From an optimization exercise on the open Yosys and OpenROAD flow, aimed at small area; shortcuts taken in it are not production practice.
Where RTL was checked, it was by simulation tests only, not by an equivalence proof against the original.
Some runs may be left out. An edit can pass the tests and still lose a function that they never use.
No functional check of the RTL was part of runs 3, 4 and 10. The clock port is modelled as an ideal driver; clocking choices that lean on that would not hold on a real chip.

**flow/config.mk**
```make
export PLATFORM = sky130hd
export DESIGN_NAME = busmux
export DESIGN_NICKNAME = busmux
export VERILOG_FILES = /design/flow/design.v
export SDC_FILE = /design/flow/constraint.sdc
export NUM_CORES = 4
export LEC_CHECK = 0
export CAP_MARGIN = 20
export CORE_MARGIN = 2
export CORE_UTILIZATION = 40
export SLEW_MARGIN = 20
export SYNTH_HIERARCHICAL = 1
```
**flow/run.sh**
```bash
#!/bin/bash
# synth_recipe.tcl (not shown) runs the flow's synth.tcl, then flattens the netlist and writes it again
# the make line also repeats each setting of config.mk as NAME=value (left out here)
make -C /OpenROAD-flow-scripts/flow DESIGN_CONFIG=/design/flow/config.mk WORK_HOME=/design/flow/orfs CLKGATE_MAP_FILE= SYNTH_SCRIPT=/design/flow/synth_recipe.tcl finish
```
**flow/design.v**
```verilog
module busmux #(
    parameter DATAW = 32
) (
    input  wire               i_clk,
    input  wire               i_rst,
    input  wire               i_stb,
    input  wire               i_we,
    input  wire [7:0]         i_addr,
    input  wire [(DATAW-1):0] i_data,
    output wire               o_ack,
    output wire [(DATAW-1):0] o_data,
    output wire               o_xor
);
    localparam NREG = 14;
    function automatic [(NREG-1):0] wsel(input [1:0] g, input [2:0] s);
        begin
            wsel = {NREG{1'b0}};
            case (g)
            2'd0: wsel[s[0]] = 1'b1;
            2'd1: if (s[1:0] != 2'd3) wsel[2 + s[1:0]] = 1'b1;
            2'd2: wsel[5 + s[1:0]] = 1'b1;
            2'd3: if (s <= 3'd4) wsel[9 + s] = 1'b1;
            endcase
        end
    endfunction
    function automatic [(NREG-1):0] rsel(input [2:0] g, input [2:0] s);
        begin
            rsel = {NREG{1'b0}};
            case (g)
            3'd0: rsel[s[0]] = 1'b1;
            3'd1: rsel[(s[1:0] == 2'd3) ? 4 : 2 + s[1:0]] = 1'b1;
            3'd2: rsel[5 + s[1:0]] = 1'b1;
            default: rsel[(s > 3'd4) ? 13 : 9 + s] = 1'b1;
            endcase
        end
    endfunction
    reg               r_wreq;
    reg [1:0]         r_wgrp;
    reg               c_we;
    reg [1:0]         c_grp;
    reg [2:0]         c_slot;
    reg               c_rst;
    reg [(DATAW-1):0] c_data;
    reg [(NREG*DATAW-1):0] mem;
    reg [(NREG-1):0]       par;
    reg               r_stb;
    reg               r_ack;
    reg [(DATAW-1):0] r_data;
    assign o_ack  = r_ack;
    assign o_data = r_data;
    assign o_xor  = ^par;
    always @(posedge i_clk) begin
        r_wreq <= i_stb && i_we && !i_addr[6];
        r_wgrp <= i_addr[5:4];
        c_we   <= r_wreq;
        c_grp  <= r_wgrp;
        c_slot <= i_addr[2:0];
        c_rst  <= i_rst;
        c_data <= i_data;
    end
    wire [(NREG-1):0] a_en  = i_rst ? {NREG{1'b1}} : (r_wreq ? wsel(r_wgrp, i_addr[2:0]) : {NREG{1'b0}});
    wire              a_par = ^i_data & !i_rst;
    wire [(NREG-1):0] par_d;
    genvar i;
    generate
        for (i = 0; i < NREG; i = i + 1) begin : g_par
            bm_hold #(.W(1)) u_par (
                .i_en  (a_en[i]),
                .i_enb (!a_en[i]),
                .i_d   (a_par),
                .i_q   (par[i]),
                .o_d   (par_d[i])
            );
        end
    endgenerate
    always @(posedge i_clk) begin
        par <= par_d;
    end
    wire [(NREG-1):0]      c_en = c_rst ? {NREG{1'b1}} : (c_we ? wsel(c_grp, c_slot) : {NREG{1'b0}});
    wire [(DATAW-1):0]     c_wd = c_data & {DATAW{!c_rst}};
    wire [(NREG*DATAW-1):0] mem_d;
    generate
        for (i = 0; i < NREG; i = i + 1) begin : g_mem
            bm_hold #(.W(DATAW)) u_mem (
                .i_en  (c_en[i]),
                .i_enb (!c_en[i]),
                .i_d   (c_wd),
                .i_q   (mem[i*DATAW +: DATAW]),
                .o_d   (mem_d[i*DATAW +: DATAW])
            );
        end
    endgenerate
    always @(posedge i_clk) begin
        mem <= mem_d;
    end
    wire [(DATAW-1):0] rd;
    bm_rmux #(.W(DATAW), .N(NREG)) u_rmux (
        .i_sel  (rsel(i_addr[6:4], c_slot)),
        .i_d    (mem),
        .o_d    (rd)
    );
    always @(posedge i_clk) begin
        r_data <= rd;
    end
    always @(posedge i_clk) begin
        r_stb <= i_stb;
        if (!r_ack)
            r_ack <= r_stb;
        else
            r_ack <= 1'b0;
    end
endmodule
module bm_hold #(
    parameter W = 32
) (
    input  wire           i_en,
    input  wire           i_enb,
    input  wire [(W-1):0] i_d,
    input  wire [(W-1):0] i_q,
    output wire [(W-1):0] o_d
);
    assign o_d = ({W{i_en}} & i_d) | ({W{i_enb}} & i_q);
endmodule
module bm_rmux #(
    parameter W = 32,
    parameter N = 14
) (
    input  wire [(N-1):0]   i_sel,
    input  wire [(N*W-1):0] i_d,
    output reg  [(W-1):0]   o_d
);
    integer k;
    always @(*) begin
        o_d = {W{1'b0}};
        for (k = 0; k < N; k = k + 1)
            o_d = o_d | ({W{i_sel[k]}} & i_d[k*W +: W]);
    end
endmodule
```
**flow/constraint.sdc**
```tcl
create_clock -name core_clock -period 6.0 [get_ports {i_clk}]
set_input_delay 1.2000 -clock core_clock [delete_from_list [all_inputs] [get_ports {i_clk}]]
set_output_delay 1.2000 -clock core_clock [all_outputs]
set_load 0.01 [all_outputs]
```
Figure 1. Selected gate families (run 1).
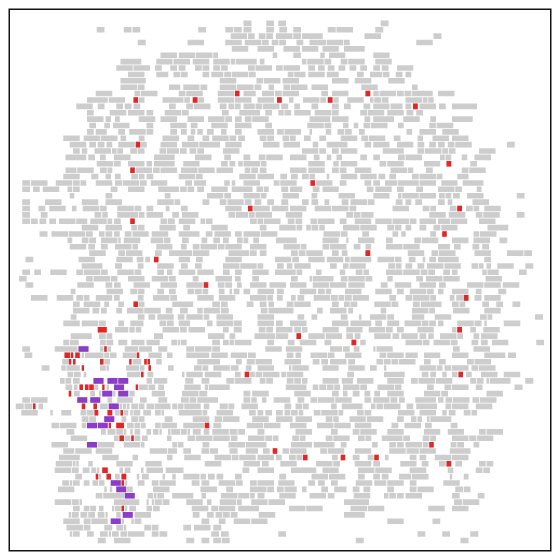
| color | family | cells |
|---|---|---|
| purple | adder and majority cells | 19 |
| red | NAND gates | 69 |
commonest non-fill, non-tap cell in the layout: dfxtp_1
post-route insts no fill: 2473
fraction of area in multi-input gates: 36.6%

Figure 2. Signal wires on met3 (run 1).
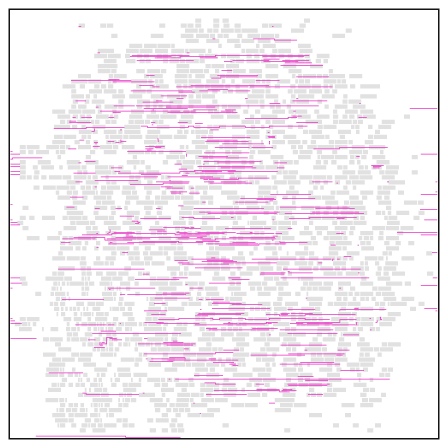
longest straight run: 115 µm
wire length on this layer: 5540 µm
grt met3 use: 5.05%
via count: 15427

Figure 3. Placement view (run 1).
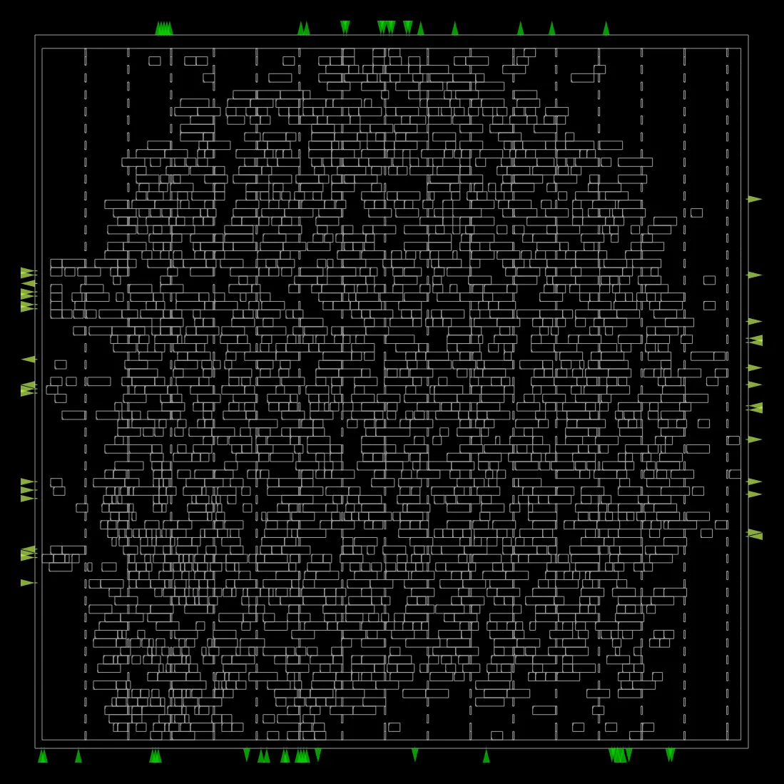
fin util: 46.5%
Seq Cell Count: 538
tapcell count: 672
Fill cells: 4569

==> out/results.tsv, run 1 <==
stage	metric	value	unit
setup_path	Register-to-Register Setup Slack	1.61	ns
sta	RSZ-0062 raised after global routing	no	
setup_path	Worst Setup Path Type	reg2reg	
cells_and_area	layout cells sized above 1	13.4	%
setup_path	crit path from	c_slot[1]$_DFF_P_	
floorplan	Core Rows	82	
setup_path	Startpoint Class	flip-flop	
global_route	number of antenna violations at the first check in global routing	0	
cells_and_area	biggest regs	mem (448), c_data (32), r_data (32)	
yosys	#FFs+latches synth	538	
cells_and_area	nets	1820	
sta	Total Neg Setup Slack	0	ns
clocking	Longest Clk Path Bufs	3	
worst_hold_path	worst hold path class	reg2reg	
yosys	YS warnings	8	
cells_and_area	Non-clock buffer share	5.11	%
cells_and_area	Top reg by flops	mem	
outcome	status	finished clean	
cells_and_area	clock-cell share of area	8.10	%
floorplan	IO Pins	78	
yosys	post-synthesis cell area	20400	µm²
placement	Port Buf Inserts	75	
sta	minimum clock period	4.39	ns
cells_and_area	register area	10800	µm²
yosys	share of the synthesized area in the top cell type	52.7	%
drt	# DRC	0	
drt	drt via density	6.24	
setup_path	Worst path max stage delay	0.91	ns
setup_path	Worst Path Required	6.52	ns
floorplan	Die Height	230	µm
clocking	number of CTS-inserted buffers	54	
-- run 1: routing by layer --
layer	vias to the layer above	part of all wire [%]	track usage [%]
li1	6793	-	-
met1	7733	44	32.9
met2	761	44	37.3
met3	140	8.5	5.05
met4	0	3.3	8.49
met5	-	0	0
-- run 1: per-stage QoR --
stage                     setup WS, ns  utilization [%]  area [µm²]
final                             1.61             46.5       23400
after global routing              1.39             46.5       23400
after floorplan                   2.70                -       20400
after detailed placement          1.40             42.7       21500
after CTS                         1.70             46.5       23400
after global placement            1.45             42.5       21400
-- run 1: critical path: cells and delay by family (launching register included) --
| family | cells | cell delay, ns |
|---|---|---|
| and+or+nand+nor | 5 | 0.88 |
| adders and majority gates | 3 | 0.76 |
| DFF | 1 | 0.59 |
| AOI/OAI and AO/OA | 4 | 1.40 |
| buffers and inverters | 2 | 0.65 |
-- run 1: cells by family after synthesis --
logic type | count (synthesis) | synth area share [%]
flip-flops | 538 | 52.7
adder cells (fa/ha/maj) | 19 | 1.16
buffers and inverters | 171 | 6.69
multiplexers | 4 | 0.263
XOR/XNOR | 46 | 1.97
AND/OR/NAND/NOR | 188 | 5.40
AO/OA/AOI/OAI | 754 | 31.8
==> run 2, diff against run 1 <==
--- a/flow/config.mk
+++ b/flow/config.mk
@@ -9,4 +9,5 @@
 export CORE_MARGIN = 2
 export CORE_UTILIZATION = 40
+export CTS_BUF_LIST = sky130_fd_sc_hd__clkbuf_4 sky130_fd_sc_hd__clkbuf_8
 export SLEW_MARGIN = 20
 export SYNTH_HIERARCHICAL = 1
Figure 4. Signal wires on met3 (run 2).
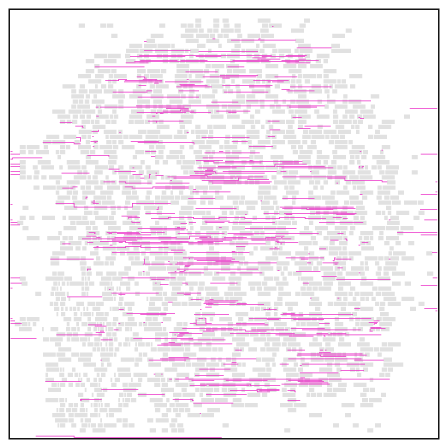
share of all routed wire: 9.3%
longest straight run: 115 µm
nets with wire on the layer: 182

Figure 5. Placement view (run 2).
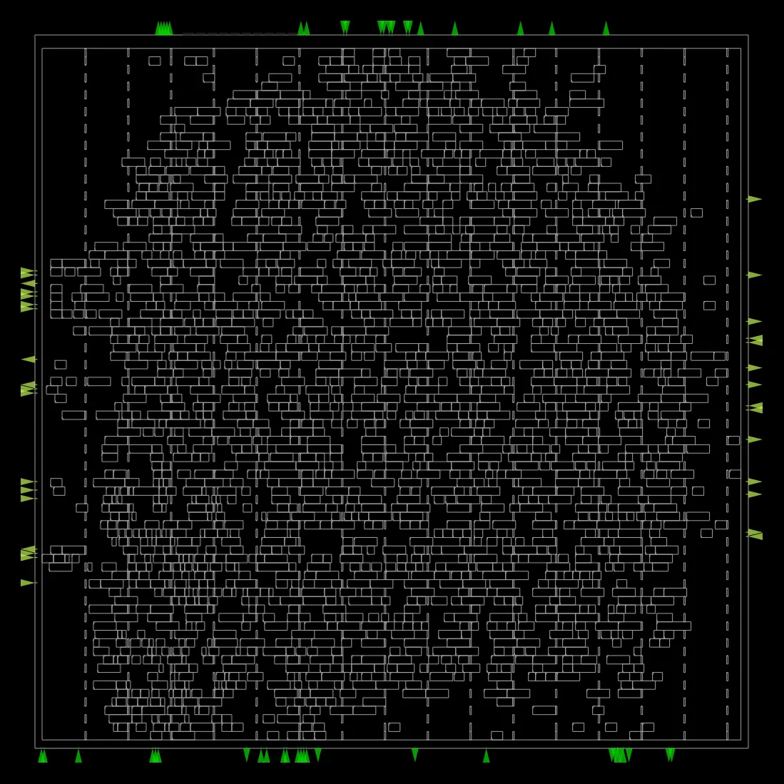
sequential share of cell area: 45.9%
Fill cells: 4591
post-route insts no fill: 2535

==> out/results.tsv, run 2 <==
stage	metric	value	unit	change
cells_and_area	layout cells sized above 1	16.9	%	+3.5 points
cells_and_area	register area	10800	µm²	unchanged
setup_path	Largest delay share family, worst path	compound AO/OA/AOI/OAI gates		
global_route	met1 Resource Use GR	32.9	%	-0.060 points
yosys	share of the synthesized area in the top cell type	52.7	%	unchanged
setup_path	Register-to-Register Setup Slack	1.62	ns	about the same
sta	slack of the critical path	1.62	ns	+0.00969 ns
drt	met3 wire len	6.06	mm	+9.4%
sta	Total Neg Setup Slack	0	ns	unchanged
yosys	Post-Synth Adder-Cell Area	1.16	%	unchanged
placement	dpl ws	1.40	ns	unchanged
drt	DR top layer	met4		
drt	met1 WL	28.4	mm	-1.3%
floorplan	IO Pins	78		unchanged
yosys	#FFs+latches synth	538		unchanged
setup_path	Worst Setup Path Type	reg2reg		
worst_hold_path	worst hold path class	reg2reg		
yosys	largest family of logic cells by synthesized area	compound AO/OA/AOI/OAI gates		
setup_path	Worst path max stage delay	0.92	ns	about the same
placement	placed cell area	21500	µm²	unchanged
yosys	XOR/XNOR Fraction of Synth Area	1.97	%	unchanged
clocking	number of CTS-inserted buffers	90		+67%
outcome	status	finished clean		
cells_and_area	Top reg by flops	mem		
drt	via count	15734		+2.0%
yosys	post-synthesis cell area	20400	µm²	unchanged
setup_path	Worst Path Buf+Inv	2		unchanged
drt	met2 WL	29.1	mm	+1.8%
global_route	grt met3 use	5.26	%	+0.21 points
drt	drt via density	6.21		-0.50%
setup_path	Startpoint Class	flip-flop		
global_route	grt peak-use layer	met2		
placement	Port Buf Inserts	75		unchanged
sta	RSZ-0062 raised after global routing	no		
yosys	mux share of post-synthesis cell area	0.263	%	unchanged
Figure 6. Full-chip view from the flow's report step (run 2).
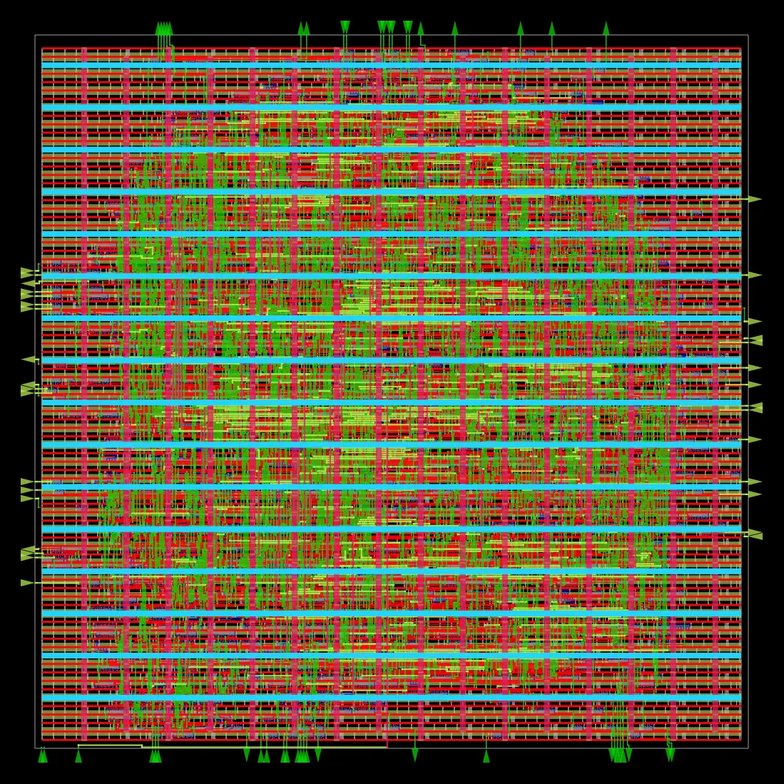
fin util: 46.7%
Die ar.: 52900 µm²
DRT Wirelength: 65.5 mm
Core Rows: 82
design area: 23500 µm²

Figure 7. Selected gate families (run 2).
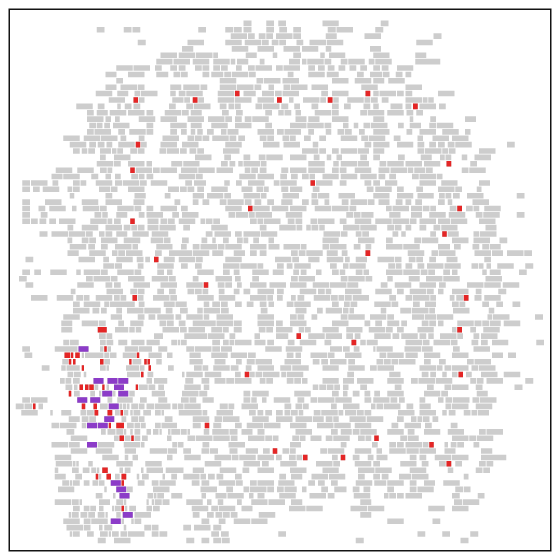
| color | family | cells |
|---|---|---|
| purple | adder and majority cells | 19 |
| red | NAND gates | 69 |
fraction of area in multi-input gates: 36.5%

run 2: cell count changes in the layout (fill, tap and decap cells not counted), moves of 3 or more:
cell / change
clkbuf_16: -57
clkbuf_8: +103
clkbuf_1: -14
bufinv_16: -3
clkbuf_4: +31
run 2: area by class of cell:
cell class / instances / area share [%]
sequential: 538 / 45.9
antenna: 1 / 0.0107
clock buffer: 147 / 7.79
tap: 672 / 3.58
multi-input combinational: 1011 / 36.5
inverter: 30 / 0.490
clock inverter: 14 / 0.703
timing repair buffer: 122 / 5.09
run 2: worst max path at each step:
stage / start / slack [ns] / depth (start not counted) / end
5_1_grt: c_slot[1]$_DFF_P_ / 1.38 / 14 / r_data[14]$_DFF_P_
3_5_place_dp: i_addr[6] / 1.40 / 9 / r_data[14]$_DFF_P_
6_report: c_slot[1]$_DFF_P_ / 1.62 / 14 / r_data[14]$_DFF_P_
3_3_place_gp: i_addr[6] / 1.45 / 9 / r_data[14]$_DFF_P_
4_1_cts: c_slot[1]$_DFF_P_ / 1.69 / 14 / r_data[14]$_DFF_P_
2_1_floorplan: c_slot[0]$_DFF_P_ / 2.70 / 17 / r_data[12]$_DFF_P_
==> run 3, diff against run 2 <==
--- a/flow/design.v
+++ b/flow/design.v
@@ -41,5 +41,6 @@
     reg [2:0]         c_slot;
     reg               c_rst;
-    reg [(DATAW-1):0] c_data;
+    reg [(DATAW-1):0] c_data;    
+    reg               ph;        
     reg [(NREG*DATAW-1):0] mem;
     reg [(NREG-1):0]       par;
@@ -57,5 +58,10 @@
         c_slot <= i_addr[2:0];
         c_rst  <= i_rst;
-        c_data <= i_data;
+        c_data <= i_data ^ {DATAW{ph_d}};
+    end
+    wire ph_n = !c_rst && !ph;
+    wire ph_d = !ph_n;
+    always @(posedge i_clk) begin
+        ph <= ph_n;
     end
     wire [(NREG-1):0] a_en  = i_rst ? {NREG{1'b1}} : (r_wreq ? wsel(r_wgrp, i_addr[2:0]) : {NREG{1'b0}});
@@ -78,12 +84,12 @@
     end
     wire [(NREG-1):0]      c_en = c_rst ? {NREG{1'b1}} : (c_we ? wsel(c_grp, c_slot) : {NREG{1'b0}});
-    wire [(DATAW-1):0]     c_wd = c_data & {DATAW{!c_rst}};
+    wire [(DATAW-1):0]     c_wn = ~c_data | {DATAW{c_rst}};
     wire [(NREG*DATAW-1):0] mem_d;
     generate
         for (i = 0; i < NREG; i = i + 1) begin : g_mem
-            bm_hold #(.W(DATAW)) u_mem (
+            bm_tog #(.W(DATAW)) u_mem (
                 .i_en  (c_en[i]),
                 .i_enb (!c_en[i]),
-                .i_d   (c_wd),
+                .i_dn  (c_wn),
                 .i_q   (mem[i*DATAW +: DATAW]),
                 .o_d   (mem_d[i*DATAW +: DATAW])
@@ -101,5 +107,5 @@
     );
     always @(posedge i_clk) begin
-        r_data <= rd;
+        r_data <= rd ^ {DATAW{ph}};
     end
     always @(posedge i_clk) begin
@@ -122,4 +128,15 @@
     assign o_d = ({W{i_en}} & i_d) | ({W{i_enb}} & i_q);
 endmodule
+module bm_tog #(
+    parameter W = 32
+) (
+    input  wire           i_en,
+    input  wire           i_enb,
+    input  wire [(W-1):0] i_dn,
+    input  wire [(W-1):0] i_q,
+    output wire [(W-1):0] o_d
+);
+    assign o_d = ~((i_q | {W{i_en}}) & (i_dn | {W{i_enb}}));
+endmodule
 module bm_rmux #(
     parameter W = 32,
--- a/flow/config.mk
+++ b/flow/config.mk
@@ -9,5 +9,4 @@
 export CORE_MARGIN = 2
 export CORE_UTILIZATION = 40
-export CTS_BUF_LIST = sky130_fd_sc_hd__clkbuf_4 sky130_fd_sc_hd__clkbuf_8
 export SLEW_MARGIN = 20
 export SYNTH_HIERARCHICAL = 1
Figure 8. Routed clock nets over the placement (run 3).
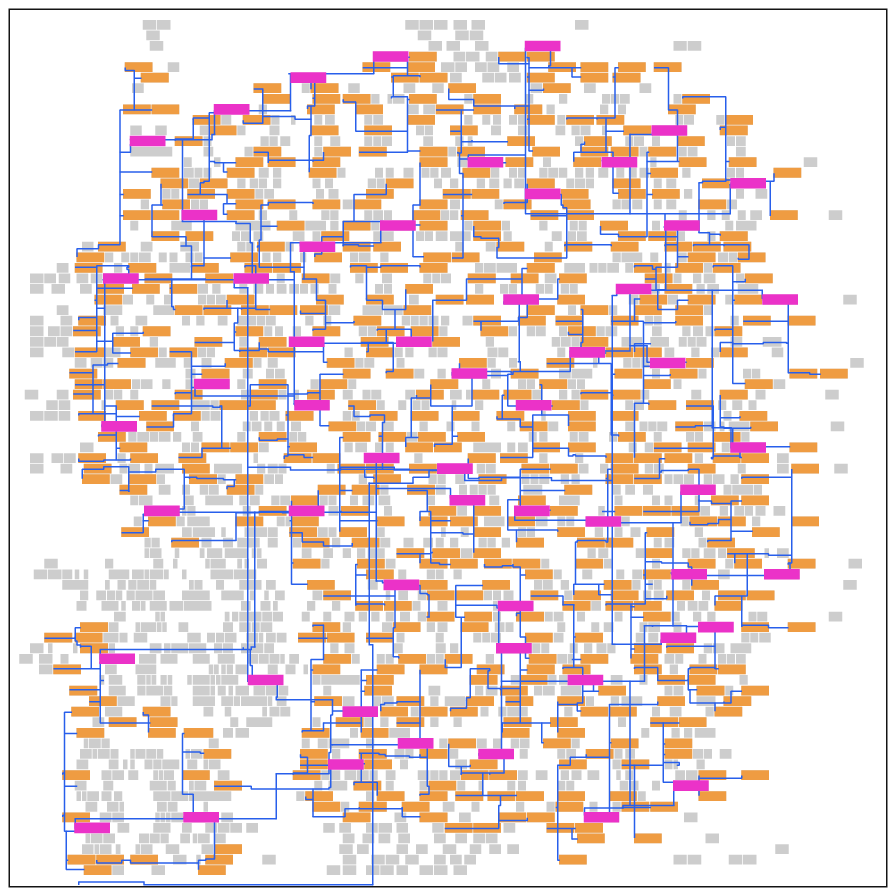
[blue] clock wires | length: 6190 µm
[magenta] cells driving clock nets | count: 55
[orange] flip-flops | count: 539
flops lie: widely spread
clk_skew: 0.0170 ns

Figure 9. Selected gate families (run 3).
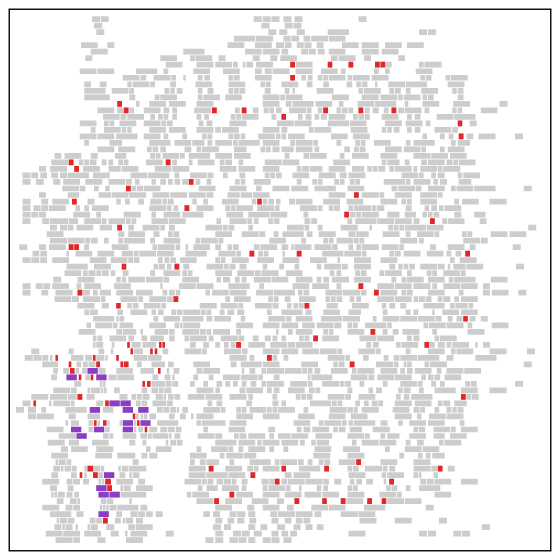
| color | family | cells |
|---|---|---|
| red | NAND gates | 97 |
| purple | adder and majority cells | 19 |
fraction of area in multi-input gates: 35.1%
post-route insts no fill: 2481

==> out/results.tsv, run 3 <==
stage	metric	value	unit	change
outcome	status	finished clean		
yosys	mux share of post-synthesis cell area	0.0765	%	-0.19 points
yosys	largest family of logic cells by synthesized area	compound AO/OA/AOI/OAI gates		
placement	placed cell area	20700	µm²	-3.5%
placement	Port Buf Inserts	75		unchanged
cells_and_area	design area	22500	µm²	-4.4%
drt	DRT Wirelength	62.6	mm	-4.4%
floorplan	Die ar.	50800	µm²	-4.0%
floorplan	Core Rows	81		-1.2%
cells_and_area	Antenna Diode Count	0		-1
setup_path	crit path from	c_slot[0]$_DFF_P_		
setup_path	critical path depth	17		+3
drt	via count	15655		-0.50%
yosys	dominant synthesized flop cell	dfxtp_1		
yosys	Post-Synth Adder-Cell Area	1.21	%	+0.049 points
yosys	XOR/XNOR Fraction of Synth Area	4.91	%	+2.9 points
run	max-cap viol count	0		
drt	Routed wire per std cell	25.2	µm	
cells_and_area	layout cells sized above 1	10.3	%	-6.6 points
sta	RSZ-0062 raised after global routing	no		
worst_hold_path	worst hold start	r_wgrp[1]$_DFF_P_		
yosys	YS warnings	8		
floorplan	IO Pins	78		unchanged
drt	# DRC	0		
clocking	CTS clock-pin slew for the worst setup and hold paths	0.06	ns	
drt	drt via density	6.31		+1.7%
setup_path	Startpoint Class	flip-flop		
worst_hold_path	worst hold path class	reg2reg		
setup_path	Worst path max stage delay	0.72	ns	-0.20 ns
global_route	number of antenna violations at the first check in global routing	0		
drt	first-pass iteration count of the detailed router	6		
clocking	number of CTS-inserted buffers	55		-39%
placement	dpl ws	1.14	ns	-0.269 ns
setup_path	Register-to-Register Setup Slack	1.13	ns	-0.49 ns
sta	Setup-failing EPs final	0		
setup_path	Worst Setup Path Type	reg2reg		
yosys	share of the synthesized area in the top cell type	55.0	%	+2.3 points
placement	Final HPWL DP	35.0	mm	
sta	Final Max Tran Viols	0		
floorplan	Die Height	225	µm	
yosys	post-synthesis cell area	19600	µm²	-4.0%
sta	fmax	0.205	GHz	
clocking	Skew-Pair Late Insertion Delay	0.61	ns	
yosys	#FFs+latches synth	539		+0.19%
setup_path	CP endpoint	r_data[25]$_DFF_P_		
setup_path	Largest delay share family, worst path	simple AND/OR/NAND/NOR gates		
sta	Total Neg Setup Slack	0	ns	unchanged
setup_path	Worst Path Buf+Inv	2		unchanged
cells_and_area	Top reg by flops	mem		
sta	slack of the critical path	1.13	ns	-0.492 ns
Figure 10. Routed metal, one color a layer (run 3).
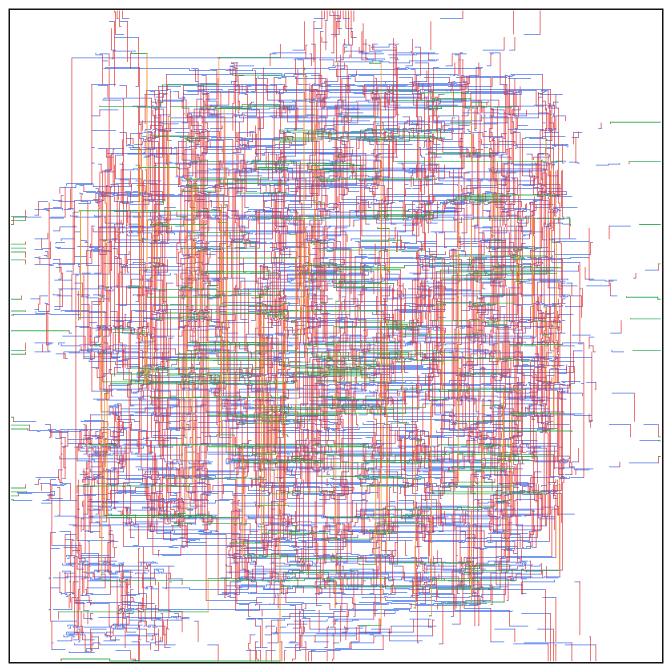
| color | layer | wire length |
|---|---|---|
| blue | met1 | 26.0 mm |
| orange | met4 | 2920 µm |
| green | met3 | 5520 µm |
| red | met2 | 28.1 mm |

Figure 11. Placement view (run 3).
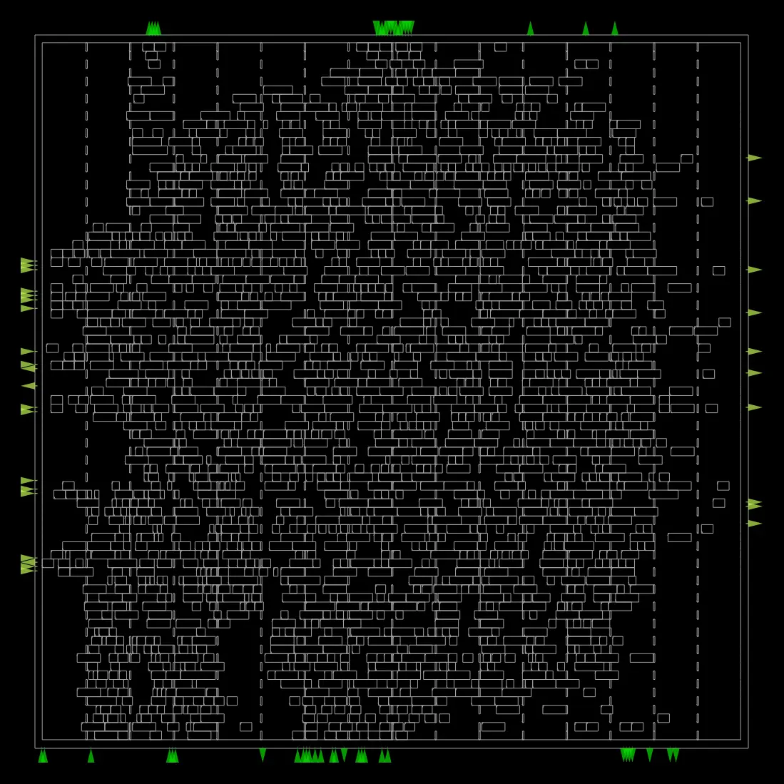
tapcell count: 622
Seq Cell Count: 539
core region area: 48600 µm²
fin util: 46.2%
sequential share of cell area: 48.1%

[run 3: per-stage QoR]
step | hold slack [ns] | std cells
after floorplan | 0.368 | 1786
after global placement | 0.405 | 2382
after detailed placement | 0.412 | 2383
after CTS | 0.420 | 2481
after global routing | 0.431 | 2481
final | 0.416 | 2481
[run 3: area by class of cell]
| type | instances | area, µm² |
|---|---|---|
| Fill cell | 4521 | 26200 |
| Sequential cell | 539 | 10800 |
| Multi-Input combinational cell | 1070 | 7880 |
| Clock buffer | 87 | 1630 |
| Timing Repair Buffer | 118 | 1130 |
| Tap cell | 622 | 778 |
| Inverter | 34 | 128 |
| Clock inverter | 11 | 124 |
[run 3: routing by layer]
metal	vias to the layer above	track usage [%]	routed length, µm
li1	7014	-	-
met1	7703	31.8	26000
met4	0	11.8	2920
met5	-	0	0
met3	177	4.35	5520
met2	761	39.3	28100
==> run 4, diff against run 3 <==
--- a/flow/config.mk
+++ b/flow/config.mk
@@ -9,4 +9,6 @@
 export CORE_MARGIN = 2
 export CORE_UTILIZATION = 40
+export CTS_CLUSTER_DIAMETER = 150
+export CTS_CLUSTER_SIZE = 30
 export SLEW_MARGIN = 20
 export SYNTH_HIERARCHICAL = 1
Figure 12. Routed clock nets over the placement (run 4).
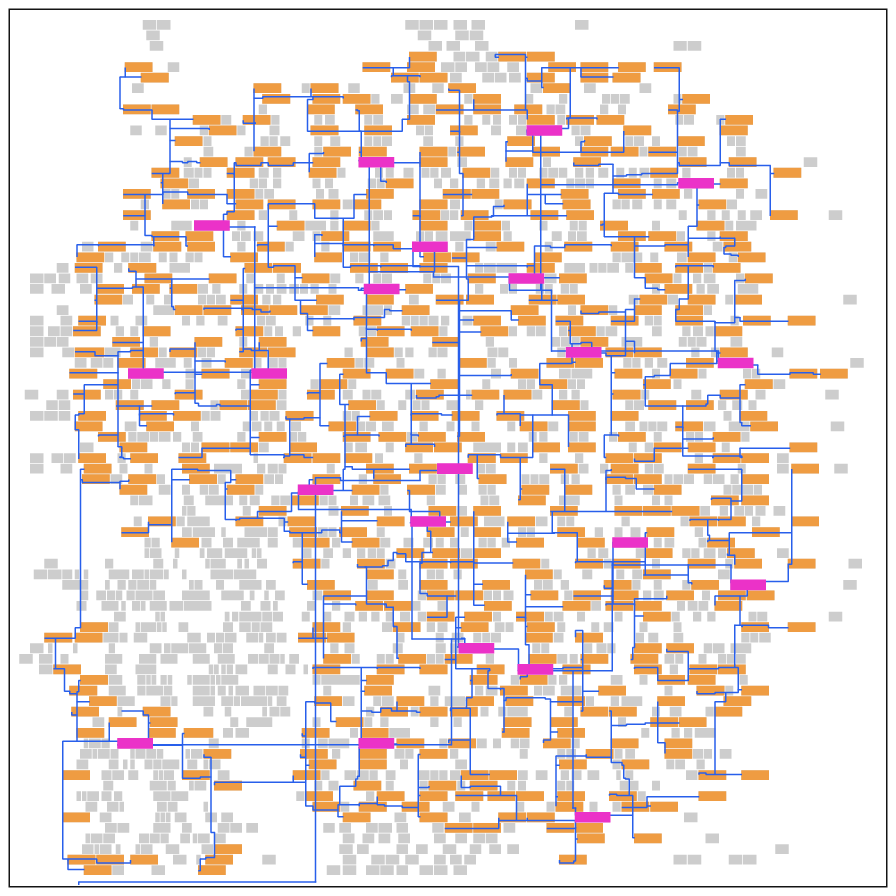
[magenta] cells driving clock nets | count: 21
[orange] flip-flops | count: 539
[blue] clock wires | length: 5340 µm
flops lie: widely spread
clk_skew: 0.0240 ns

Figure 13. Placement view (run 4).
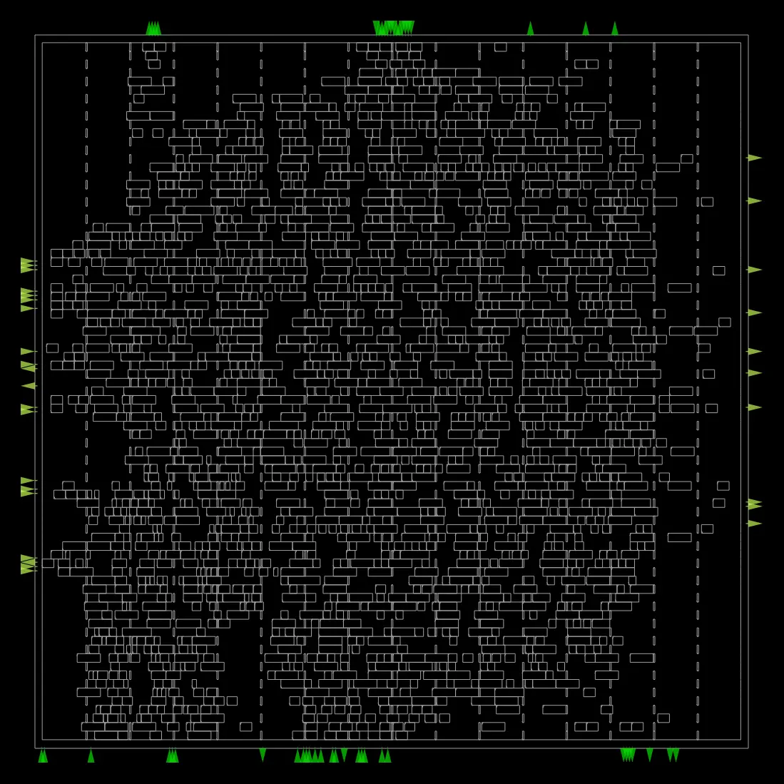
fin util: 43.7%
sequential share of cell area: 50.8%
Core Rows: 81

==> out/results.tsv, run 4 <==
stage	metric	value	unit	change
floorplan	core region area	48600	µm²	unchanged
drt	met3 wire len	5.06	mm	-8.3%
clocking	CTS clock-pin slew for the worst setup and hold paths	0.11	ns	+0.05 ns
sta	RSZ-0062 raised after global routing	no		
global_route	met1 Resource Use GR	31.8	%	-0.033 points
drt	drt via density	6.38		+1.1%
placement	Port Buf Inserts	75		unchanged
drt	met2 WL	28.0	mm	-0.48%
outcome	status	finished clean		
worst_hold_path	worst hold start	r_wgrp[1]$_DFF_P_		
cells_and_area	Fill cells	4609		+1.9%
drt	met1 WL	26.0	mm	-0.16%
setup_path	Register-to-Register Setup Slack	1.13	ns	about the same
setup_path	Largest delay share family, worst path	simple AND/OR/NAND/NOR gates		
setup_path	Worst Setup Path Type	reg2reg		
setup_path	Worst Path Buf+Inv	2		unchanged
setup_path	CP endpoint	r_data[25]$_DFF_P_		
sta	Hold WS	0.427	ns	+0.0109 ns
drt	first-pass iteration count of the detailed router	5		-1
sta	Final Max Tran Viols	0		unchanged
cells_and_area	multi-input logic area	7880	µm²	unchanged
cells_and_area	Antenna Diode Count	0		unchanged
global_route	grt met3 use	3.49	%	-0.86 points
yosys	share of the synthesized area in the top cell type	55.0	%	unchanged
worst_hold_path	worst hold path class	reg2reg		
setup_path	crit path from	c_slot[0]$_DFF_P_		
drt	via count	15346		-2.0%
Figure 14. Routed metal, one color a layer (run 4).
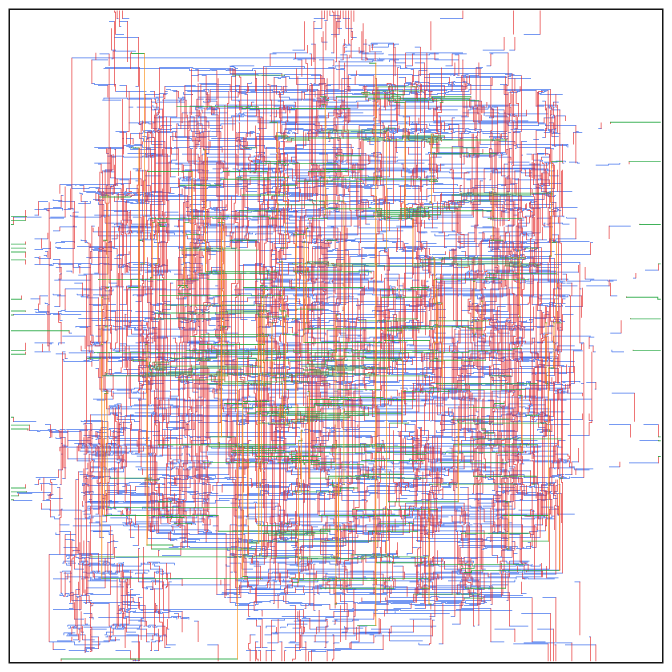
| color | layer | wire length |
|---|---|---|
| orange | met4 | 2600 µm |
| blue | met1 | 26.0 mm |
| red | met2 | 28.0 mm |
| green | met3 | 5060 µm |

Figure 15. Full-chip view from the flow's report step (run 4).
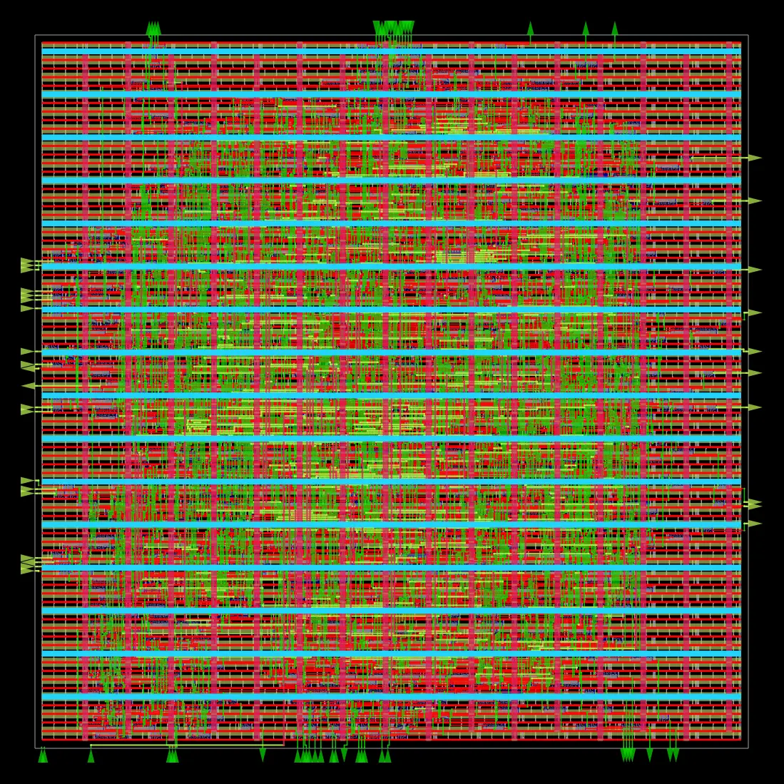
Die ar.: 50800 µm²
design area: 21200 µm²

[run 4: cell count changes in the layout (fill, tap and decap cells not counted)]
cell	delta
clkbuf_16	-35
clkbuf_1	-19
clkbuf_8	-11
clkinv_2	-6
bufinv_16	-2
clkinv_4	-1
clkinv_8	-1
[run 4: cells by family after synthesis]
logic type	Yosys count	synth area share (%)
AOI/OAI and AO/OA	756	27.4
DFF	539	55.0
and+or+nand+nor	184	5.53
buffers and inverters	177	5.88
xor gates and xnor gates	110	4.91
adders and majority gates	19	1.21
muxes	1	0.0765
[run 4: area by class of cell]
type                            count  share of cell area [%]
Multi-Input combinational cell   1070                    37.1
Tap cell                          622                    3.66
Clock inverter                      1                  0.0412
Sequential cell                   539                    50.8
Inverter                           34                   0.601
Timing Repair Buffer              118                    5.32
Clock buffer                       22                    2.49
[run 4: per-stage QoR]
step / util [%] / cells / worst slack (ns)
floorplan: - / 1786 / 2.54
global placement: 42.5 / 2382 / 1.22
detailed placement: 42.6 / 2383 / 1.14
CTS: 43.7 / 2406 / 1.15
global route: 43.7 / 2406 / 0.870
finish: 43.7 / 2406 / 1.13
==> run 5, diff against run 4 <==
--- a/flow/design.v
+++ b/flow/design.v
@@ -15,22 +15,41 @@
     function automatic [(NREG-1):0] wsel(input [1:0] g, input [2:0] s);
         begin
-            wsel = {NREG{1'b0}};
-            case (g)
-            2'd0: wsel[s[0]] = 1'b1;
-            2'd1: if (s[1:0] != 2'd3) wsel[2 + s[1:0]] = 1'b1;
-            2'd2: wsel[5 + s[1:0]] = 1'b1;
-            2'd3: if (s <= 3'd4) wsel[9 + s] = 1'b1;
-            endcase
+            wsel[0]  = (g == 2'd0) && !s[0];
+            wsel[1]  = (g == 2'd0) &&  s[0];
+            wsel[2]  = (g == 2'd1) && (s[1:0] == 2'd0);
+            wsel[3]  = (g == 2'd1) && (s[1:0] == 2'd1);
+            wsel[4]  = (g == 2'd1) && (s[1:0] == 2'd2);
+            wsel[5]  = (g == 2'd2) && (s[1:0] == 2'd0);
+            wsel[6]  = (g == 2'd2) && (s[1:0] == 2'd1);
+            wsel[7]  = (g == 2'd2) && (s[1:0] == 2'd2);
+            wsel[8]  = (g == 2'd2) && (s[1:0] == 2'd3);
+            wsel[9]  = (g == 2'd3) && (s == 3'd0);
+            wsel[10] = (g == 2'd3) && (s == 3'd1);
+            wsel[11] = (g == 2'd3) && (s == 3'd2);
+            wsel[12] = (g == 2'd3) && (s == 3'd3);
+            wsel[13] = (g == 2'd3) && (s == 3'd4);
         end
     endfunction
     function automatic [(NREG-1):0] rsel(input [2:0] g, input [2:0] s);
+        reg g0, g1, g2, g3;
         begin
-            rsel = {NREG{1'b0}};
-            case (g)
-            3'd0: rsel[s[0]] = 1'b1;
-            3'd1: rsel[(s[1:0] == 2'd3) ? 4 : 2 + s[1:0]] = 1'b1;
-            3'd2: rsel[5 + s[1:0]] = 1'b1;
-            default: rsel[(s > 3'd4) ? 13 : 9 + s] = 1'b1;
-            endcase
+            g0 = (g == 3'd0);
+            g1 = (g == 3'd1);
+            g2 = (g == 3'd2);
+            g3 = g[2] || (g[1:0] == 2'd3);
+            rsel[0]  = g0 && !s[0];
+            rsel[1]  = g0 &&  s[0];
+            rsel[2]  = g1 && (s[1:0] == 2'd0);
+            rsel[3]  = g1 && (s[1:0] == 2'd1);
+            rsel[4]  = g1 &&  s[1];
+            rsel[5]  = g2 && (s[1:0] == 2'd0);
+            rsel[6]  = g2 && (s[1:0] == 2'd1);
+            rsel[7]  = g2 && (s[1:0] == 2'd2);
+            rsel[8]  = g2 && (s[1:0] == 2'd3);
+            rsel[9]  = g3 && (s == 3'd0);
+            rsel[10] = g3 && (s == 3'd1);
+            rsel[11] = g3 && (s == 3'd2);
+            rsel[12] = g3 && (s == 3'd3);
+            rsel[13] = g3 && s[2];
         end
     endfunction
--- a/flow/config.mk
+++ b/flow/config.mk
@@ -8,5 +8,5 @@
 export CAP_MARGIN = 20
 export CORE_MARGIN = 2
-export CORE_UTILIZATION = 40
+export CORE_UTILIZATION = 65
 export CTS_CLUSTER_DIAMETER = 150
 export CTS_CLUSTER_SIZE = 30
Figure 16. Full-chip view from the flow's report step (run 5).
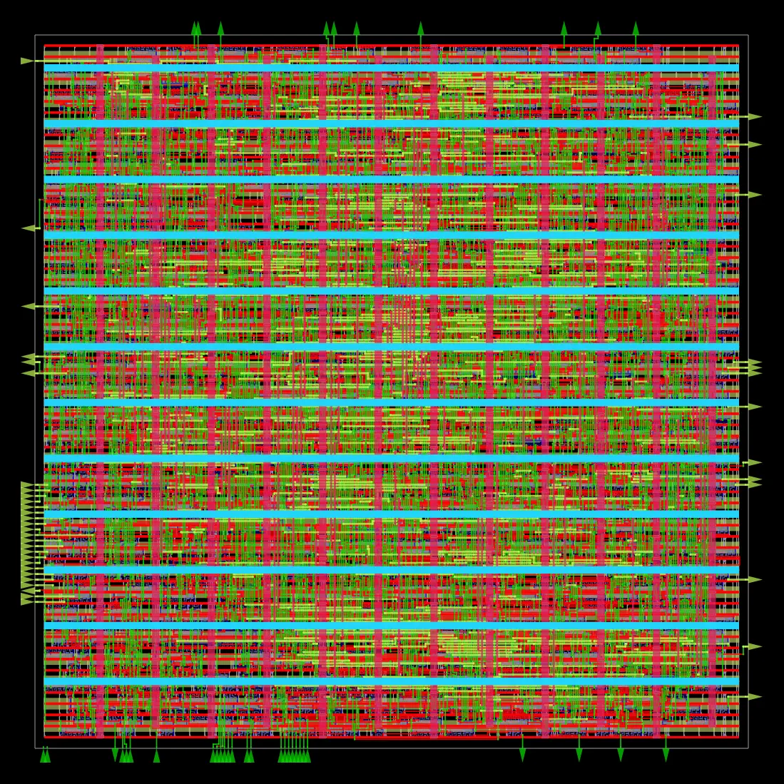
Die ar.: 30300 µm²
Die Height: 174 µm

Figure 17. Selected gate families (run 5).
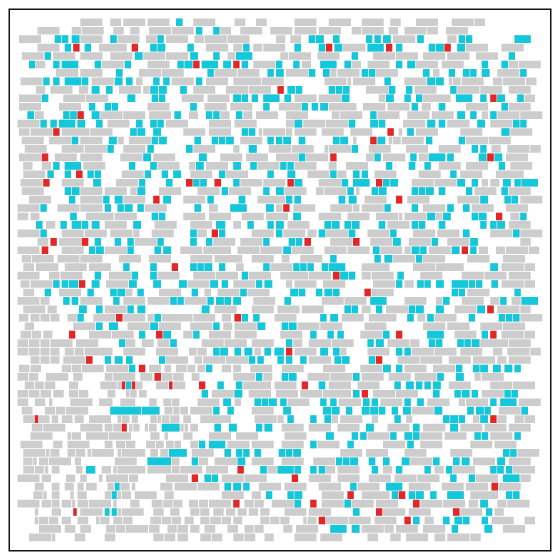
| color | family | cells | where |
|---|---|---|---|
| red | NAND gates | 72 | widely spread |
| cyan | inverting AOI/OAI gates | 651 | widely spread |
post-route insts no fill: 2053
fraction of area in multi-input gates: 35.1%

==> out/results.tsv, run 5 <==
stage	metric	value	unit	change
cells_and_area	comb_multi_in	966		-9.7%
yosys	mux share of post-synthesis cell area	0	%	-0.077 points
cells_and_area	design area	20000	µm²	-5.9%
placement	dpl ws	1.94	ns	+0.805 ns
cells_and_area	multi-input logic area	7010	µm²	-11%
outcome	status	finished clean		
yosys	XOR/XNOR Fraction of Synth Area	5.04	%	+0.13 points
cells_and_area	Non-clock buffer share	5.38	%	+0.056 points
setup_path	Register-to-Register Setup Slack	2.79	ns	+1.66 ns
worst_hold_path	worst hold path class	reg2reg		
placement	Port Buf Inserts	75		unchanged
drt	drt via density	7.32		+15%
placement	Inst Count DP	2031		-15%
sta	RSZ-0062 raised after global routing	no		
worst_hold_path	worst hold start	r_wgrp[1]$_DFF_P_		
cells_and_area	buffers outside the clock class	113		-4.2%
cells_and_area	Seq Cell Count	539		unchanged
drt	first-pass iteration count of the detailed router	8		+3
yosys	Synth Area in Compound Gates	27.0	%	-0.42 points
clocking	CTS clock-pin slew for the worst setup and hold paths	0.11	ns	about the same
cells_and_area	Antenna Diode Count	0		unchanged
cells_and_area	fin util	70.1	%	+26 points
sta	Final Max Tran Viols	0		unchanged
floorplan	Core Rows	62		-23%
drt	via count	15019		-2.1%
Figure 18. Placement view (run 5).
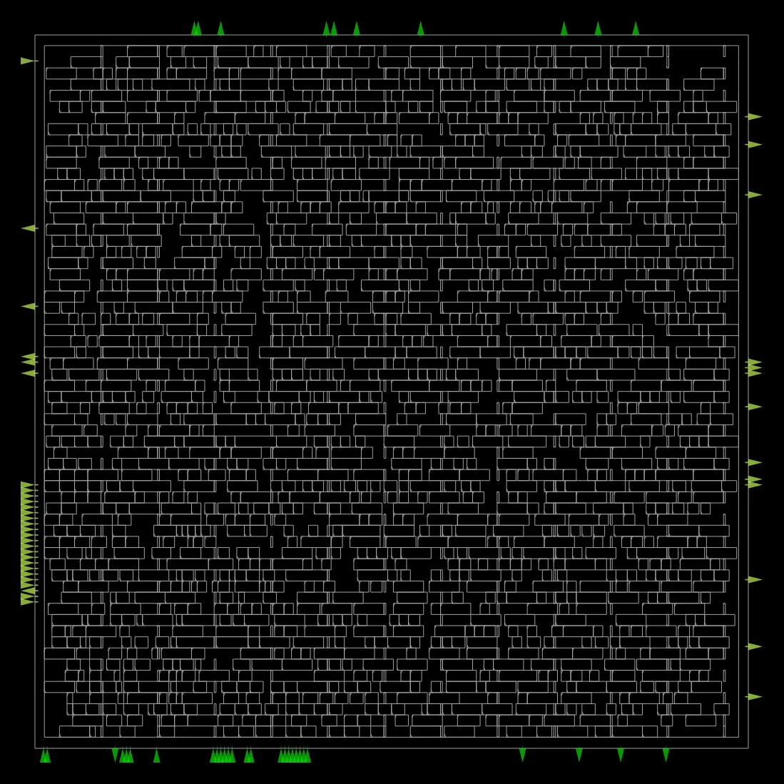
sequential share of cell area: 54.0%
core region area: 28500 µm²
Fill cells: 2214

Figure 19. Routed clock nets over the placement (run 5).
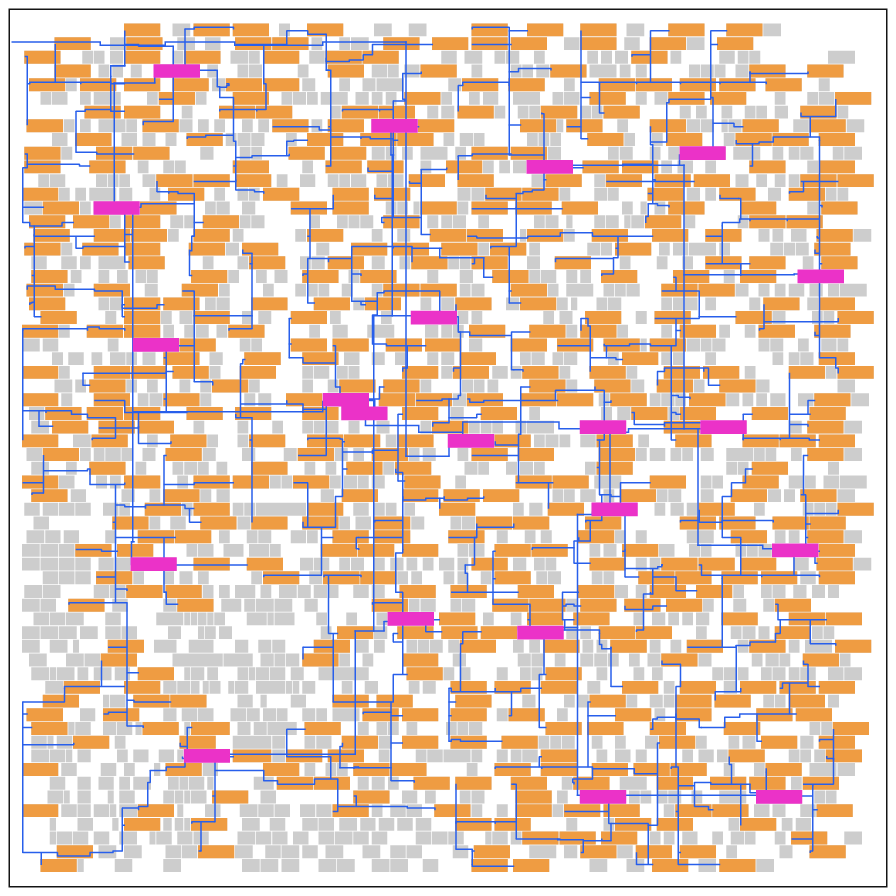
[magenta] cells driving clock nets | count: 21
[orange] flip-flops | count: 539
[blue] clock wires | length: 4700 µm
routed clock nets: 22
Skew-Pair Late Insertion Delay: 0.55 ns
clk_skew: 0.0179 ns

[run 5: how the worst max path moves through the flow]
| stage | cells past startpoint | slack, ns | from | end |
|---|---|---|---|---|
| after floorplan | 8 | 3.34 | i_addr[4] | r_data[15]$_DFF_P_ |
| after global placement | 8 | 1.91 | i_addr[4] | r_data[15]$_DFF_P_ |
| after detailed placement | 8 | 1.94 | i_addr[4] | r_data[15]$_DFF_P_ |
| after CTS | 8 | 2.50 | i_addr[4] | r_data[15]$_DFF_P_ |
| after global routing | 8 | 2.33 | i_addr[4] | r_data[15]$_DFF_P_ |
| final | 8 | 2.39 | i_addr[4] | r_data[15]$_DFF_P_ |
[run 5: worst reg2reg max path: stages (launching register included)]
cell and delay, ns:
dfxtp_1 0.52, nor2_1 0.51, a21o_1 0.90, buf_4 0.45, inv_2 0.43, o22ai_1 0.29
[run 5: layer usage]
metal  global-route usage (%)  wire length, µm  part of all wire [%]  vias up
li1                         -                -                     -     6488
met1                     51.3            23200                    40     7385
met2                     59.3            26000                    45      920
met3                     6.85             6060                    10      226
met4                     15.6             2880                   5.0        0
met5                        0                0                     0        -
==> run 6, diff against run 5 <==
--- a/flow/config.mk
+++ b/flow/config.mk
@@ -8,5 +8,5 @@
 export CAP_MARGIN = 20
 export CORE_MARGIN = 2
-export CORE_UTILIZATION = 65
+export CORE_UTILIZATION = 40
 export CTS_CLUSTER_DIAMETER = 150
 export CTS_CLUSTER_SIZE = 30
Figure 20. Routed metal, one color a layer (run 6).
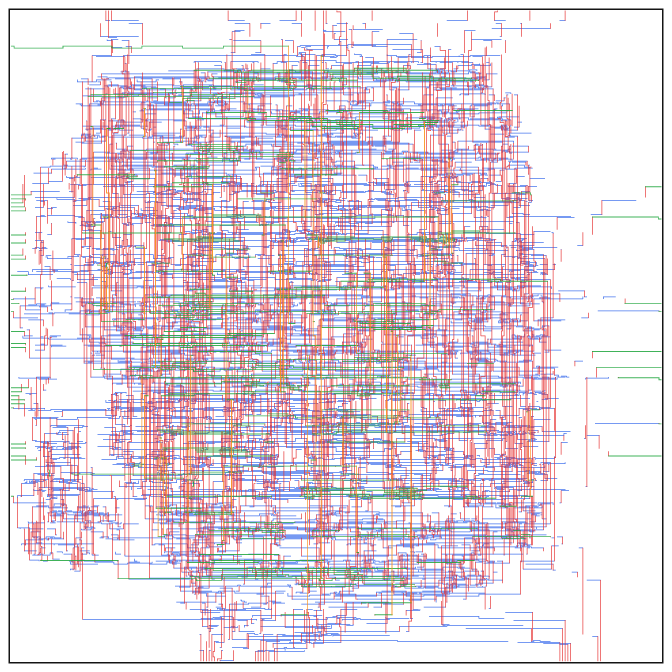
| color | layer | wire length |
|---|---|---|
| orange | met4 | 1950 µm |
| green | met3 | 5850 µm |
| blue | met1 | 25.9 mm |
| red | met2 | 25.9 mm |

Figure 21. Selected gate families (run 6).
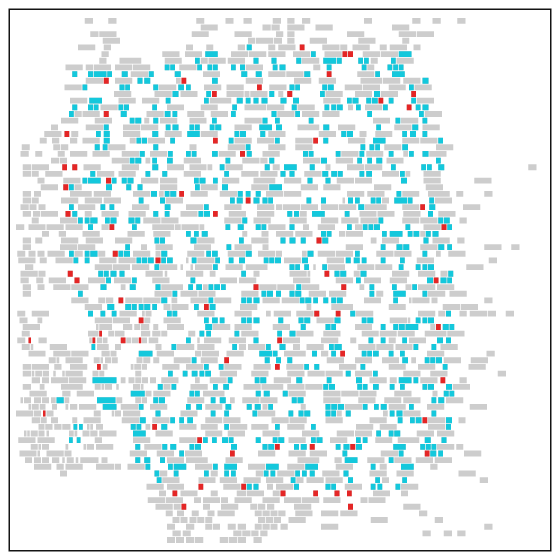
| color | family | cells |
|---|---|---|
| cyan | inverting AOI/OAI gates | 651 |
| red | NAND gates | 72 |

==> out/results.tsv, run 6 <==
stage	metric	value	unit	change
outcome	status	finished clean		
placement	placed cell area	19700	µm²	
placement	dpl ws	1.83	ns	-0.114 ns
sta	Hold WS	0.425	ns	
sta	minimum clock period	3.60	ns	
cells_and_area	design area	20300	µm²	+1.3%
drt	drt via density	6.47		-12%
setup_path	worst path cell trace	clkdlybuf4s50_1 -> a21oi_1 -> or2_2 -> nor2_4 -> buf_4 -> a22oi_1 -> and3_1 -> nand4_1 -> xor2_1		
floorplan	Die Height	221	µm	+27%
floorplan	Die ar.	48700	µm²	+61%
cells_and_area	fraction of area in multi-input gates	34.6	%	-0.49 points
worst_hold_path	worst hold start	r_wgrp[1]$_DFF_P_		
worst_hold_path	worst hold path class	reg2reg		
cells_and_area	Non-clock buffer share	5.25	%	-0.13 points
yosys	XOR/XNOR Fraction of Synth Area	5.04	%	unchanged
placement	Inst Count DP	2256		+11%
global_route	number of antenna violations at the first check in global routing	0		
floorplan	Core Rows	79		+27%
drt	first-pass iteration count of the detailed router	6		-2
yosys	Synth Net Count	1720		
sta	Final Max Tran Viols	0		unchanged
cells_and_area	multi-input logic area	7000	µm²	-0.14%
clocking	CTS clock-pin slew for the worst setup and hold paths	0.12	ns	about the same
yosys	YS warnings	8		
placement	Final GP Congestion	0.776		
cells_and_area	Top reg by flops	mem		
cells_and_area	buffers outside the clock class	115		+1.8%
sta	Setup-failing EPs final	0		
drt	Antenna Nets Post-Route	0		
floorplan	chip width	221	µm	
sta	Final Cycle Share	60.0	%	
yosys	mux share of post-synthesis cell area	0	%	unchanged
setup_path	Register-to-Register Setup Slack	2.72	ns	-0.07 ns
cells_and_area	comb_multi_in	966		unchanged
clocking	Skew-Pair Late Insertion Delay	0.57	ns	+0.02 ns
setup_path	Worst Setup Path Type	in2reg		
cells_and_area	nets	1716		
cells_and_area	Antenna Diode Count	0		unchanged
sta	RSZ-0062 raised after global routing	no		
cells_and_area	Seq Cell Count	539		unchanged
drt	via count	14739		-1.9%
setup_path	CP Data Arrival Time	4.04	ns	
sta	clk_skew	0.0134	ns	-0.00446 ns
clocking	CTS root buf	clkbuf_16		
yosys	Synth Area in Compound Gates	27.0	%	unchanged
floorplan	core region area	46500	µm²	+63%
placement	Port Buf Inserts	75		unchanged
yosys	share of the synthesized area in the top cell type	57.5	%	
Figure 22. Placement view (run 6).
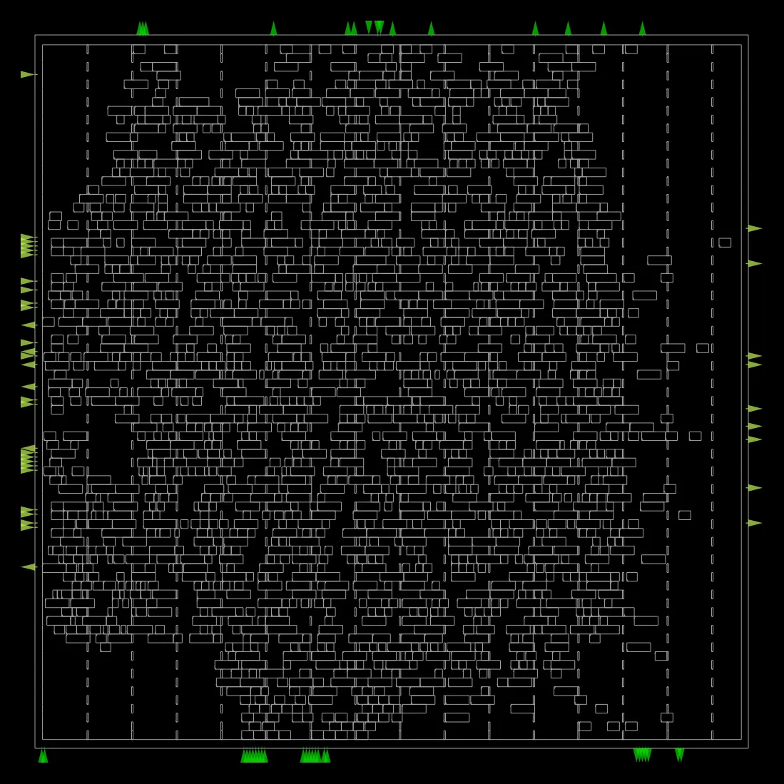
Fill cells: 4376
sequential share of cell area: 53.3%
post-route insts no fill: 2278
fin util: 43.6%

Figure 23. Routed clock nets over the placement (run 6).
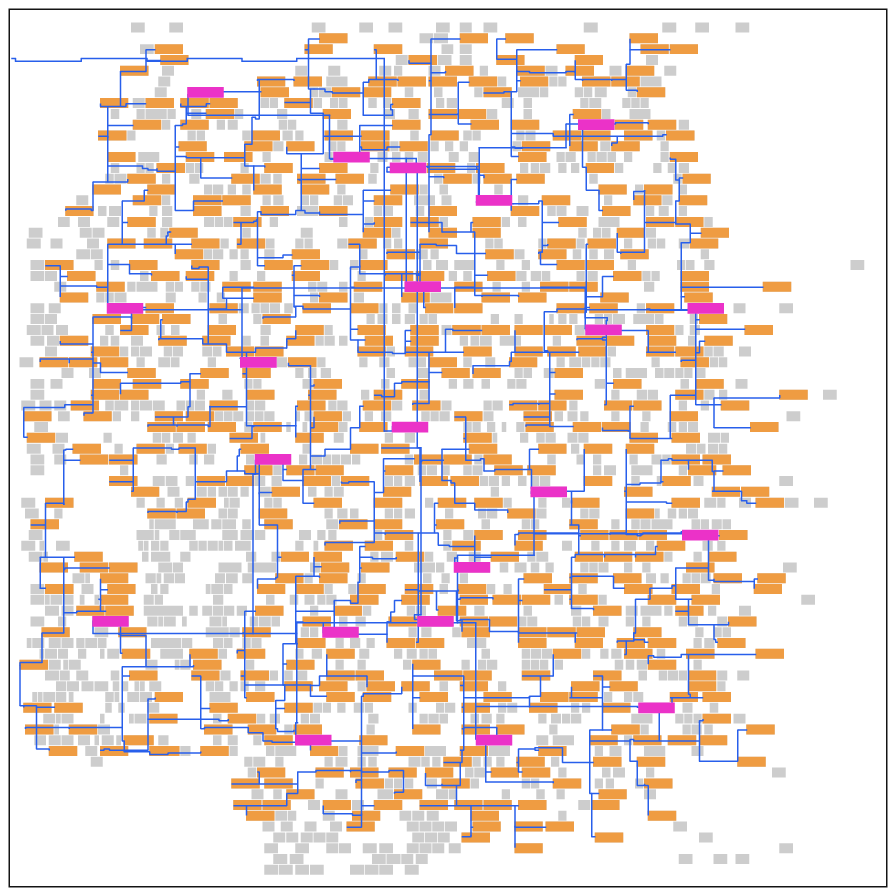
[orange] flip-flops | count: 539
[magenta] cells driving clock nets | count: 21
[blue] clock wires | length: 5340 µm
routed clock nets: 22

==> run 6: changes by cell type in the layout (fill, tap and decap cells not counted), sizes merged <==
cell,previous run,this run
inv,27,26
clkinv,2,3
buf,38,40
==> run 6: worst max-delay path by stage <==
| stage | startpoint | to | slack (ns) | depth (start not counted) |
|---|---|---|---|---|
| 6_report | i_addr[4] | r_data[29]$_DFF_P_ | 2.40 | 9 |
| 5_1_grt | i_data[13] | par[11]$_DFF_P_ | 2.35 | 8 |
| 4_1_cts | i_data[13] | par[9]$_DFF_P_ | 2.40 | 8 |
| 3_5_place_dp | i_data[13] | par[1]$_DFF_P_ | 1.83 | 8 |
| 3_3_place_gp | i_data[13] | par[0]$_DFF_P_ | 1.89 | 8 |
| 2_1_floorplan | i_addr[4] | r_data[15]$_DFF_P_ | 3.34 | 8 |
==> run 6: per-layer routing <==
metal  vias to the layer above  share of wire [%]  track usage (%)
met1                      7369                 43             34.4
met3                       126                9.8             3.95
met2                       757                 43             36.9
met4                         0                3.3             7.93
met5                         -                  0                0
li1                       6487                  -                -
==> run 7, diff against run 6 <==
==> flow/flow/run.sh (new file) <==
#!/bin/bash
set -euo pipefail
export BUFFER_PORTS_ARGS="-buffer_cell sky130_fd_sc_hd__buf_1"
bash standard.sh finish > orfs_make.log 2>&1
==> flow/standard.sh (new file) <==
#!/bin/bash
# synth_recipe.tcl (not shown) runs the flow's synth.tcl, then flattens the netlist and writes it again
# the make line also repeats each setting of config.mk as NAME=value (left out here)
make -C /OpenROAD-flow-scripts/flow DESIGN_CONFIG=/design/flow/config.mk WORK_HOME=/design/flow/orfs CLKGATE_MAP_FILE= SYNTH_SCRIPT=/design/flow/synth_recipe.tcl "${@:-finish}"
removed: flow/run.sh
Figure 24. Full-chip view from the flow's report step (run 7).
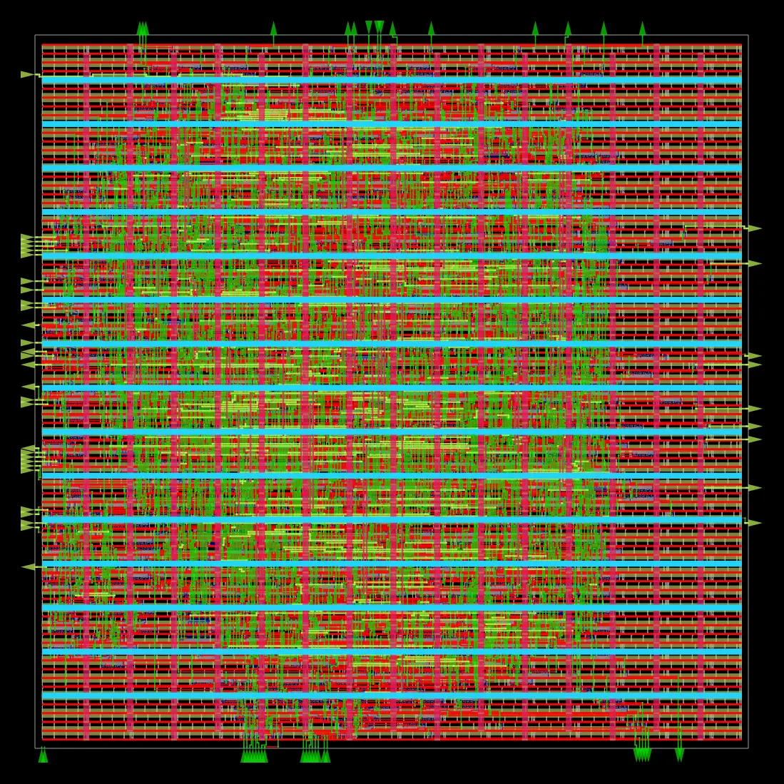
design area: 19800 µm²
fin util: 42.7%
DRT Wirelength: 59.9 mm

Figure 25. Routed clock nets over the placement (run 7).
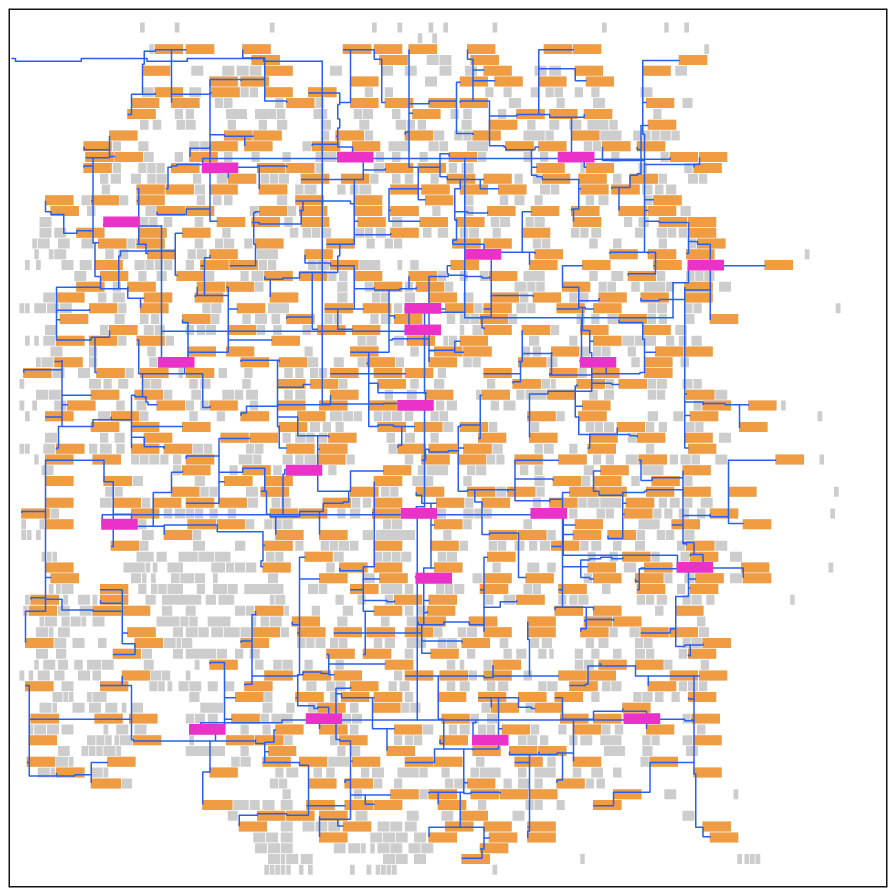
[blue] clock wires | length: 5100 µm
[orange] flip-flops | count: 539
[magenta] cells driving clock nets | count: 21
flops lie: widely spread
routed clock nets: 22

==> out/results.tsv, run 7 <==
stage	metric	value	unit	change
yosys	top cells by area, synth	dfxtp_1, o22ai_1, a22oi_1, xnor2_1, buf_6		
setup_path	crit path from	i_data[13]		
cells_and_area	post-route insts no fill	2277		-0.044%
sta	Hold WS	0.428	ns	+0.00271 ns
floorplan	Die Height	221	µm	unchanged
clocking	Skew-Pair Late Insertion Delay	0.55	ns	-0.02 ns
setup_path	CP endpoint	par[4]$_DFF_P_		
yosys	YS warnings	8		unchanged
drt	first-pass iteration count of the detailed router	6		unchanged
drt	drt via density	6.42		-0.78%
setup_path	critical path depth	8		-1
sta	Final Max Tran Viols	0		unchanged
setup_path	CP Max Fanout	14		
sta	clk_skew	0.0130	ns	-0.000372 ns
cells_and_area	Fill cells	4436		+1.4%
placement	Final GP Congestion	0.778		+0.28%
placement	Final HPWL DP	32.3	mm	
placement	placed cell area	19300	µm²	-2.4%
worst_hold_path	Hold Path End	r_ack$_SDFF_PP0_		
sta	minimum clock period	3.14	ns	-0.461 ns
worst_hold_path	worst hold start	r_ack$_SDFF_PP0_		
setup_path	worst path cell trace	buf_1 -> xnor2_1 -> xnor2_1 -> xnor2_1 -> xnor2_1 -> xnor2_1 -> nor2_1 -> a22o_1		
sta	RSZ-0062 raised after global routing	no		
clocking	CTS clock-pin slew for the worst setup and hold paths	0.11	ns	about the same
setup_path	CP Data Arrival Time	3.64	ns	-0.40 ns
placement	Inst Count DP	2253		-0.13%
floorplan	core region area	46500	µm²	unchanged
outcome	status	finished clean		
yosys	Synth Area in Compound Gates	27.0	%	unchanged
yosys	share of the synthesized area in the top cell type	57.5	%	unchanged
sta	Setup-failing EPs final	0		unchanged
cells_and_area	Antenna Diode Count	0		unchanged
yosys	mux share of post-synthesis cell area	0	%	unchanged
clocking	CTS root buf	clkbuf_16		
cells_and_area	Top reg by flops	mem		
cells_and_area	multi-input logic area	7010	µm²	+0.14%
floorplan	Die ar.	48700	µm²	unchanged
global_route	number of antenna violations at the first check in global routing	0		unchanged
setup_path	Worst Setup Path Type	in2reg		
floorplan	chip width	221	µm	unchanged
placement	Port Buf Inserts	75		unchanged
setup_path	Register-to-Register Setup Slack	2.92	ns	+0.20 ns
worst_hold_path	worst hold path class	reg2reg		
drt	Antenna Nets Post-Route	0		unchanged
placement	dpl ws	2.19	ns	+0.362 ns
cells_and_area	nets	1715		-0.058%
Figure 26. Signal wires on met3 (run 7).
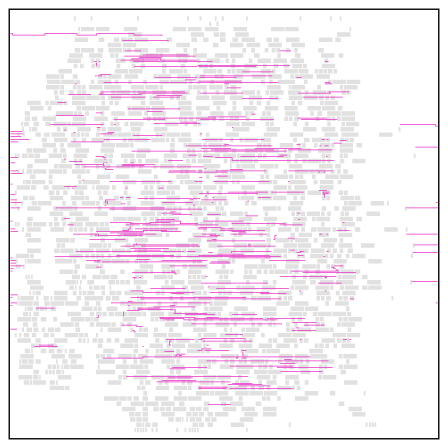
nets with wire on the layer: 135
longest straight run: 116 µm
wire length on this layer: 4980 µm
grt met3 use: 3.26%
via count: 14618

Figure 27. Routed metal, one color a layer (run 7).
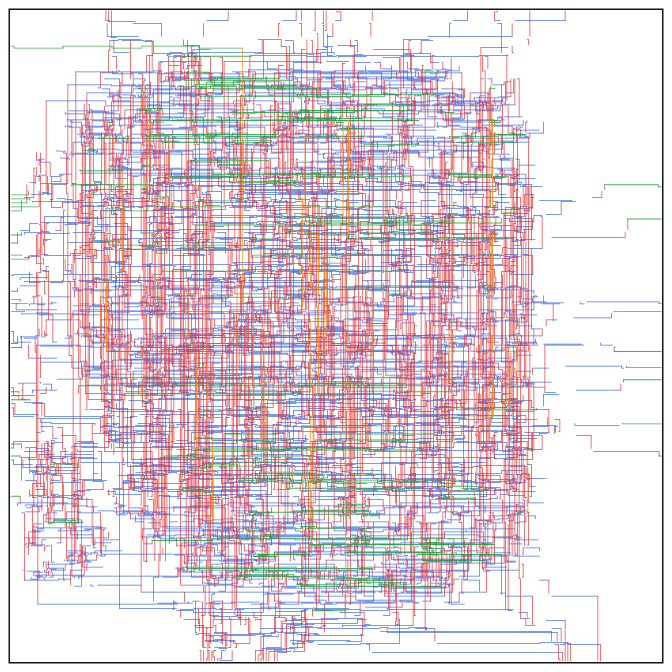
| color | layer | wire length |
|---|---|---|
| green | met3 | 4980 µm |
| orange | met4 | 1700 µm |
| blue | met1 | 25.8 mm |
| red | met2 | 27.4 mm |
Total GRT Usage: 24.3%
Routed wire per std cell: 26.3 µm

[run 7: cell counts after synthesis]
No cell type changed its count.
[run 7: layout make-up]
class                      instances  area share (%)
sequential                       539            54.4
multi-input combinational        966            35.4
tap                              607            3.83
timing repair buffer             114            3.20
clock buffer                      22            2.67
inverter                          29           0.549
[run 7: logic make-up (layout without fill, tap and decap cells)]
| family | Yosys count | in the layout |
|---|---|---|
| flip-flops | 539 | 539 |
| buffers and inverters | 171 | 165 |
| AND/OR/NAND/NOR | 143 | 143 |
| AO/OA/AOI/OAI | 715 | 715 |
| XOR/XNOR | 108 | 108 |
[run 7: routing by layer]
layer	vias up	wire length, µm	share of wire, %	GRT usage (%)
met5	-	0	0	0
met4	0	1700	2.8	6.49
met3	140	4980	8.3	3.26
met2	658	27400	46	39.4
met1	7327	25800	43	33.9
li1	6493	-	-	-
==> run 8, diff against run 7 <==
==> flow/flow/run.sh (replaced) <==
#!/bin/bash
set -euo pipefail
export BUFFER_PORTS_ARGS="-buffer_cell sky130_fd_sc_hd__buf_1"
export RECOVER_POWER=100
bash standard.sh finish > orfs_make.log 2>&1
Figure 28. Selected gate families (run 8).
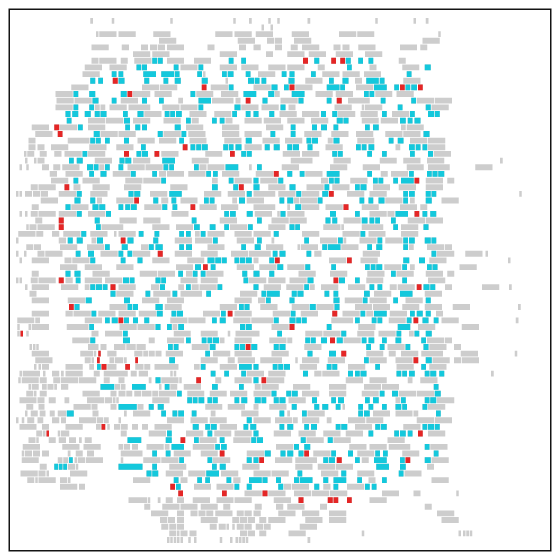
| color | family | cells |
|---|---|---|
| cyan | inverting AOI/OAI gates | 651 |
| red | NAND gates | 72 |

Figure 29. Routed metal, one color a layer (run 8).
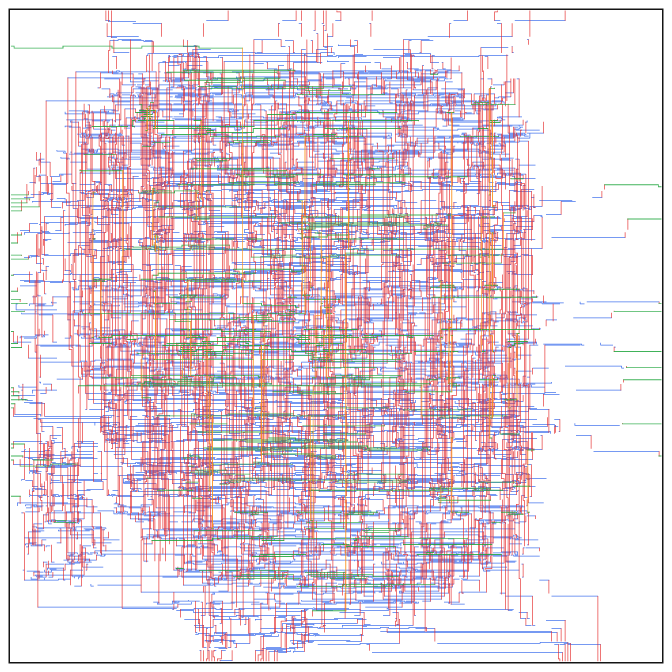
| color | layer | wire length |
|---|---|---|
| orange | met4 | 1540 µm |
| green | met3 | 4910 µm |
| red | met2 | 27.7 mm |
| blue | met1 | 26.0 mm |

==> out/results.tsv, run 8 <==
stage	metric	value	unit	change
outcome	status	failed layout checks		
outcome	SO Faults	capacitance limit, slew limit		
floorplan	Die Height	221	µm	unchanged
cells_and_area	Antenna Diode Count	0		unchanged
drt	DR top layer	met4		
setup_path	CP Data Arrival Time	5.07	ns	+1.43 ns
sta	Final Max Tran Viols	439		+439
global_route	Total GRT Usage	24.3	%	unchanged
drt	met3 wire len	4.91	mm	-1.3%
global_route	met1 Resource Use GR	33.9	%	unchanged
drt	DRT Wirelength	60.1	mm	+0.31%
cells_and_area	design area	19800	µm²	-0.23%
setup_path	Register-to-Register Setup Slack	1.90	ns	-1.02 ns
cells_and_area	post-route insts no fill	2277		unchanged
global_route	grt peak-use layer	met2		
global_route	grt met3 use	3.26	%	unchanged
drt	first-pass iteration count of the detailed router	6		unchanged
yosys	share of the synthesized area in the top cell type	57.5	%	unchanged
cells_and_area	Fill cells	4443		+0.16%
drt	Routed wire per std cell	26.4	µm	+0.31%
sta	Setup-failing EPs final	0		unchanged
global_route	met2 GRT Util	39.4	%	unchanged
global_route	number of antenna violations at the first check in global routing	0		unchanged
sta	RSZ-0062 raised after global routing	no		
setup_path	worst path cell trace	clkbuf_1 -> a21oi_1 -> or2_0 -> nor3_2 -> clkbuf_1 -> a22oi_1 -> and3_1 -> nand4_1 -> xor2_1		
placement	dpl ws	2.19	ns	unchanged
worst_hold_path	worst hold path class	reg2reg		
drt	via count	14762		+0.99%
run	max-cap viol count	16		
placement	Inst Count DP	2253		unchanged
Figure 30. Signal wires on met3 (run 8).
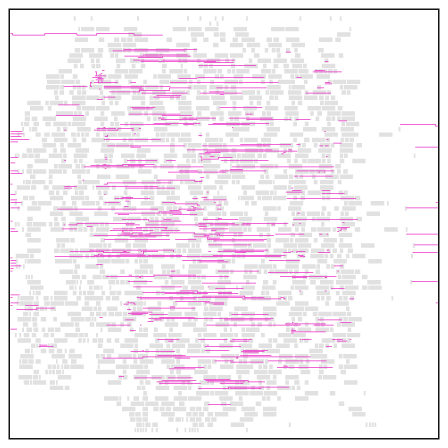
share of all routed wire: 8.2%
nets with wire on the layer: 153
longest straight run: 116 µm
main direction: horizontal

Figure 31. Routed clock nets over the placement (run 8).
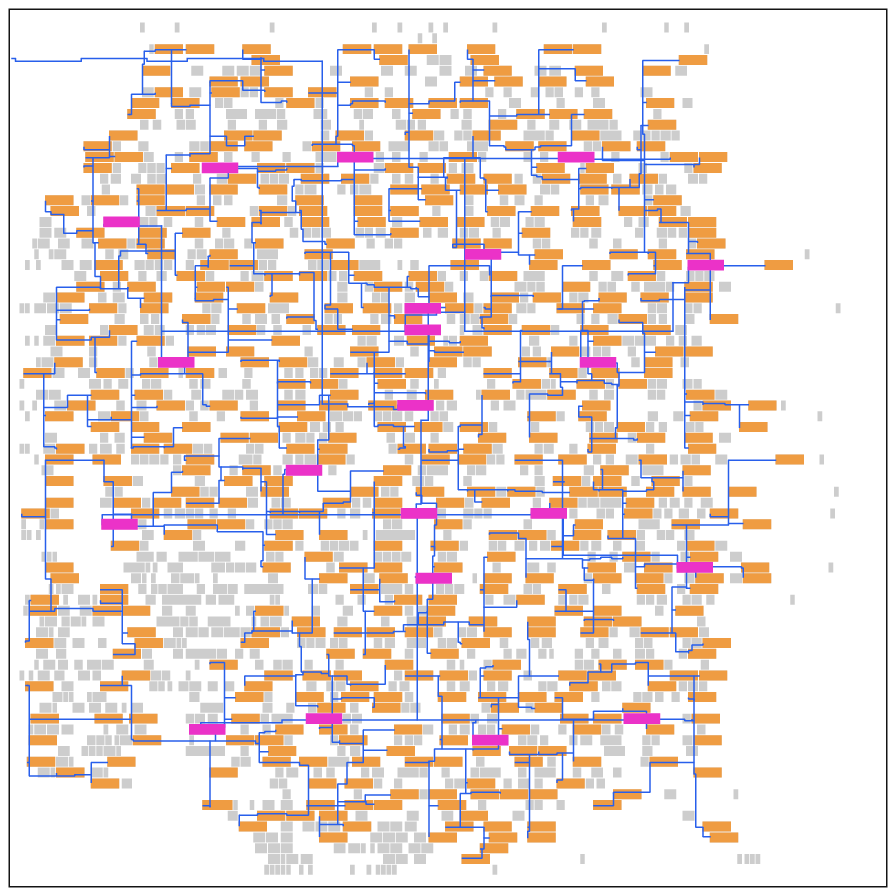
[blue] clock wires | length: 5120 µm
[magenta] cells driving clock nets | count: 21
[orange] flip-flops | count: 539
routed clock nets: 22
flops lie: widely spread
Skew-Pair Late Insertion Delay: 0.56 ns
clk_skew: 0.0155 ns

run 8: cell types whose count changed in the layout (fill, tap and decap cells not counted), moves of 6 or more:
cell / delta
buf_4: -10
buf_1: -6
inv_1: +6
inv_2: -6
clkbuf_1: +16
run 8: final timing paths:
| kind | startpoint | end | cells past startpoint |
|---|---|---|---|
| setup / recovery | i_addr[4] | r_data[1]$_DFF_P_ | 9 |
| setup reg to reg | c_grp[0]$_DFF_P_ | mem[414]$_DFF_P_ | 7 |
| hold reg to reg | r_ack$_SDFF_PP0_ | r_ack$_SDFF_PP0_ | 1 |
| hold / removal | r_ack$_SDFF_PP0_ | r_ack$_SDFF_PP0_ | 1 |
run 8: final cells by class:
type / instances / area (µm²) / area share, %
inverter: 29 / 109 / 0.550
clock buffer: 22 / 529 / 2.67
multi-input combinational: 966 / 7010 / 35.4
timing repair buffer: 114 / 597 / 3.02
sequential: 539 / 10800 / 54.5
tap: 607 / 759 / 3.84
run 8: worst reg2reg max path, stage by stage (launching register included):
cell and delay [ns]:
dfxtp_1 0.53, nand3_1 0.12, nor2_1 0.60, a31oi_4 0.13
buf_4 0.34, clkinv_1 0.10, clkbuf_1 1.73, o22ai_1 0.32
==> run 9, diff against run 8 <==
==> flow/flow/run.sh (replaced) <==
#!/bin/bash
set -euo pipefail
export BUFFER_PORTS_ARGS="-buffer_cell sky130_fd_sc_hd__buf_1"
bash standard.sh finish > orfs_make.log 2>&1
--- a/flow/config.mk
+++ b/flow/config.mk
@@ -9,6 +9,6 @@
 export CORE_MARGIN = 2
 export CORE_UTILIZATION = 40
-export CTS_CLUSTER_DIAMETER = 150
-export CTS_CLUSTER_SIZE = 30
+export CTS_CLUSTER_DIAMETER = 120
+export CTS_CLUSTER_SIZE = 34
 export SLEW_MARGIN = 20
 export SYNTH_HIERARCHICAL = 1
Figure 32. Selected gate families (run 9).
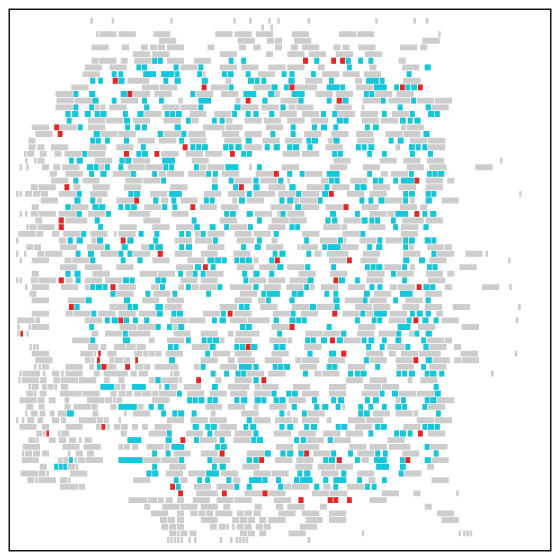
| color | family | cells |
|---|---|---|
| cyan | inverting AOI/OAI gates | 651 |
| red | NAND gates | 72 |

Figure 33. Placement view (run 9).
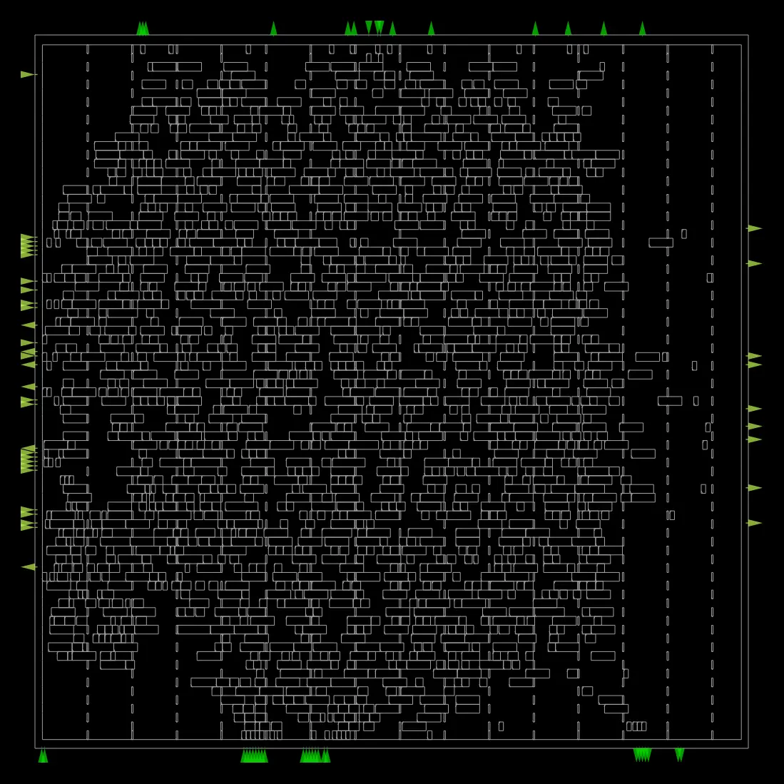
fin util: 42.6%
sequential share of cell area: 54.5%

==> out/results.tsv, run 9 <==
stage	metric	value	unit	change
outcome	status	finished clean		
yosys	YS warnings	8		
setup_path	crit path from	i_data[13]		
setup_path	Reg2Reg Capture Point	mem[4]$_DFF_P_		
drt	first-pass iteration count of the detailed router	5		-1
sta	RSZ-0062 raised after global routing	no		
cells_and_area	multi-input logic area	7010	µm²	+0.11%
setup_path	Worst R2R Start	c_rst$_DFF_P_		
sta	Final Max Tran Viols	0		-100%
cells_and_area	register area	10800	µm²	about the same
placement	dpl ws	2.19	ns	unchanged
setup_path	CP Data Arrival Time	3.67	ns	-1.40 ns
setup_path	worst path cell trace	buf_1 -> xnor2_1 -> xnor2_1 -> xnor2_1 -> xnor2_1 -> xnor2_1 -> nor2_1 -> a22o_1		
drt	DR top layer	met4		
global_route	Total GRT Usage	24.3	%	about the same
setup_path	Register-to-Register Setup Slack	2.90	ns	+1.00 ns
sta	Total Neg Setup Slack	0	ns	
cells_and_area	Top reg by flops	mem		
sta	Least-Margin Pin Slew	1.09	ns	
drt	Routed wire per std cell	26.4	µm	about the same
sta	clk_skew	0.0179	ns	+0.00244 ns
yosys	share of the synthesized area in the top cell type	57.5	%	unchanged
clocking	Skew-Pair Late Insertion Delay	0.56	ns	about the same
setup_path	CP endpoint	par[7]$_DFF_P_		
run	max-cap viol count	0		-16
placement	Inst Count DP	2253		unchanged
worst_hold_path	worst hold path class	reg2reg		
cells_and_area	Antenna Diode Count	0		unchanged
drt	via count	14661		-0.68%
worst_hold_path	Hold Path End	r_ack$_SDFF_PP0_		
worst_hold_path	worst hold start	r_ack$_SDFF_PP0_		
sta	Setup-failing EPs final	0		unchanged
global_route	number of antenna violations at the first check in global routing	0		unchanged
global_route	largest net degree at the start of global routing	48		
drt	met3 wire len	4.83	mm	-1.6%
setup_path	r2r worst-path depth	6		-1
Figure 34. Signal wires on met3 (run 9).
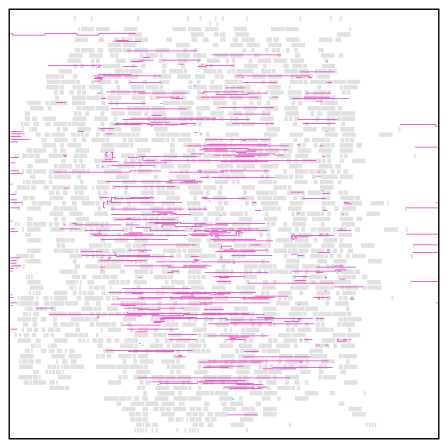
nets with wire on the layer: 155
wire length on this layer: 4830 µm
longest straight run: 80.0 µm

Figure 35. Full-chip view from the flow's report step (run 9).
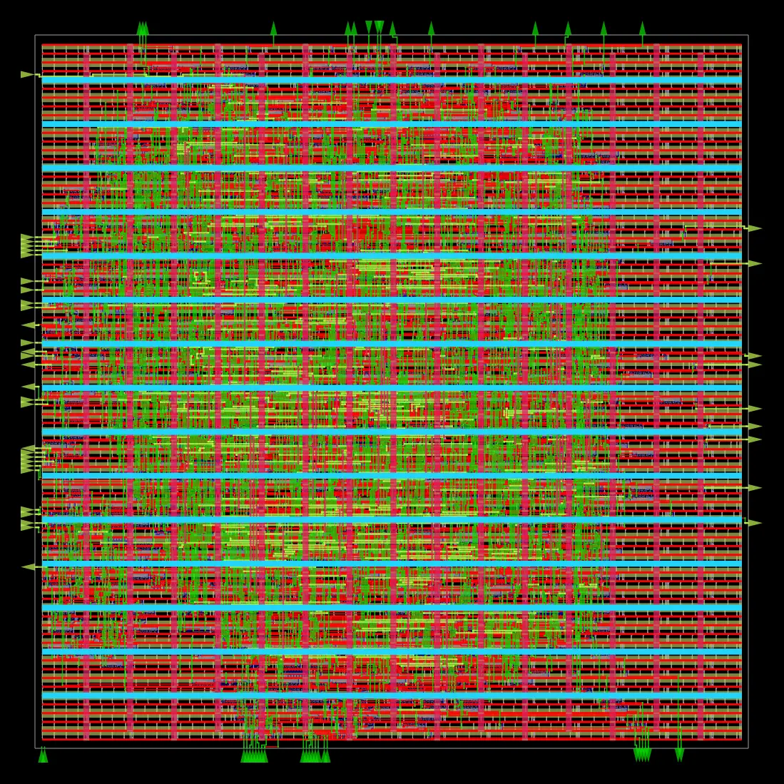
Die Height: 221 µm
DRT Wirelength: 60.0 mm
design area: 19800 µm²
IO Pins: 78
post-route insts no fill: 2275

==> run 9: layer usage <==
layer	up-vias	track usage (%)
li1	6487	-
met1	7363	33.9
met2	687	39.4
met4	0	6.96
met3	124	2.89
met5	-	0
==> run 9: kinds of logic after synthesis <==
logic type	count (synthesis)	synth area share (%)
compound gates	715	27.0
flops	539	57.5
buf+inv	171	6.02
simple gates	143	4.48
xor+xnor	108	5.04
==> run 9: cell type report <==
type,count,area share [%]
inverter,29,0.550
timing repair buffer,114,3.21
tap,607,3.84
multi-input combinational,966,35.4
sequential,539,54.5
clock inverter,1,0.0379
clock buffer,19,2.40
==> run 9: per-stage QoR <==
stage | instance area [µm²] | utilization (%)
2_1_floorplan | 18800 | -
3_3_place_gp | 19200 | 41.4
3_5_place_dp | 19300 | 41.4
4_1_cts | 19700 | 42.5
5_1_grt | 19800 | 42.6
6_report | 19800 | 42.6
==> run 10, diff against run 9 <==
--- a/flow/design.v
+++ b/flow/design.v
@@ -164,11 +164,40 @@
     input  wire [(N-1):0]   i_sel,
     input  wire [(N*W-1):0] i_d,
-    output reg  [(W-1):0]   o_d
-);
-    integer k;
-    always @(*) begin
-        o_d = {W{1'b0}};
-        for (k = 0; k < N; k = k + 1)
-            o_d = o_d | ({W{i_sel[k]}} & i_d[k*W +: W]);
-    end
-endmodule
+    output wire [(W-1):0]   o_d
+);
+    genvar b;
+    generate
+        for (b = 0; b < W; b = b + 1) begin : g_bit
+            wire [4:0] n;
+            bm_aoi222 u_n0 (.a0(i_sel[0]),  .b0(i_d[0*W+b]),  .a1(i_sel[1]),  .b1(i_d[1*W+b]),
+                            .a2(i_sel[2]),  .b2(i_d[2*W+b]),  .y(n[0]));
+            bm_aoi222 u_n1 (.a0(i_sel[3]),  .b0(i_d[3*W+b]),  .a1(i_sel[4]),  .b1(i_d[4*W+b]),
+                            .a2(i_sel[5]),  .b2(i_d[5*W+b]),  .y(n[1]));
+            bm_aoi222 u_n2 (.a0(i_sel[6]),  .b0(i_d[6*W+b]),  .a1(i_sel[7]),  .b1(i_d[7*W+b]),
+                            .a2(i_sel[8]),  .b2(i_d[8*W+b]),  .y(n[2]));
+            bm_aoi222 u_n3 (.a0(i_sel[9]),  .b0(i_d[9*W+b]),  .a1(i_sel[10]), .b1(i_d[10*W+b]),
+                            .a2(i_sel[11]), .b2(i_d[11*W+b]), .y(n[3]));
+            bm_nand4  u_n4 (.i_n(n[3:0]), .y(n[4]));
+            bm_ao221  u_y  (.a0(i_sel[12]), .b0(i_d[12*W+b]), .a1(i_sel[13]), .b1(i_d[13*W+b]),
+                            .c(n[4]), .y(o_d[b]));
+        end
+    endgenerate
+endmodule
+module bm_aoi222 (
+    input  wire a0, b0, a1, b1, a2, b2,
+    output wire y
+);
+    assign y = ~((a0 & b0) | (a1 & b1) | (a2 & b2));
+endmodule
+module bm_nand4 (
+    input  wire [3:0] i_n,
+    output wire       y
+);
+    assign y = ~&i_n;
+endmodule
+module bm_ao221 (
+    input  wire a0, b0, a1, b1, c,
+    output wire y
+);
+    assign y = (a0 & b0) | (a1 & b1) | c;
+endmodule
--- a/flow/config.mk
+++ b/flow/config.mk
@@ -9,6 +9,6 @@
 export CORE_MARGIN = 2
 export CORE_UTILIZATION = 40
-export CTS_CLUSTER_DIAMETER = 120
-export CTS_CLUSTER_SIZE = 34
+export CTS_CLUSTER_DIAMETER = 150
+export CTS_CLUSTER_SIZE = 30
 export SLEW_MARGIN = 20
 export SYNTH_HIERARCHICAL = 1
Figure 36. Signal wires on met3 (run 10).
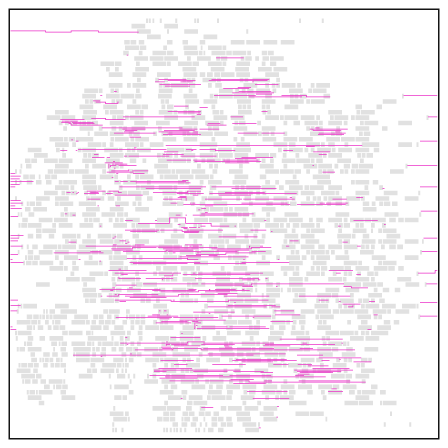
longest straight run: 98.9 µm
nets with wire on the layer: 173
wire length on this layer: 5180 µm
via count: 14298
grt met3 use: 3.65%
DRT Wirelength: 56.7 mm

Figure 37. Placement view (run 10).
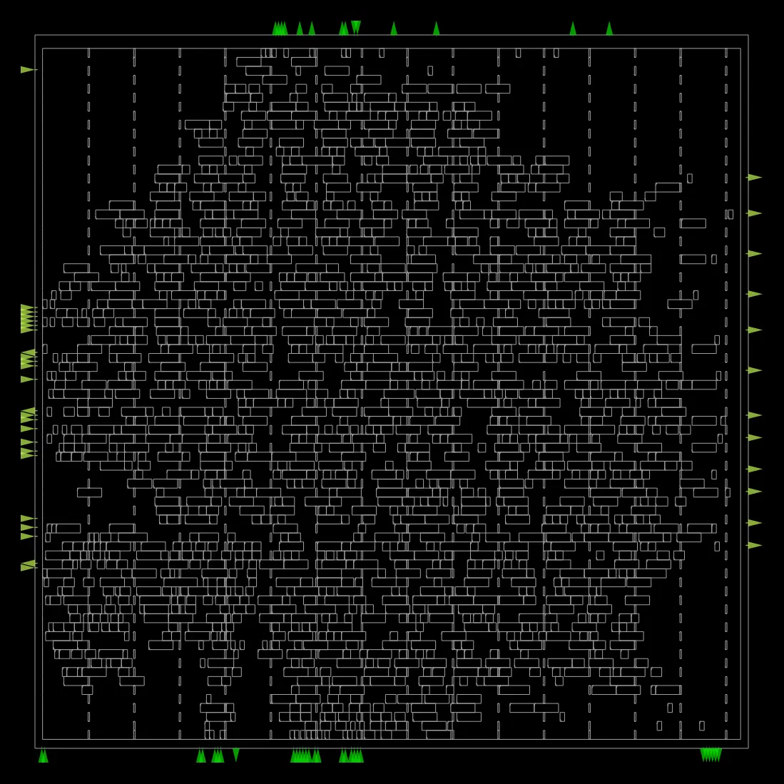
Fill cells: 4222
fin util: 43.3%

==> out/results.tsv, run 10 <==
stage	metric	value	unit	change
global_route	met1 Resource Use GR	30.9	%	-3.1 points
sta	Final Max Tran Viols	0		unchanged
outcome	status	finished clean		
global_route	number of antenna violations at the first check in global routing	0		unchanged
setup_path	CP endpoint	mem[139]$_DFF_P_		
yosys	share of the synthesized area in the top cell type	59.9	%	+2.4 points
setup_path	Worst R2R Start	c_slot[1]$_DFF_P_		
clocking	Skew-Pair Late Insertion Delay	0.56	ns	about the same
global_route	Total GRT Usage	23.5	%	-0.77 points
yosys	top cells by area, synth	dfxtp_1, o22ai_1, a222oi_1, xnor2_1, buf_6		
worst_hold_path	worst hold start	r_ack$_SDFF_PP0_		
yosys	YS warnings	7		-1
sta	Total Neg Setup Slack	0	ns	unchanged
cells_and_area	Top reg by flops	mem		
placement	Inst Count DP	2141		-5.0%
clocking	Longest Clk Path Bufs	3		
drt	Routed wire per std cell	26.2	µm	-0.64%
setup_path	crit path from	c_slot[1]$_DFF_P_		
setup_path	CP Data Arrival Time	4.32	ns	+0.65 ns
floorplan	IO Pins	78		unchanged
sta	clk_skew	0.0251	ns	+0.00718 ns
setup_path	Reg2Reg Capture Point	mem[139]$_DFF_P_		
setup_path	Register-to-Register Setup Slack	2.15	ns	-0.75 ns
worst_hold_path	worst hold path class	reg2reg		
sta	RSZ-0062 raised after global routing	no		
worst_hold_path	Hold Path End	r_ack$_SDFF_PP0_		
run	max-cap viol count	0		unchanged
yosys	post-synth cell types	32		
drt	met3 wire len	5.18	mm	+7.3%
global_route	grt peak-use layer	met2		
sta	Least-Margin Pin Slew	1.17	ns	+0.0856 ns
sta	Slew headroom	21.9	%	
setup_path	r2r worst-path depth	5		-1
global_route	met2 GRT Util	38.7	%	-0.71 points
sta	Setup-failing EPs final	0		unchanged
global_route	largest net degree at the start of global routing	48		unchanged
drt	first-pass iteration count of the detailed router	9		+4
setup_path	Worst Setup Path Type	reg2reg		
yosys	top cells by count, synth	dfxtp_1, o22ai_1, a222oi_1		
cells_and_area	Antenna Diode Count	0		unchanged
cells_and_area	Area Overhead vs Synth	6.44	%	
Figure 38. Full-chip view from the flow's report step (run 10).
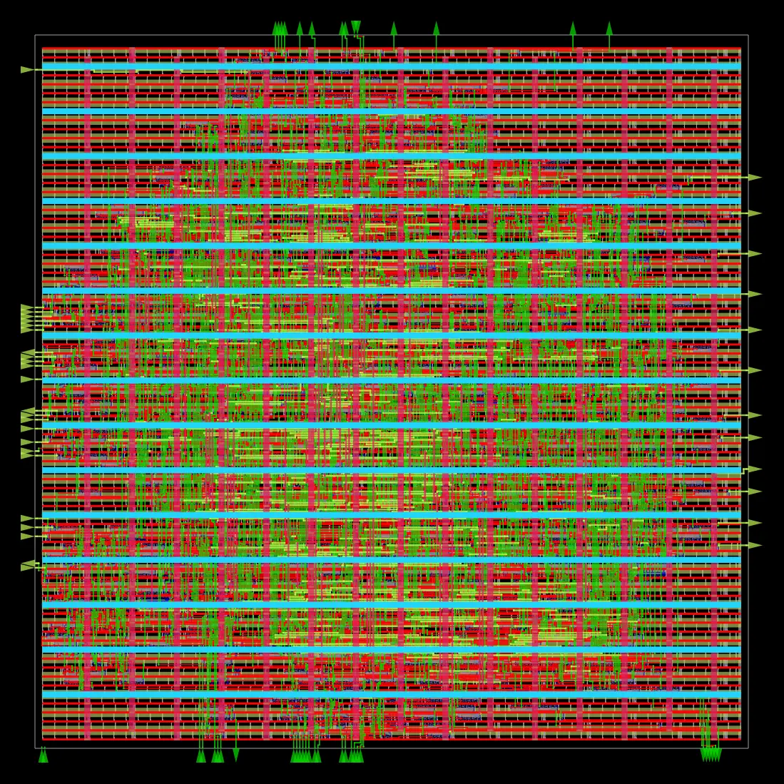
Core Rows: 77
Die Height: 216 µm
post-route insts no fill: 2163

Figure 39. Selected gate families (run 10).
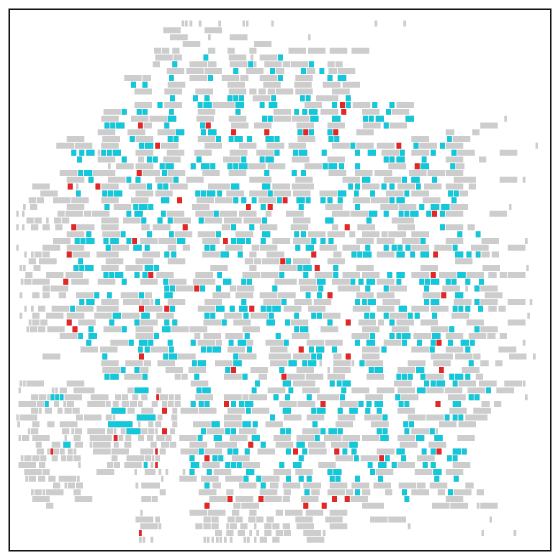
| color | family | cells |
|---|---|---|
| red | NAND gates | 72 |
| cyan | inverting AOI/OAI gates | 587 |
fraction of area in multi-input gates: 33.6%

## run 10: worst max-delay path, stage by stage (launching register included)
cell and delay, ns:
dfxtp_1 0.65, nor2b_1 0.38, a31o_2 1.00, clkinv_1 1.00, buf_4 0.52, o22ai_1 0.18
## run 10: Yosys stat by module, one instance, submodules excluded, a selection
module	cells	times used	area, µm²
busmux	800	1	12600
bm_nand4	1	32	6.26
bm_ao221	1	32	10.0
bm_aoi222	1	128	10.0
## run 10: kinds of logic after synthesis
logic type	synth area share [%]
compound gates	26.3
flops	59.9
buf+inv	5.01
simple gates	3.56
xor+xnor	5.25
## run 10: metrics by stage
stage / area [µm²] / hold WS [ns] / setup slack, ns
2_1_floorplan: 18000 / 0.380 / 1.52
3_3_place_gp: 18600 / 0.401 / 2.02
3_5_place_dp: 18600 / 0.404 / 1.96
4_1_cts: 19200 / 0.422 / 2.19
5_1_grt: 19200 / 0.430 / 2.16
6_report: 19200 / 0.418 / 2.15
## run 10: final cells by class
cell class / instances / area [µm²]
Tap cell: 592 / 741
Clock buffer: 22 / 529
Fill cell: 4222 / 25100
Inverter: 29 / 109
Sequential cell: 539 / 10800
Multi-Input combinational cell: 870 / 6450
Timing Repair Buffer: 111 / 552
==> run 11, diff against run 10 <==
--- a/flow/design.v
+++ b/flow/design.v
@@ -59,5 +59,5 @@
     reg [1:0]         c_grp;
     reg [2:0]         c_slot;
-    reg               c_rst;
+    reg               c_rstn;    
     reg [(DATAW-1):0] c_data;    
     reg               ph;        
@@ -76,7 +76,8 @@
         c_grp  <= r_wgrp;
         c_slot <= i_addr[2:0];
-        c_rst  <= i_rst;
+        c_rstn <= !i_rst;
         c_data <= i_data ^ {DATAW{ph_d}};
     end
+    wire c_rst = !c_rstn;
     wire ph_n = !c_rst && !ph;
     wire ph_d = !ph_n;
@@ -103,5 +104,5 @@
     end
     wire [(NREG-1):0]      c_en = c_rst ? {NREG{1'b1}} : (c_we ? wsel(c_grp, c_slot) : {NREG{1'b0}});
-    wire [(DATAW-1):0]     c_wn = ~c_data | {DATAW{c_rst}};
+    wire [(DATAW-1):0]     c_wn = ~(c_data & {DATAW{c_rstn}});
     wire [(NREG*DATAW-1):0] mem_d;
     generate
Figure 40. Routed metal, one color a layer (run 11).
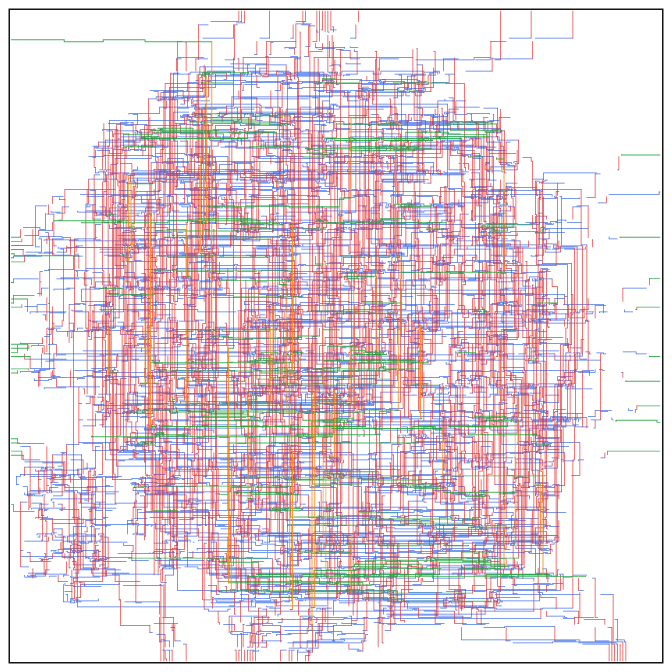
| color | layer | wire length |
|---|---|---|
| red | met2 | 26.6 mm |
| orange | met4 | 1850 µm |
| blue | met1 | 23.7 mm |
| green | met3 | 5070 µm |
DRT Wirelength: 57.2 mm
via count: 14252
Routed wire per std cell: 26.2 µm
Total GRT Usage: 23.7%

Figure 41. Routed clock nets over the placement (run 11).
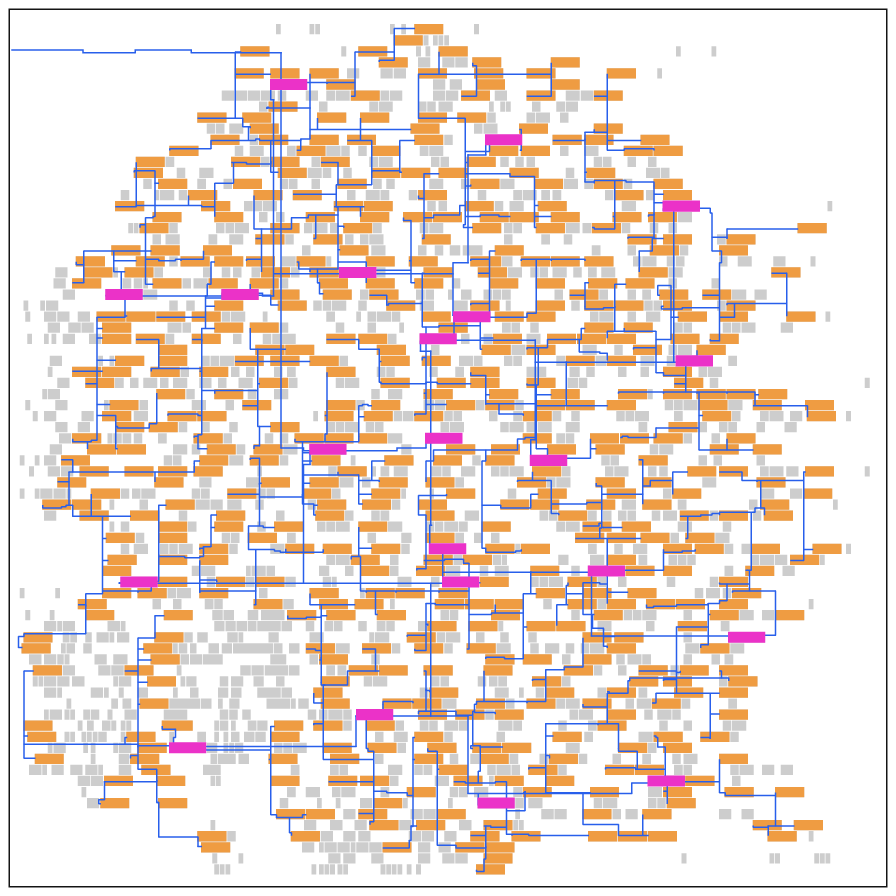
[orange] flip-flops | count: 539
[blue] clock wires | length: 5120 µm
[magenta] cells driving clock nets | count: 21
routed clock nets: 22
flops lie: widely spread
clk_skew: 0.0256 ns
Skew-Pair Late Insertion Delay: 0.57 ns

==> out/results.tsv, run 11 <==
stage	metric	value	unit	change
outcome	status	finished clean		
sta	Hold WS	0.419	ns	+0.000605 ns
clocking	Longest Clk Path Bufs	3		unchanged
floorplan	IO Pins	78		unchanged
drt	met3 wire len	5.07	mm	-2.3%
setup_path	critical path depth	9		+4
setup_path	Worst Setup Path Type	in2reg		
setup_path	r2r worst-path depth	7		+2
global_route	met2 GRT Util	39.3	%	+0.53 points
run	max-cap viol count	0		unchanged
setup_path	Worst path max stage delay	0.88	ns	-0.12 ns
yosys	Synth Area in Simple Gates	3.42	%	-0.14 points
sta	slack of the critical path	2.74	ns	+0.596 ns
setup_path	CP endpoint	r_data[26]$_DFF_P_		
yosys	share of the synthesized area in the top cell type	60.3	%	+0.40 points
yosys	Post-Synth Adder-Cell Area	0	%	unchanged
yosys	largest family of logic cells by synthesized area	compound AO/OA/AOI/OAI gates		
yosys	top cells by area, synth	dfxtp_1, o22ai_1, a222oi_1, xnor2_1, buf_6		
floorplan	Core Rows	77		unchanged
setup_path	CP Data Arrival Time	3.76	ns	-0.56 ns
worst_hold_path	worst hold path class	reg2reg		
cells_and_area	Top reg by flops	mem		
sta	Least-Margin Pin Slew	1.14	ns	-0.0288 ns
drt	first-pass iteration count of the detailed router	6		-3
sta	Setup-failing EPs final	0		unchanged
placement	dpl ws	2.04	ns	+0.0812 ns
yosys	mux share of post-synthesis cell area	0	%	unchanged
sta	Final Max Tran Viols	0		unchanged
setup_path	crit path from	i_addr[5]		
global_route	number of antenna violations at the first check in global routing	0		unchanged
clocking	CTS root buf	clkbuf_16		
global_route	grt met3 use	3.45	%	-0.20 points
yosys	XOR/XNOR Fraction of Synth Area	5.28	%	+0.035 points
yosys	Synth Area in Compound Gates	26.0	%	-0.31 points
setup_path	Worst R2R Start	c_slot[0]$_DFF_P_		
setup_path	Worst Path Buf+Inv	2		unchanged
setup_path	worst path cell trace	buf_1 -> nor2_1 -> nand2_1 -> nor2_2 -> buf_4 -> a222oi_1 -> nand4_1 -> a221o_1 -> xor2_1		
setup_path	Critical Path Slowest Stage Cell	nor2_2		
cells_and_area	Antenna Diode Count	0		unchanged
sta	Slew headroom	23.7	%	+1.8 points
sta	Total Neg Setup Slack	0	ns	unchanged
global_route	met1 Resource Use GR	31.7	%	+0.89 points
setup_path	Reg2Reg Capture Point	r_data[26]$_DFF_P_		
sta	RSZ-0062 raised after global routing	no		
global_route	grt peak-use layer	met2		
yosys	top cells by count, synth	dfxtp_1, o22ai_1, a222oi_1		
setup_path	Largest delay share family, worst path	simple AND/OR/NAND/NOR gates		
setup_path	Register-to-Register Setup Slack	2.91	ns	+0.76 ns
Figure 42. Full-chip view from the flow's report step (run 11).
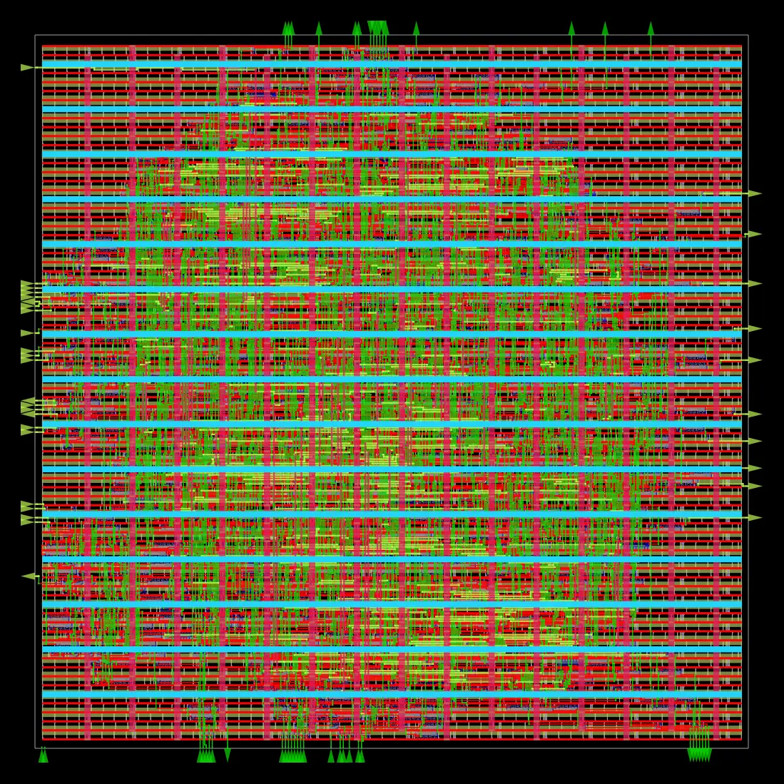
design area: 19200 µm²
Die Height: 216 µm
chip width: 216 µm

Figure 43. Placement view (run 11).
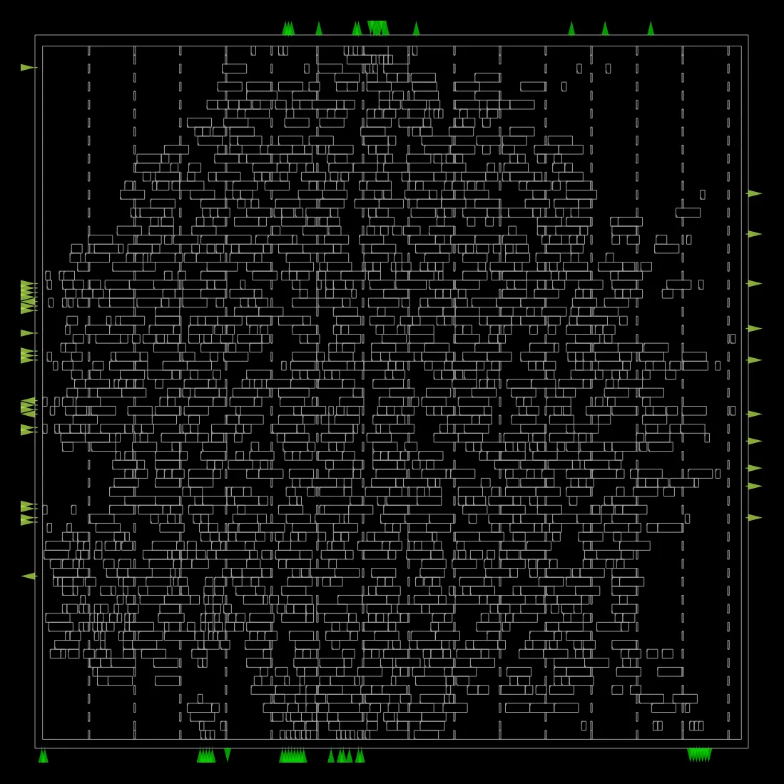
tapcell count: 592
post-route insts no fill: 2179
core region area: 44200 µm²

[run 11: changes by cell type after synthesis, moves of 4 or more]
cell	previous run	this run
a21o_1	10	0
a31o_2	7	0
buf_2	31	35
nand2_1	5	52
nand2b_1	34	2
o21a_1	0	4
o21ai_0	0	9
[run 11: Yosys stat by module (local to each module, per instance), a selection]
module / cell area [µm²] / cells / times used
busmux: 12500 / 807 / 1
bm_nand4: 6.26 / 1 / 32
bm_aoi222: 10.0 / 1 / 128
bm_ao221: 10.0 / 1 / 32
[run 11: worst reg2reg max path, stage by stage (launching register included)]
cell and delay [ns]:
dfxtp_1 0.41, or2_2 0.45, nor2_2 0.92, buf_4 0.51, a222oi_1 0.18, nand4_1 0.14, a221o_1 0.26, xor2_1 0.17
[run 11: cell type report]
class,instances,area [µm²],share of cell area [%]
Multi-Input combinational cell,876,6350,33.2
Timing Repair Buffer,118,624,3.26
Inverter,32,120,0.627
Clock buffer,22,529,2.76
Sequential cell,539,10800,56.3
Tap cell,592,741,3.87
==> run 12, diff against run 11 <==
--- a/flow/design.v
+++ b/flow/design.v
@@ -86,13 +86,13 @@
     end
     wire [(NREG-1):0] a_en  = i_rst ? {NREG{1'b1}} : (r_wreq ? wsel(r_wgrp, i_addr[2:0]) : {NREG{1'b0}});
-    wire              a_par = ^i_data & !i_rst;
+    wire              a_pn  = i_rst | (^i_data ^ ph_n);
     wire [(NREG-1):0] par_d;
     genvar i;
     generate
         for (i = 0; i < NREG; i = i + 1) begin : g_par
-            bm_hold #(.W(1)) u_par (
+            bm_tog #(.W(1)) u_par (
                 .i_en  (a_en[i]),
                 .i_enb (!a_en[i]),
-                .i_d   (a_par),
+                .i_dn  (a_pn),
                 .i_q   (par[i]),
                 .o_d   (par_d[i])
@@ -136,15 +136,4 @@
             r_ack <= 1'b0;
     end
-endmodule
-module bm_hold #(
-    parameter W = 32
-) (
-    input  wire           i_en,
-    input  wire           i_enb,
-    input  wire [(W-1):0] i_d,
-    input  wire [(W-1):0] i_q,
-    output wire [(W-1):0] o_d
-);
-    assign o_d = ({W{i_en}} & i_d) | ({W{i_enb}} & i_q);
 endmodule
 module bm_tog #(
--- a/flow/config.mk
+++ b/flow/config.mk
@@ -6,9 +6,9 @@
 export NUM_CORES = 4
 export LEC_CHECK = 0
-export CAP_MARGIN = 20
+export CAP_MARGIN = 0
 export CORE_MARGIN = 2
 export CORE_UTILIZATION = 40
 export CTS_CLUSTER_DIAMETER = 150
 export CTS_CLUSTER_SIZE = 30
-export SLEW_MARGIN = 20
+export SLEW_MARGIN = 0
 export SYNTH_HIERARCHICAL = 1
Figure 44. Full-chip view from the flow's report step (run 12).
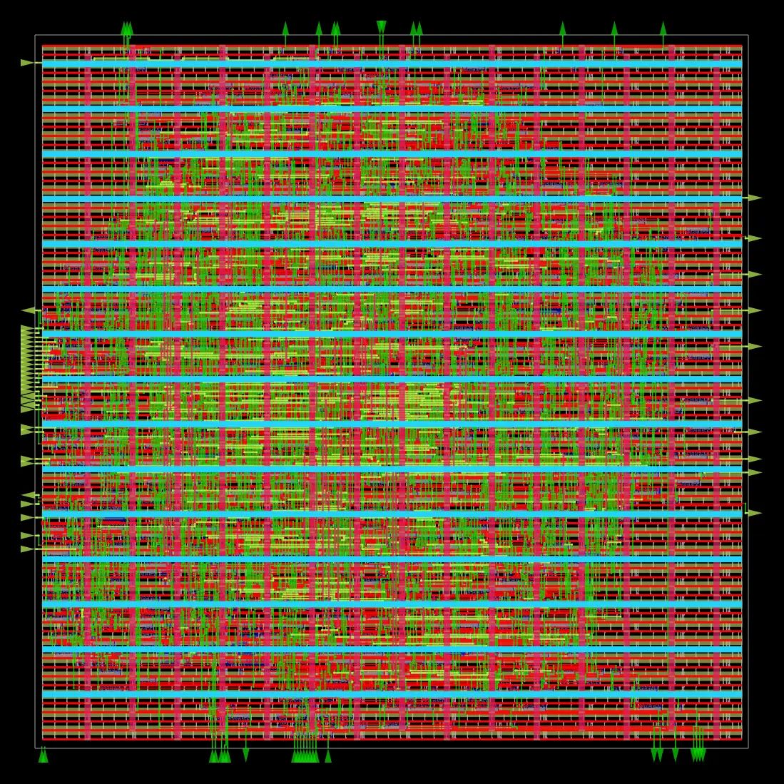
Die Height: 215 µm
design area: 19100 µm²
chip width: 215 µm
Die ar.: 46400 µm²

Figure 45. Placement view (run 12).
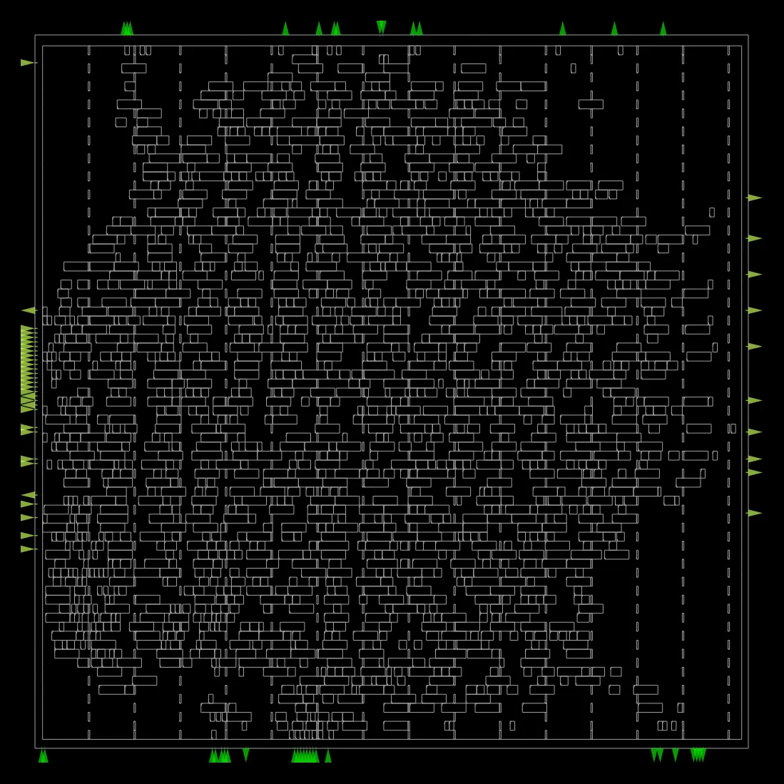
fin util: 43.3%
post-route insts no fill: 2181
sequential share of cell area: 56.4%
Fill cells: 4176

==> out/results.tsv, run 12 <==
stage	metric	value	unit	change
outcome	status	finished clean		
global_route	number of antenna violations at the first check in global routing	0		unchanged
sta	Least-Margin Pin Slew	1.11	ns	-0.0307 ns
sta	RSZ-0062 raised after global routing	no		
cells_and_area	dominant class by area	sequential cells		
placement	dpl ws	2.24	ns	+0.199 ns
drt	first-pass iteration count of the detailed router	9		+3
clocking	Skew-Pair Late Insertion Delay	0.56	ns	about the same
floorplan	core region area	44200	µm²	unchanged
worst_hold_path	worst hold path class	reg2reg		
run	max-cap viol count	0		unchanged
floorplan	IO Pins	78		unchanged
floorplan	tapcell count	592		unchanged
setup_path	Worst path max stage delay	0.85	ns	-0.03 ns
sta	slack of the critical path	2.26	ns	-0.486 ns
cells_and_area	Non-clock buffer share	3.08	%	-0.18 points
floorplan	Core Rows	77		unchanged
cells_and_area	multi-input logic area	6370	µm²	+0.24%
drt	DRT Wirelength	57.5	mm	+0.53%
Figure 46. Routed clock nets over the placement (run 12).
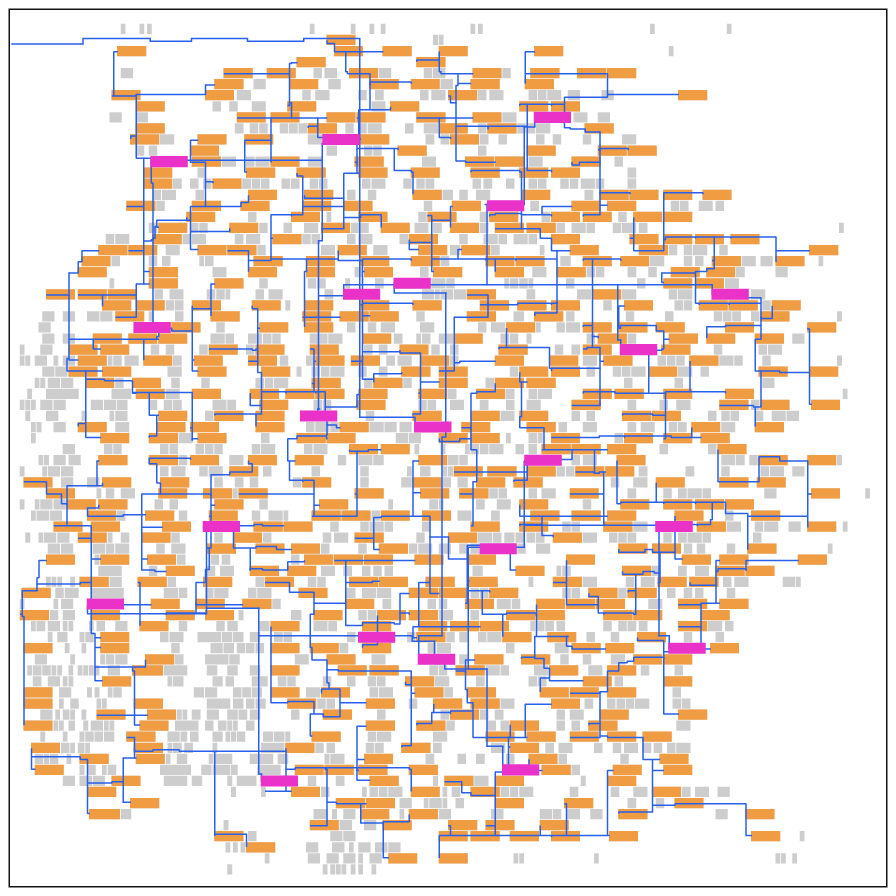
[blue] clock wires | length: 5180 µm
[orange] flip-flops | count: 539
[magenta] cells driving clock nets | count: 21
routed clock nets: 22
flops lie: widely spread

Figure 47. Selected gate families (run 12).
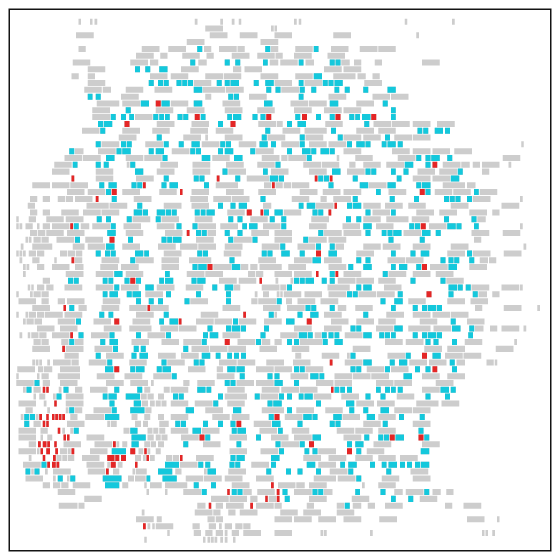
| color | family | cells |
|---|---|---|
| cyan | inverting AOI/OAI gates | 604 |
| red | NAND gates | 103 |
fraction of area in multi-input gates: 33.3%

run 12: cell types whose count changed after synthesis, sizes merged, moves of 2 or more:
cell and change:
o21a -4, buf +2, nor2b -3, a22o -14, o22ai +14, a21oi -4, xnor3 +2, nand2 +11
xnor2 -6, o21ai +3
run 12: path summary, 6_finish.rpt:
| path | start | endpoint |
|---|---|---|
| hold reg to reg | r_wreq$_DFF_P_ | c_we$_DFF_P_ |
| hold / removal | r_wreq$_DFF_P_ | c_we$_DFF_P_ |
| setup / recovery | c_rstn$_DFF_P_ | par[0]$_DFF_P_ |
| setup reg to reg | c_rstn$_DFF_P_ | par[0]$_DFF_P_ |
run 12: cell families after synthesis:
kind of cell,Yosys count,synth area share [%]
compound gates,637,25.6
simple gates,136,3.63
buf+inv,131,5.07
flops,539,60.3
mux,1,0.0560
xor+xnor,105,5.34
run 12: Yosys stat by module, one instance, submodules excluded, a selection:
module / flops+latches / times used / area, µm²
bm_ao221: 0 / 32 / 10.0
bm_nand4: 0 / 32 / 6.26
bm_aoi222: 0 / 128 / 10.0
busmux: 539 / 1 / 12500

static timing again, ports no longer ideal:
The flow's constraints put no driver on any port. The routed layouts listed below were extracted and timed again, unchanged, in two steps. Step 1, drivers: a clkbuf_16 drives i_clk and a buf_2 each remaining input, both assumed. Step 2 adds t to the input delays and takes it off the output delays; t is the mean of the earliest and latest rising clock arrival at the registers after step 1. Input paths then give back, and output paths get back, about the clock's delay inside the block. Three values: ideal ports, drivers, drivers and shift; two values: the first two.
| run | t, ns | slack for setup (ns) | worst hold slack (ns) | worst setup path after step 2 |
|---|---|---|---|---|
| run 1 | 0.655 | 1.615 / 1.615 / 1.298 | 0.397 / 0.397 / 0.397 | input to register |
| run 2 | 0.710 | 1.624 / 1.624 / 1.295 | 0.402 / 0.402 / 0.402 | input to register |
| run 3 | 0.656 | 1.133 / 1.133 / 1.112 | 0.416 / 0.416 / 0.416 | input to register |
| run 4 | 0.625 | 1.126 / 1.126 / 1.101 | 0.427 / 0.427 / 0.427 | input to register |
| run 5 | 0.597 | 2.390 / 2.419 / 1.822 | 0.425 / 0.425 / 0.425 | input to register |
| run 6 | 0.615 | 2.400 / 2.426 / 1.810 | 0.425 / 0.425 / 0.425 | input to register |
| run 7 | 0.602 | 2.861 / 2.895 / 2.293 | 0.428 / 0.428 / 0.428 | input to register |
| run 8 | 0.603 | 1.412 / 1.439 / 0.836 | 0.428 / 0.428 / 0.428 | input to register |
| run 9 | 0.609 | 2.834 / 2.871 / 2.262 | 0.428 / 0.428 / 0.428 | input to register |
| run 10 | 0.613 | 2.146 / 2.146 / 1.893 | 0.418 / 0.418 / 0.418 | input to register |
| run 11 | 0.608 | 2.742 / 2.767 / 2.159 | 0.419 / 0.419 / 0.419 | input to register |
| run 12 | 0.614 | 2.256 / 2.256 / 2.185 | 0.407 / 0.407 / 0.407 | input to register |
For run 6, which loses most, drivers alone change the setup slack by +0.026 ns; drivers and shift together by -0.590 ns.
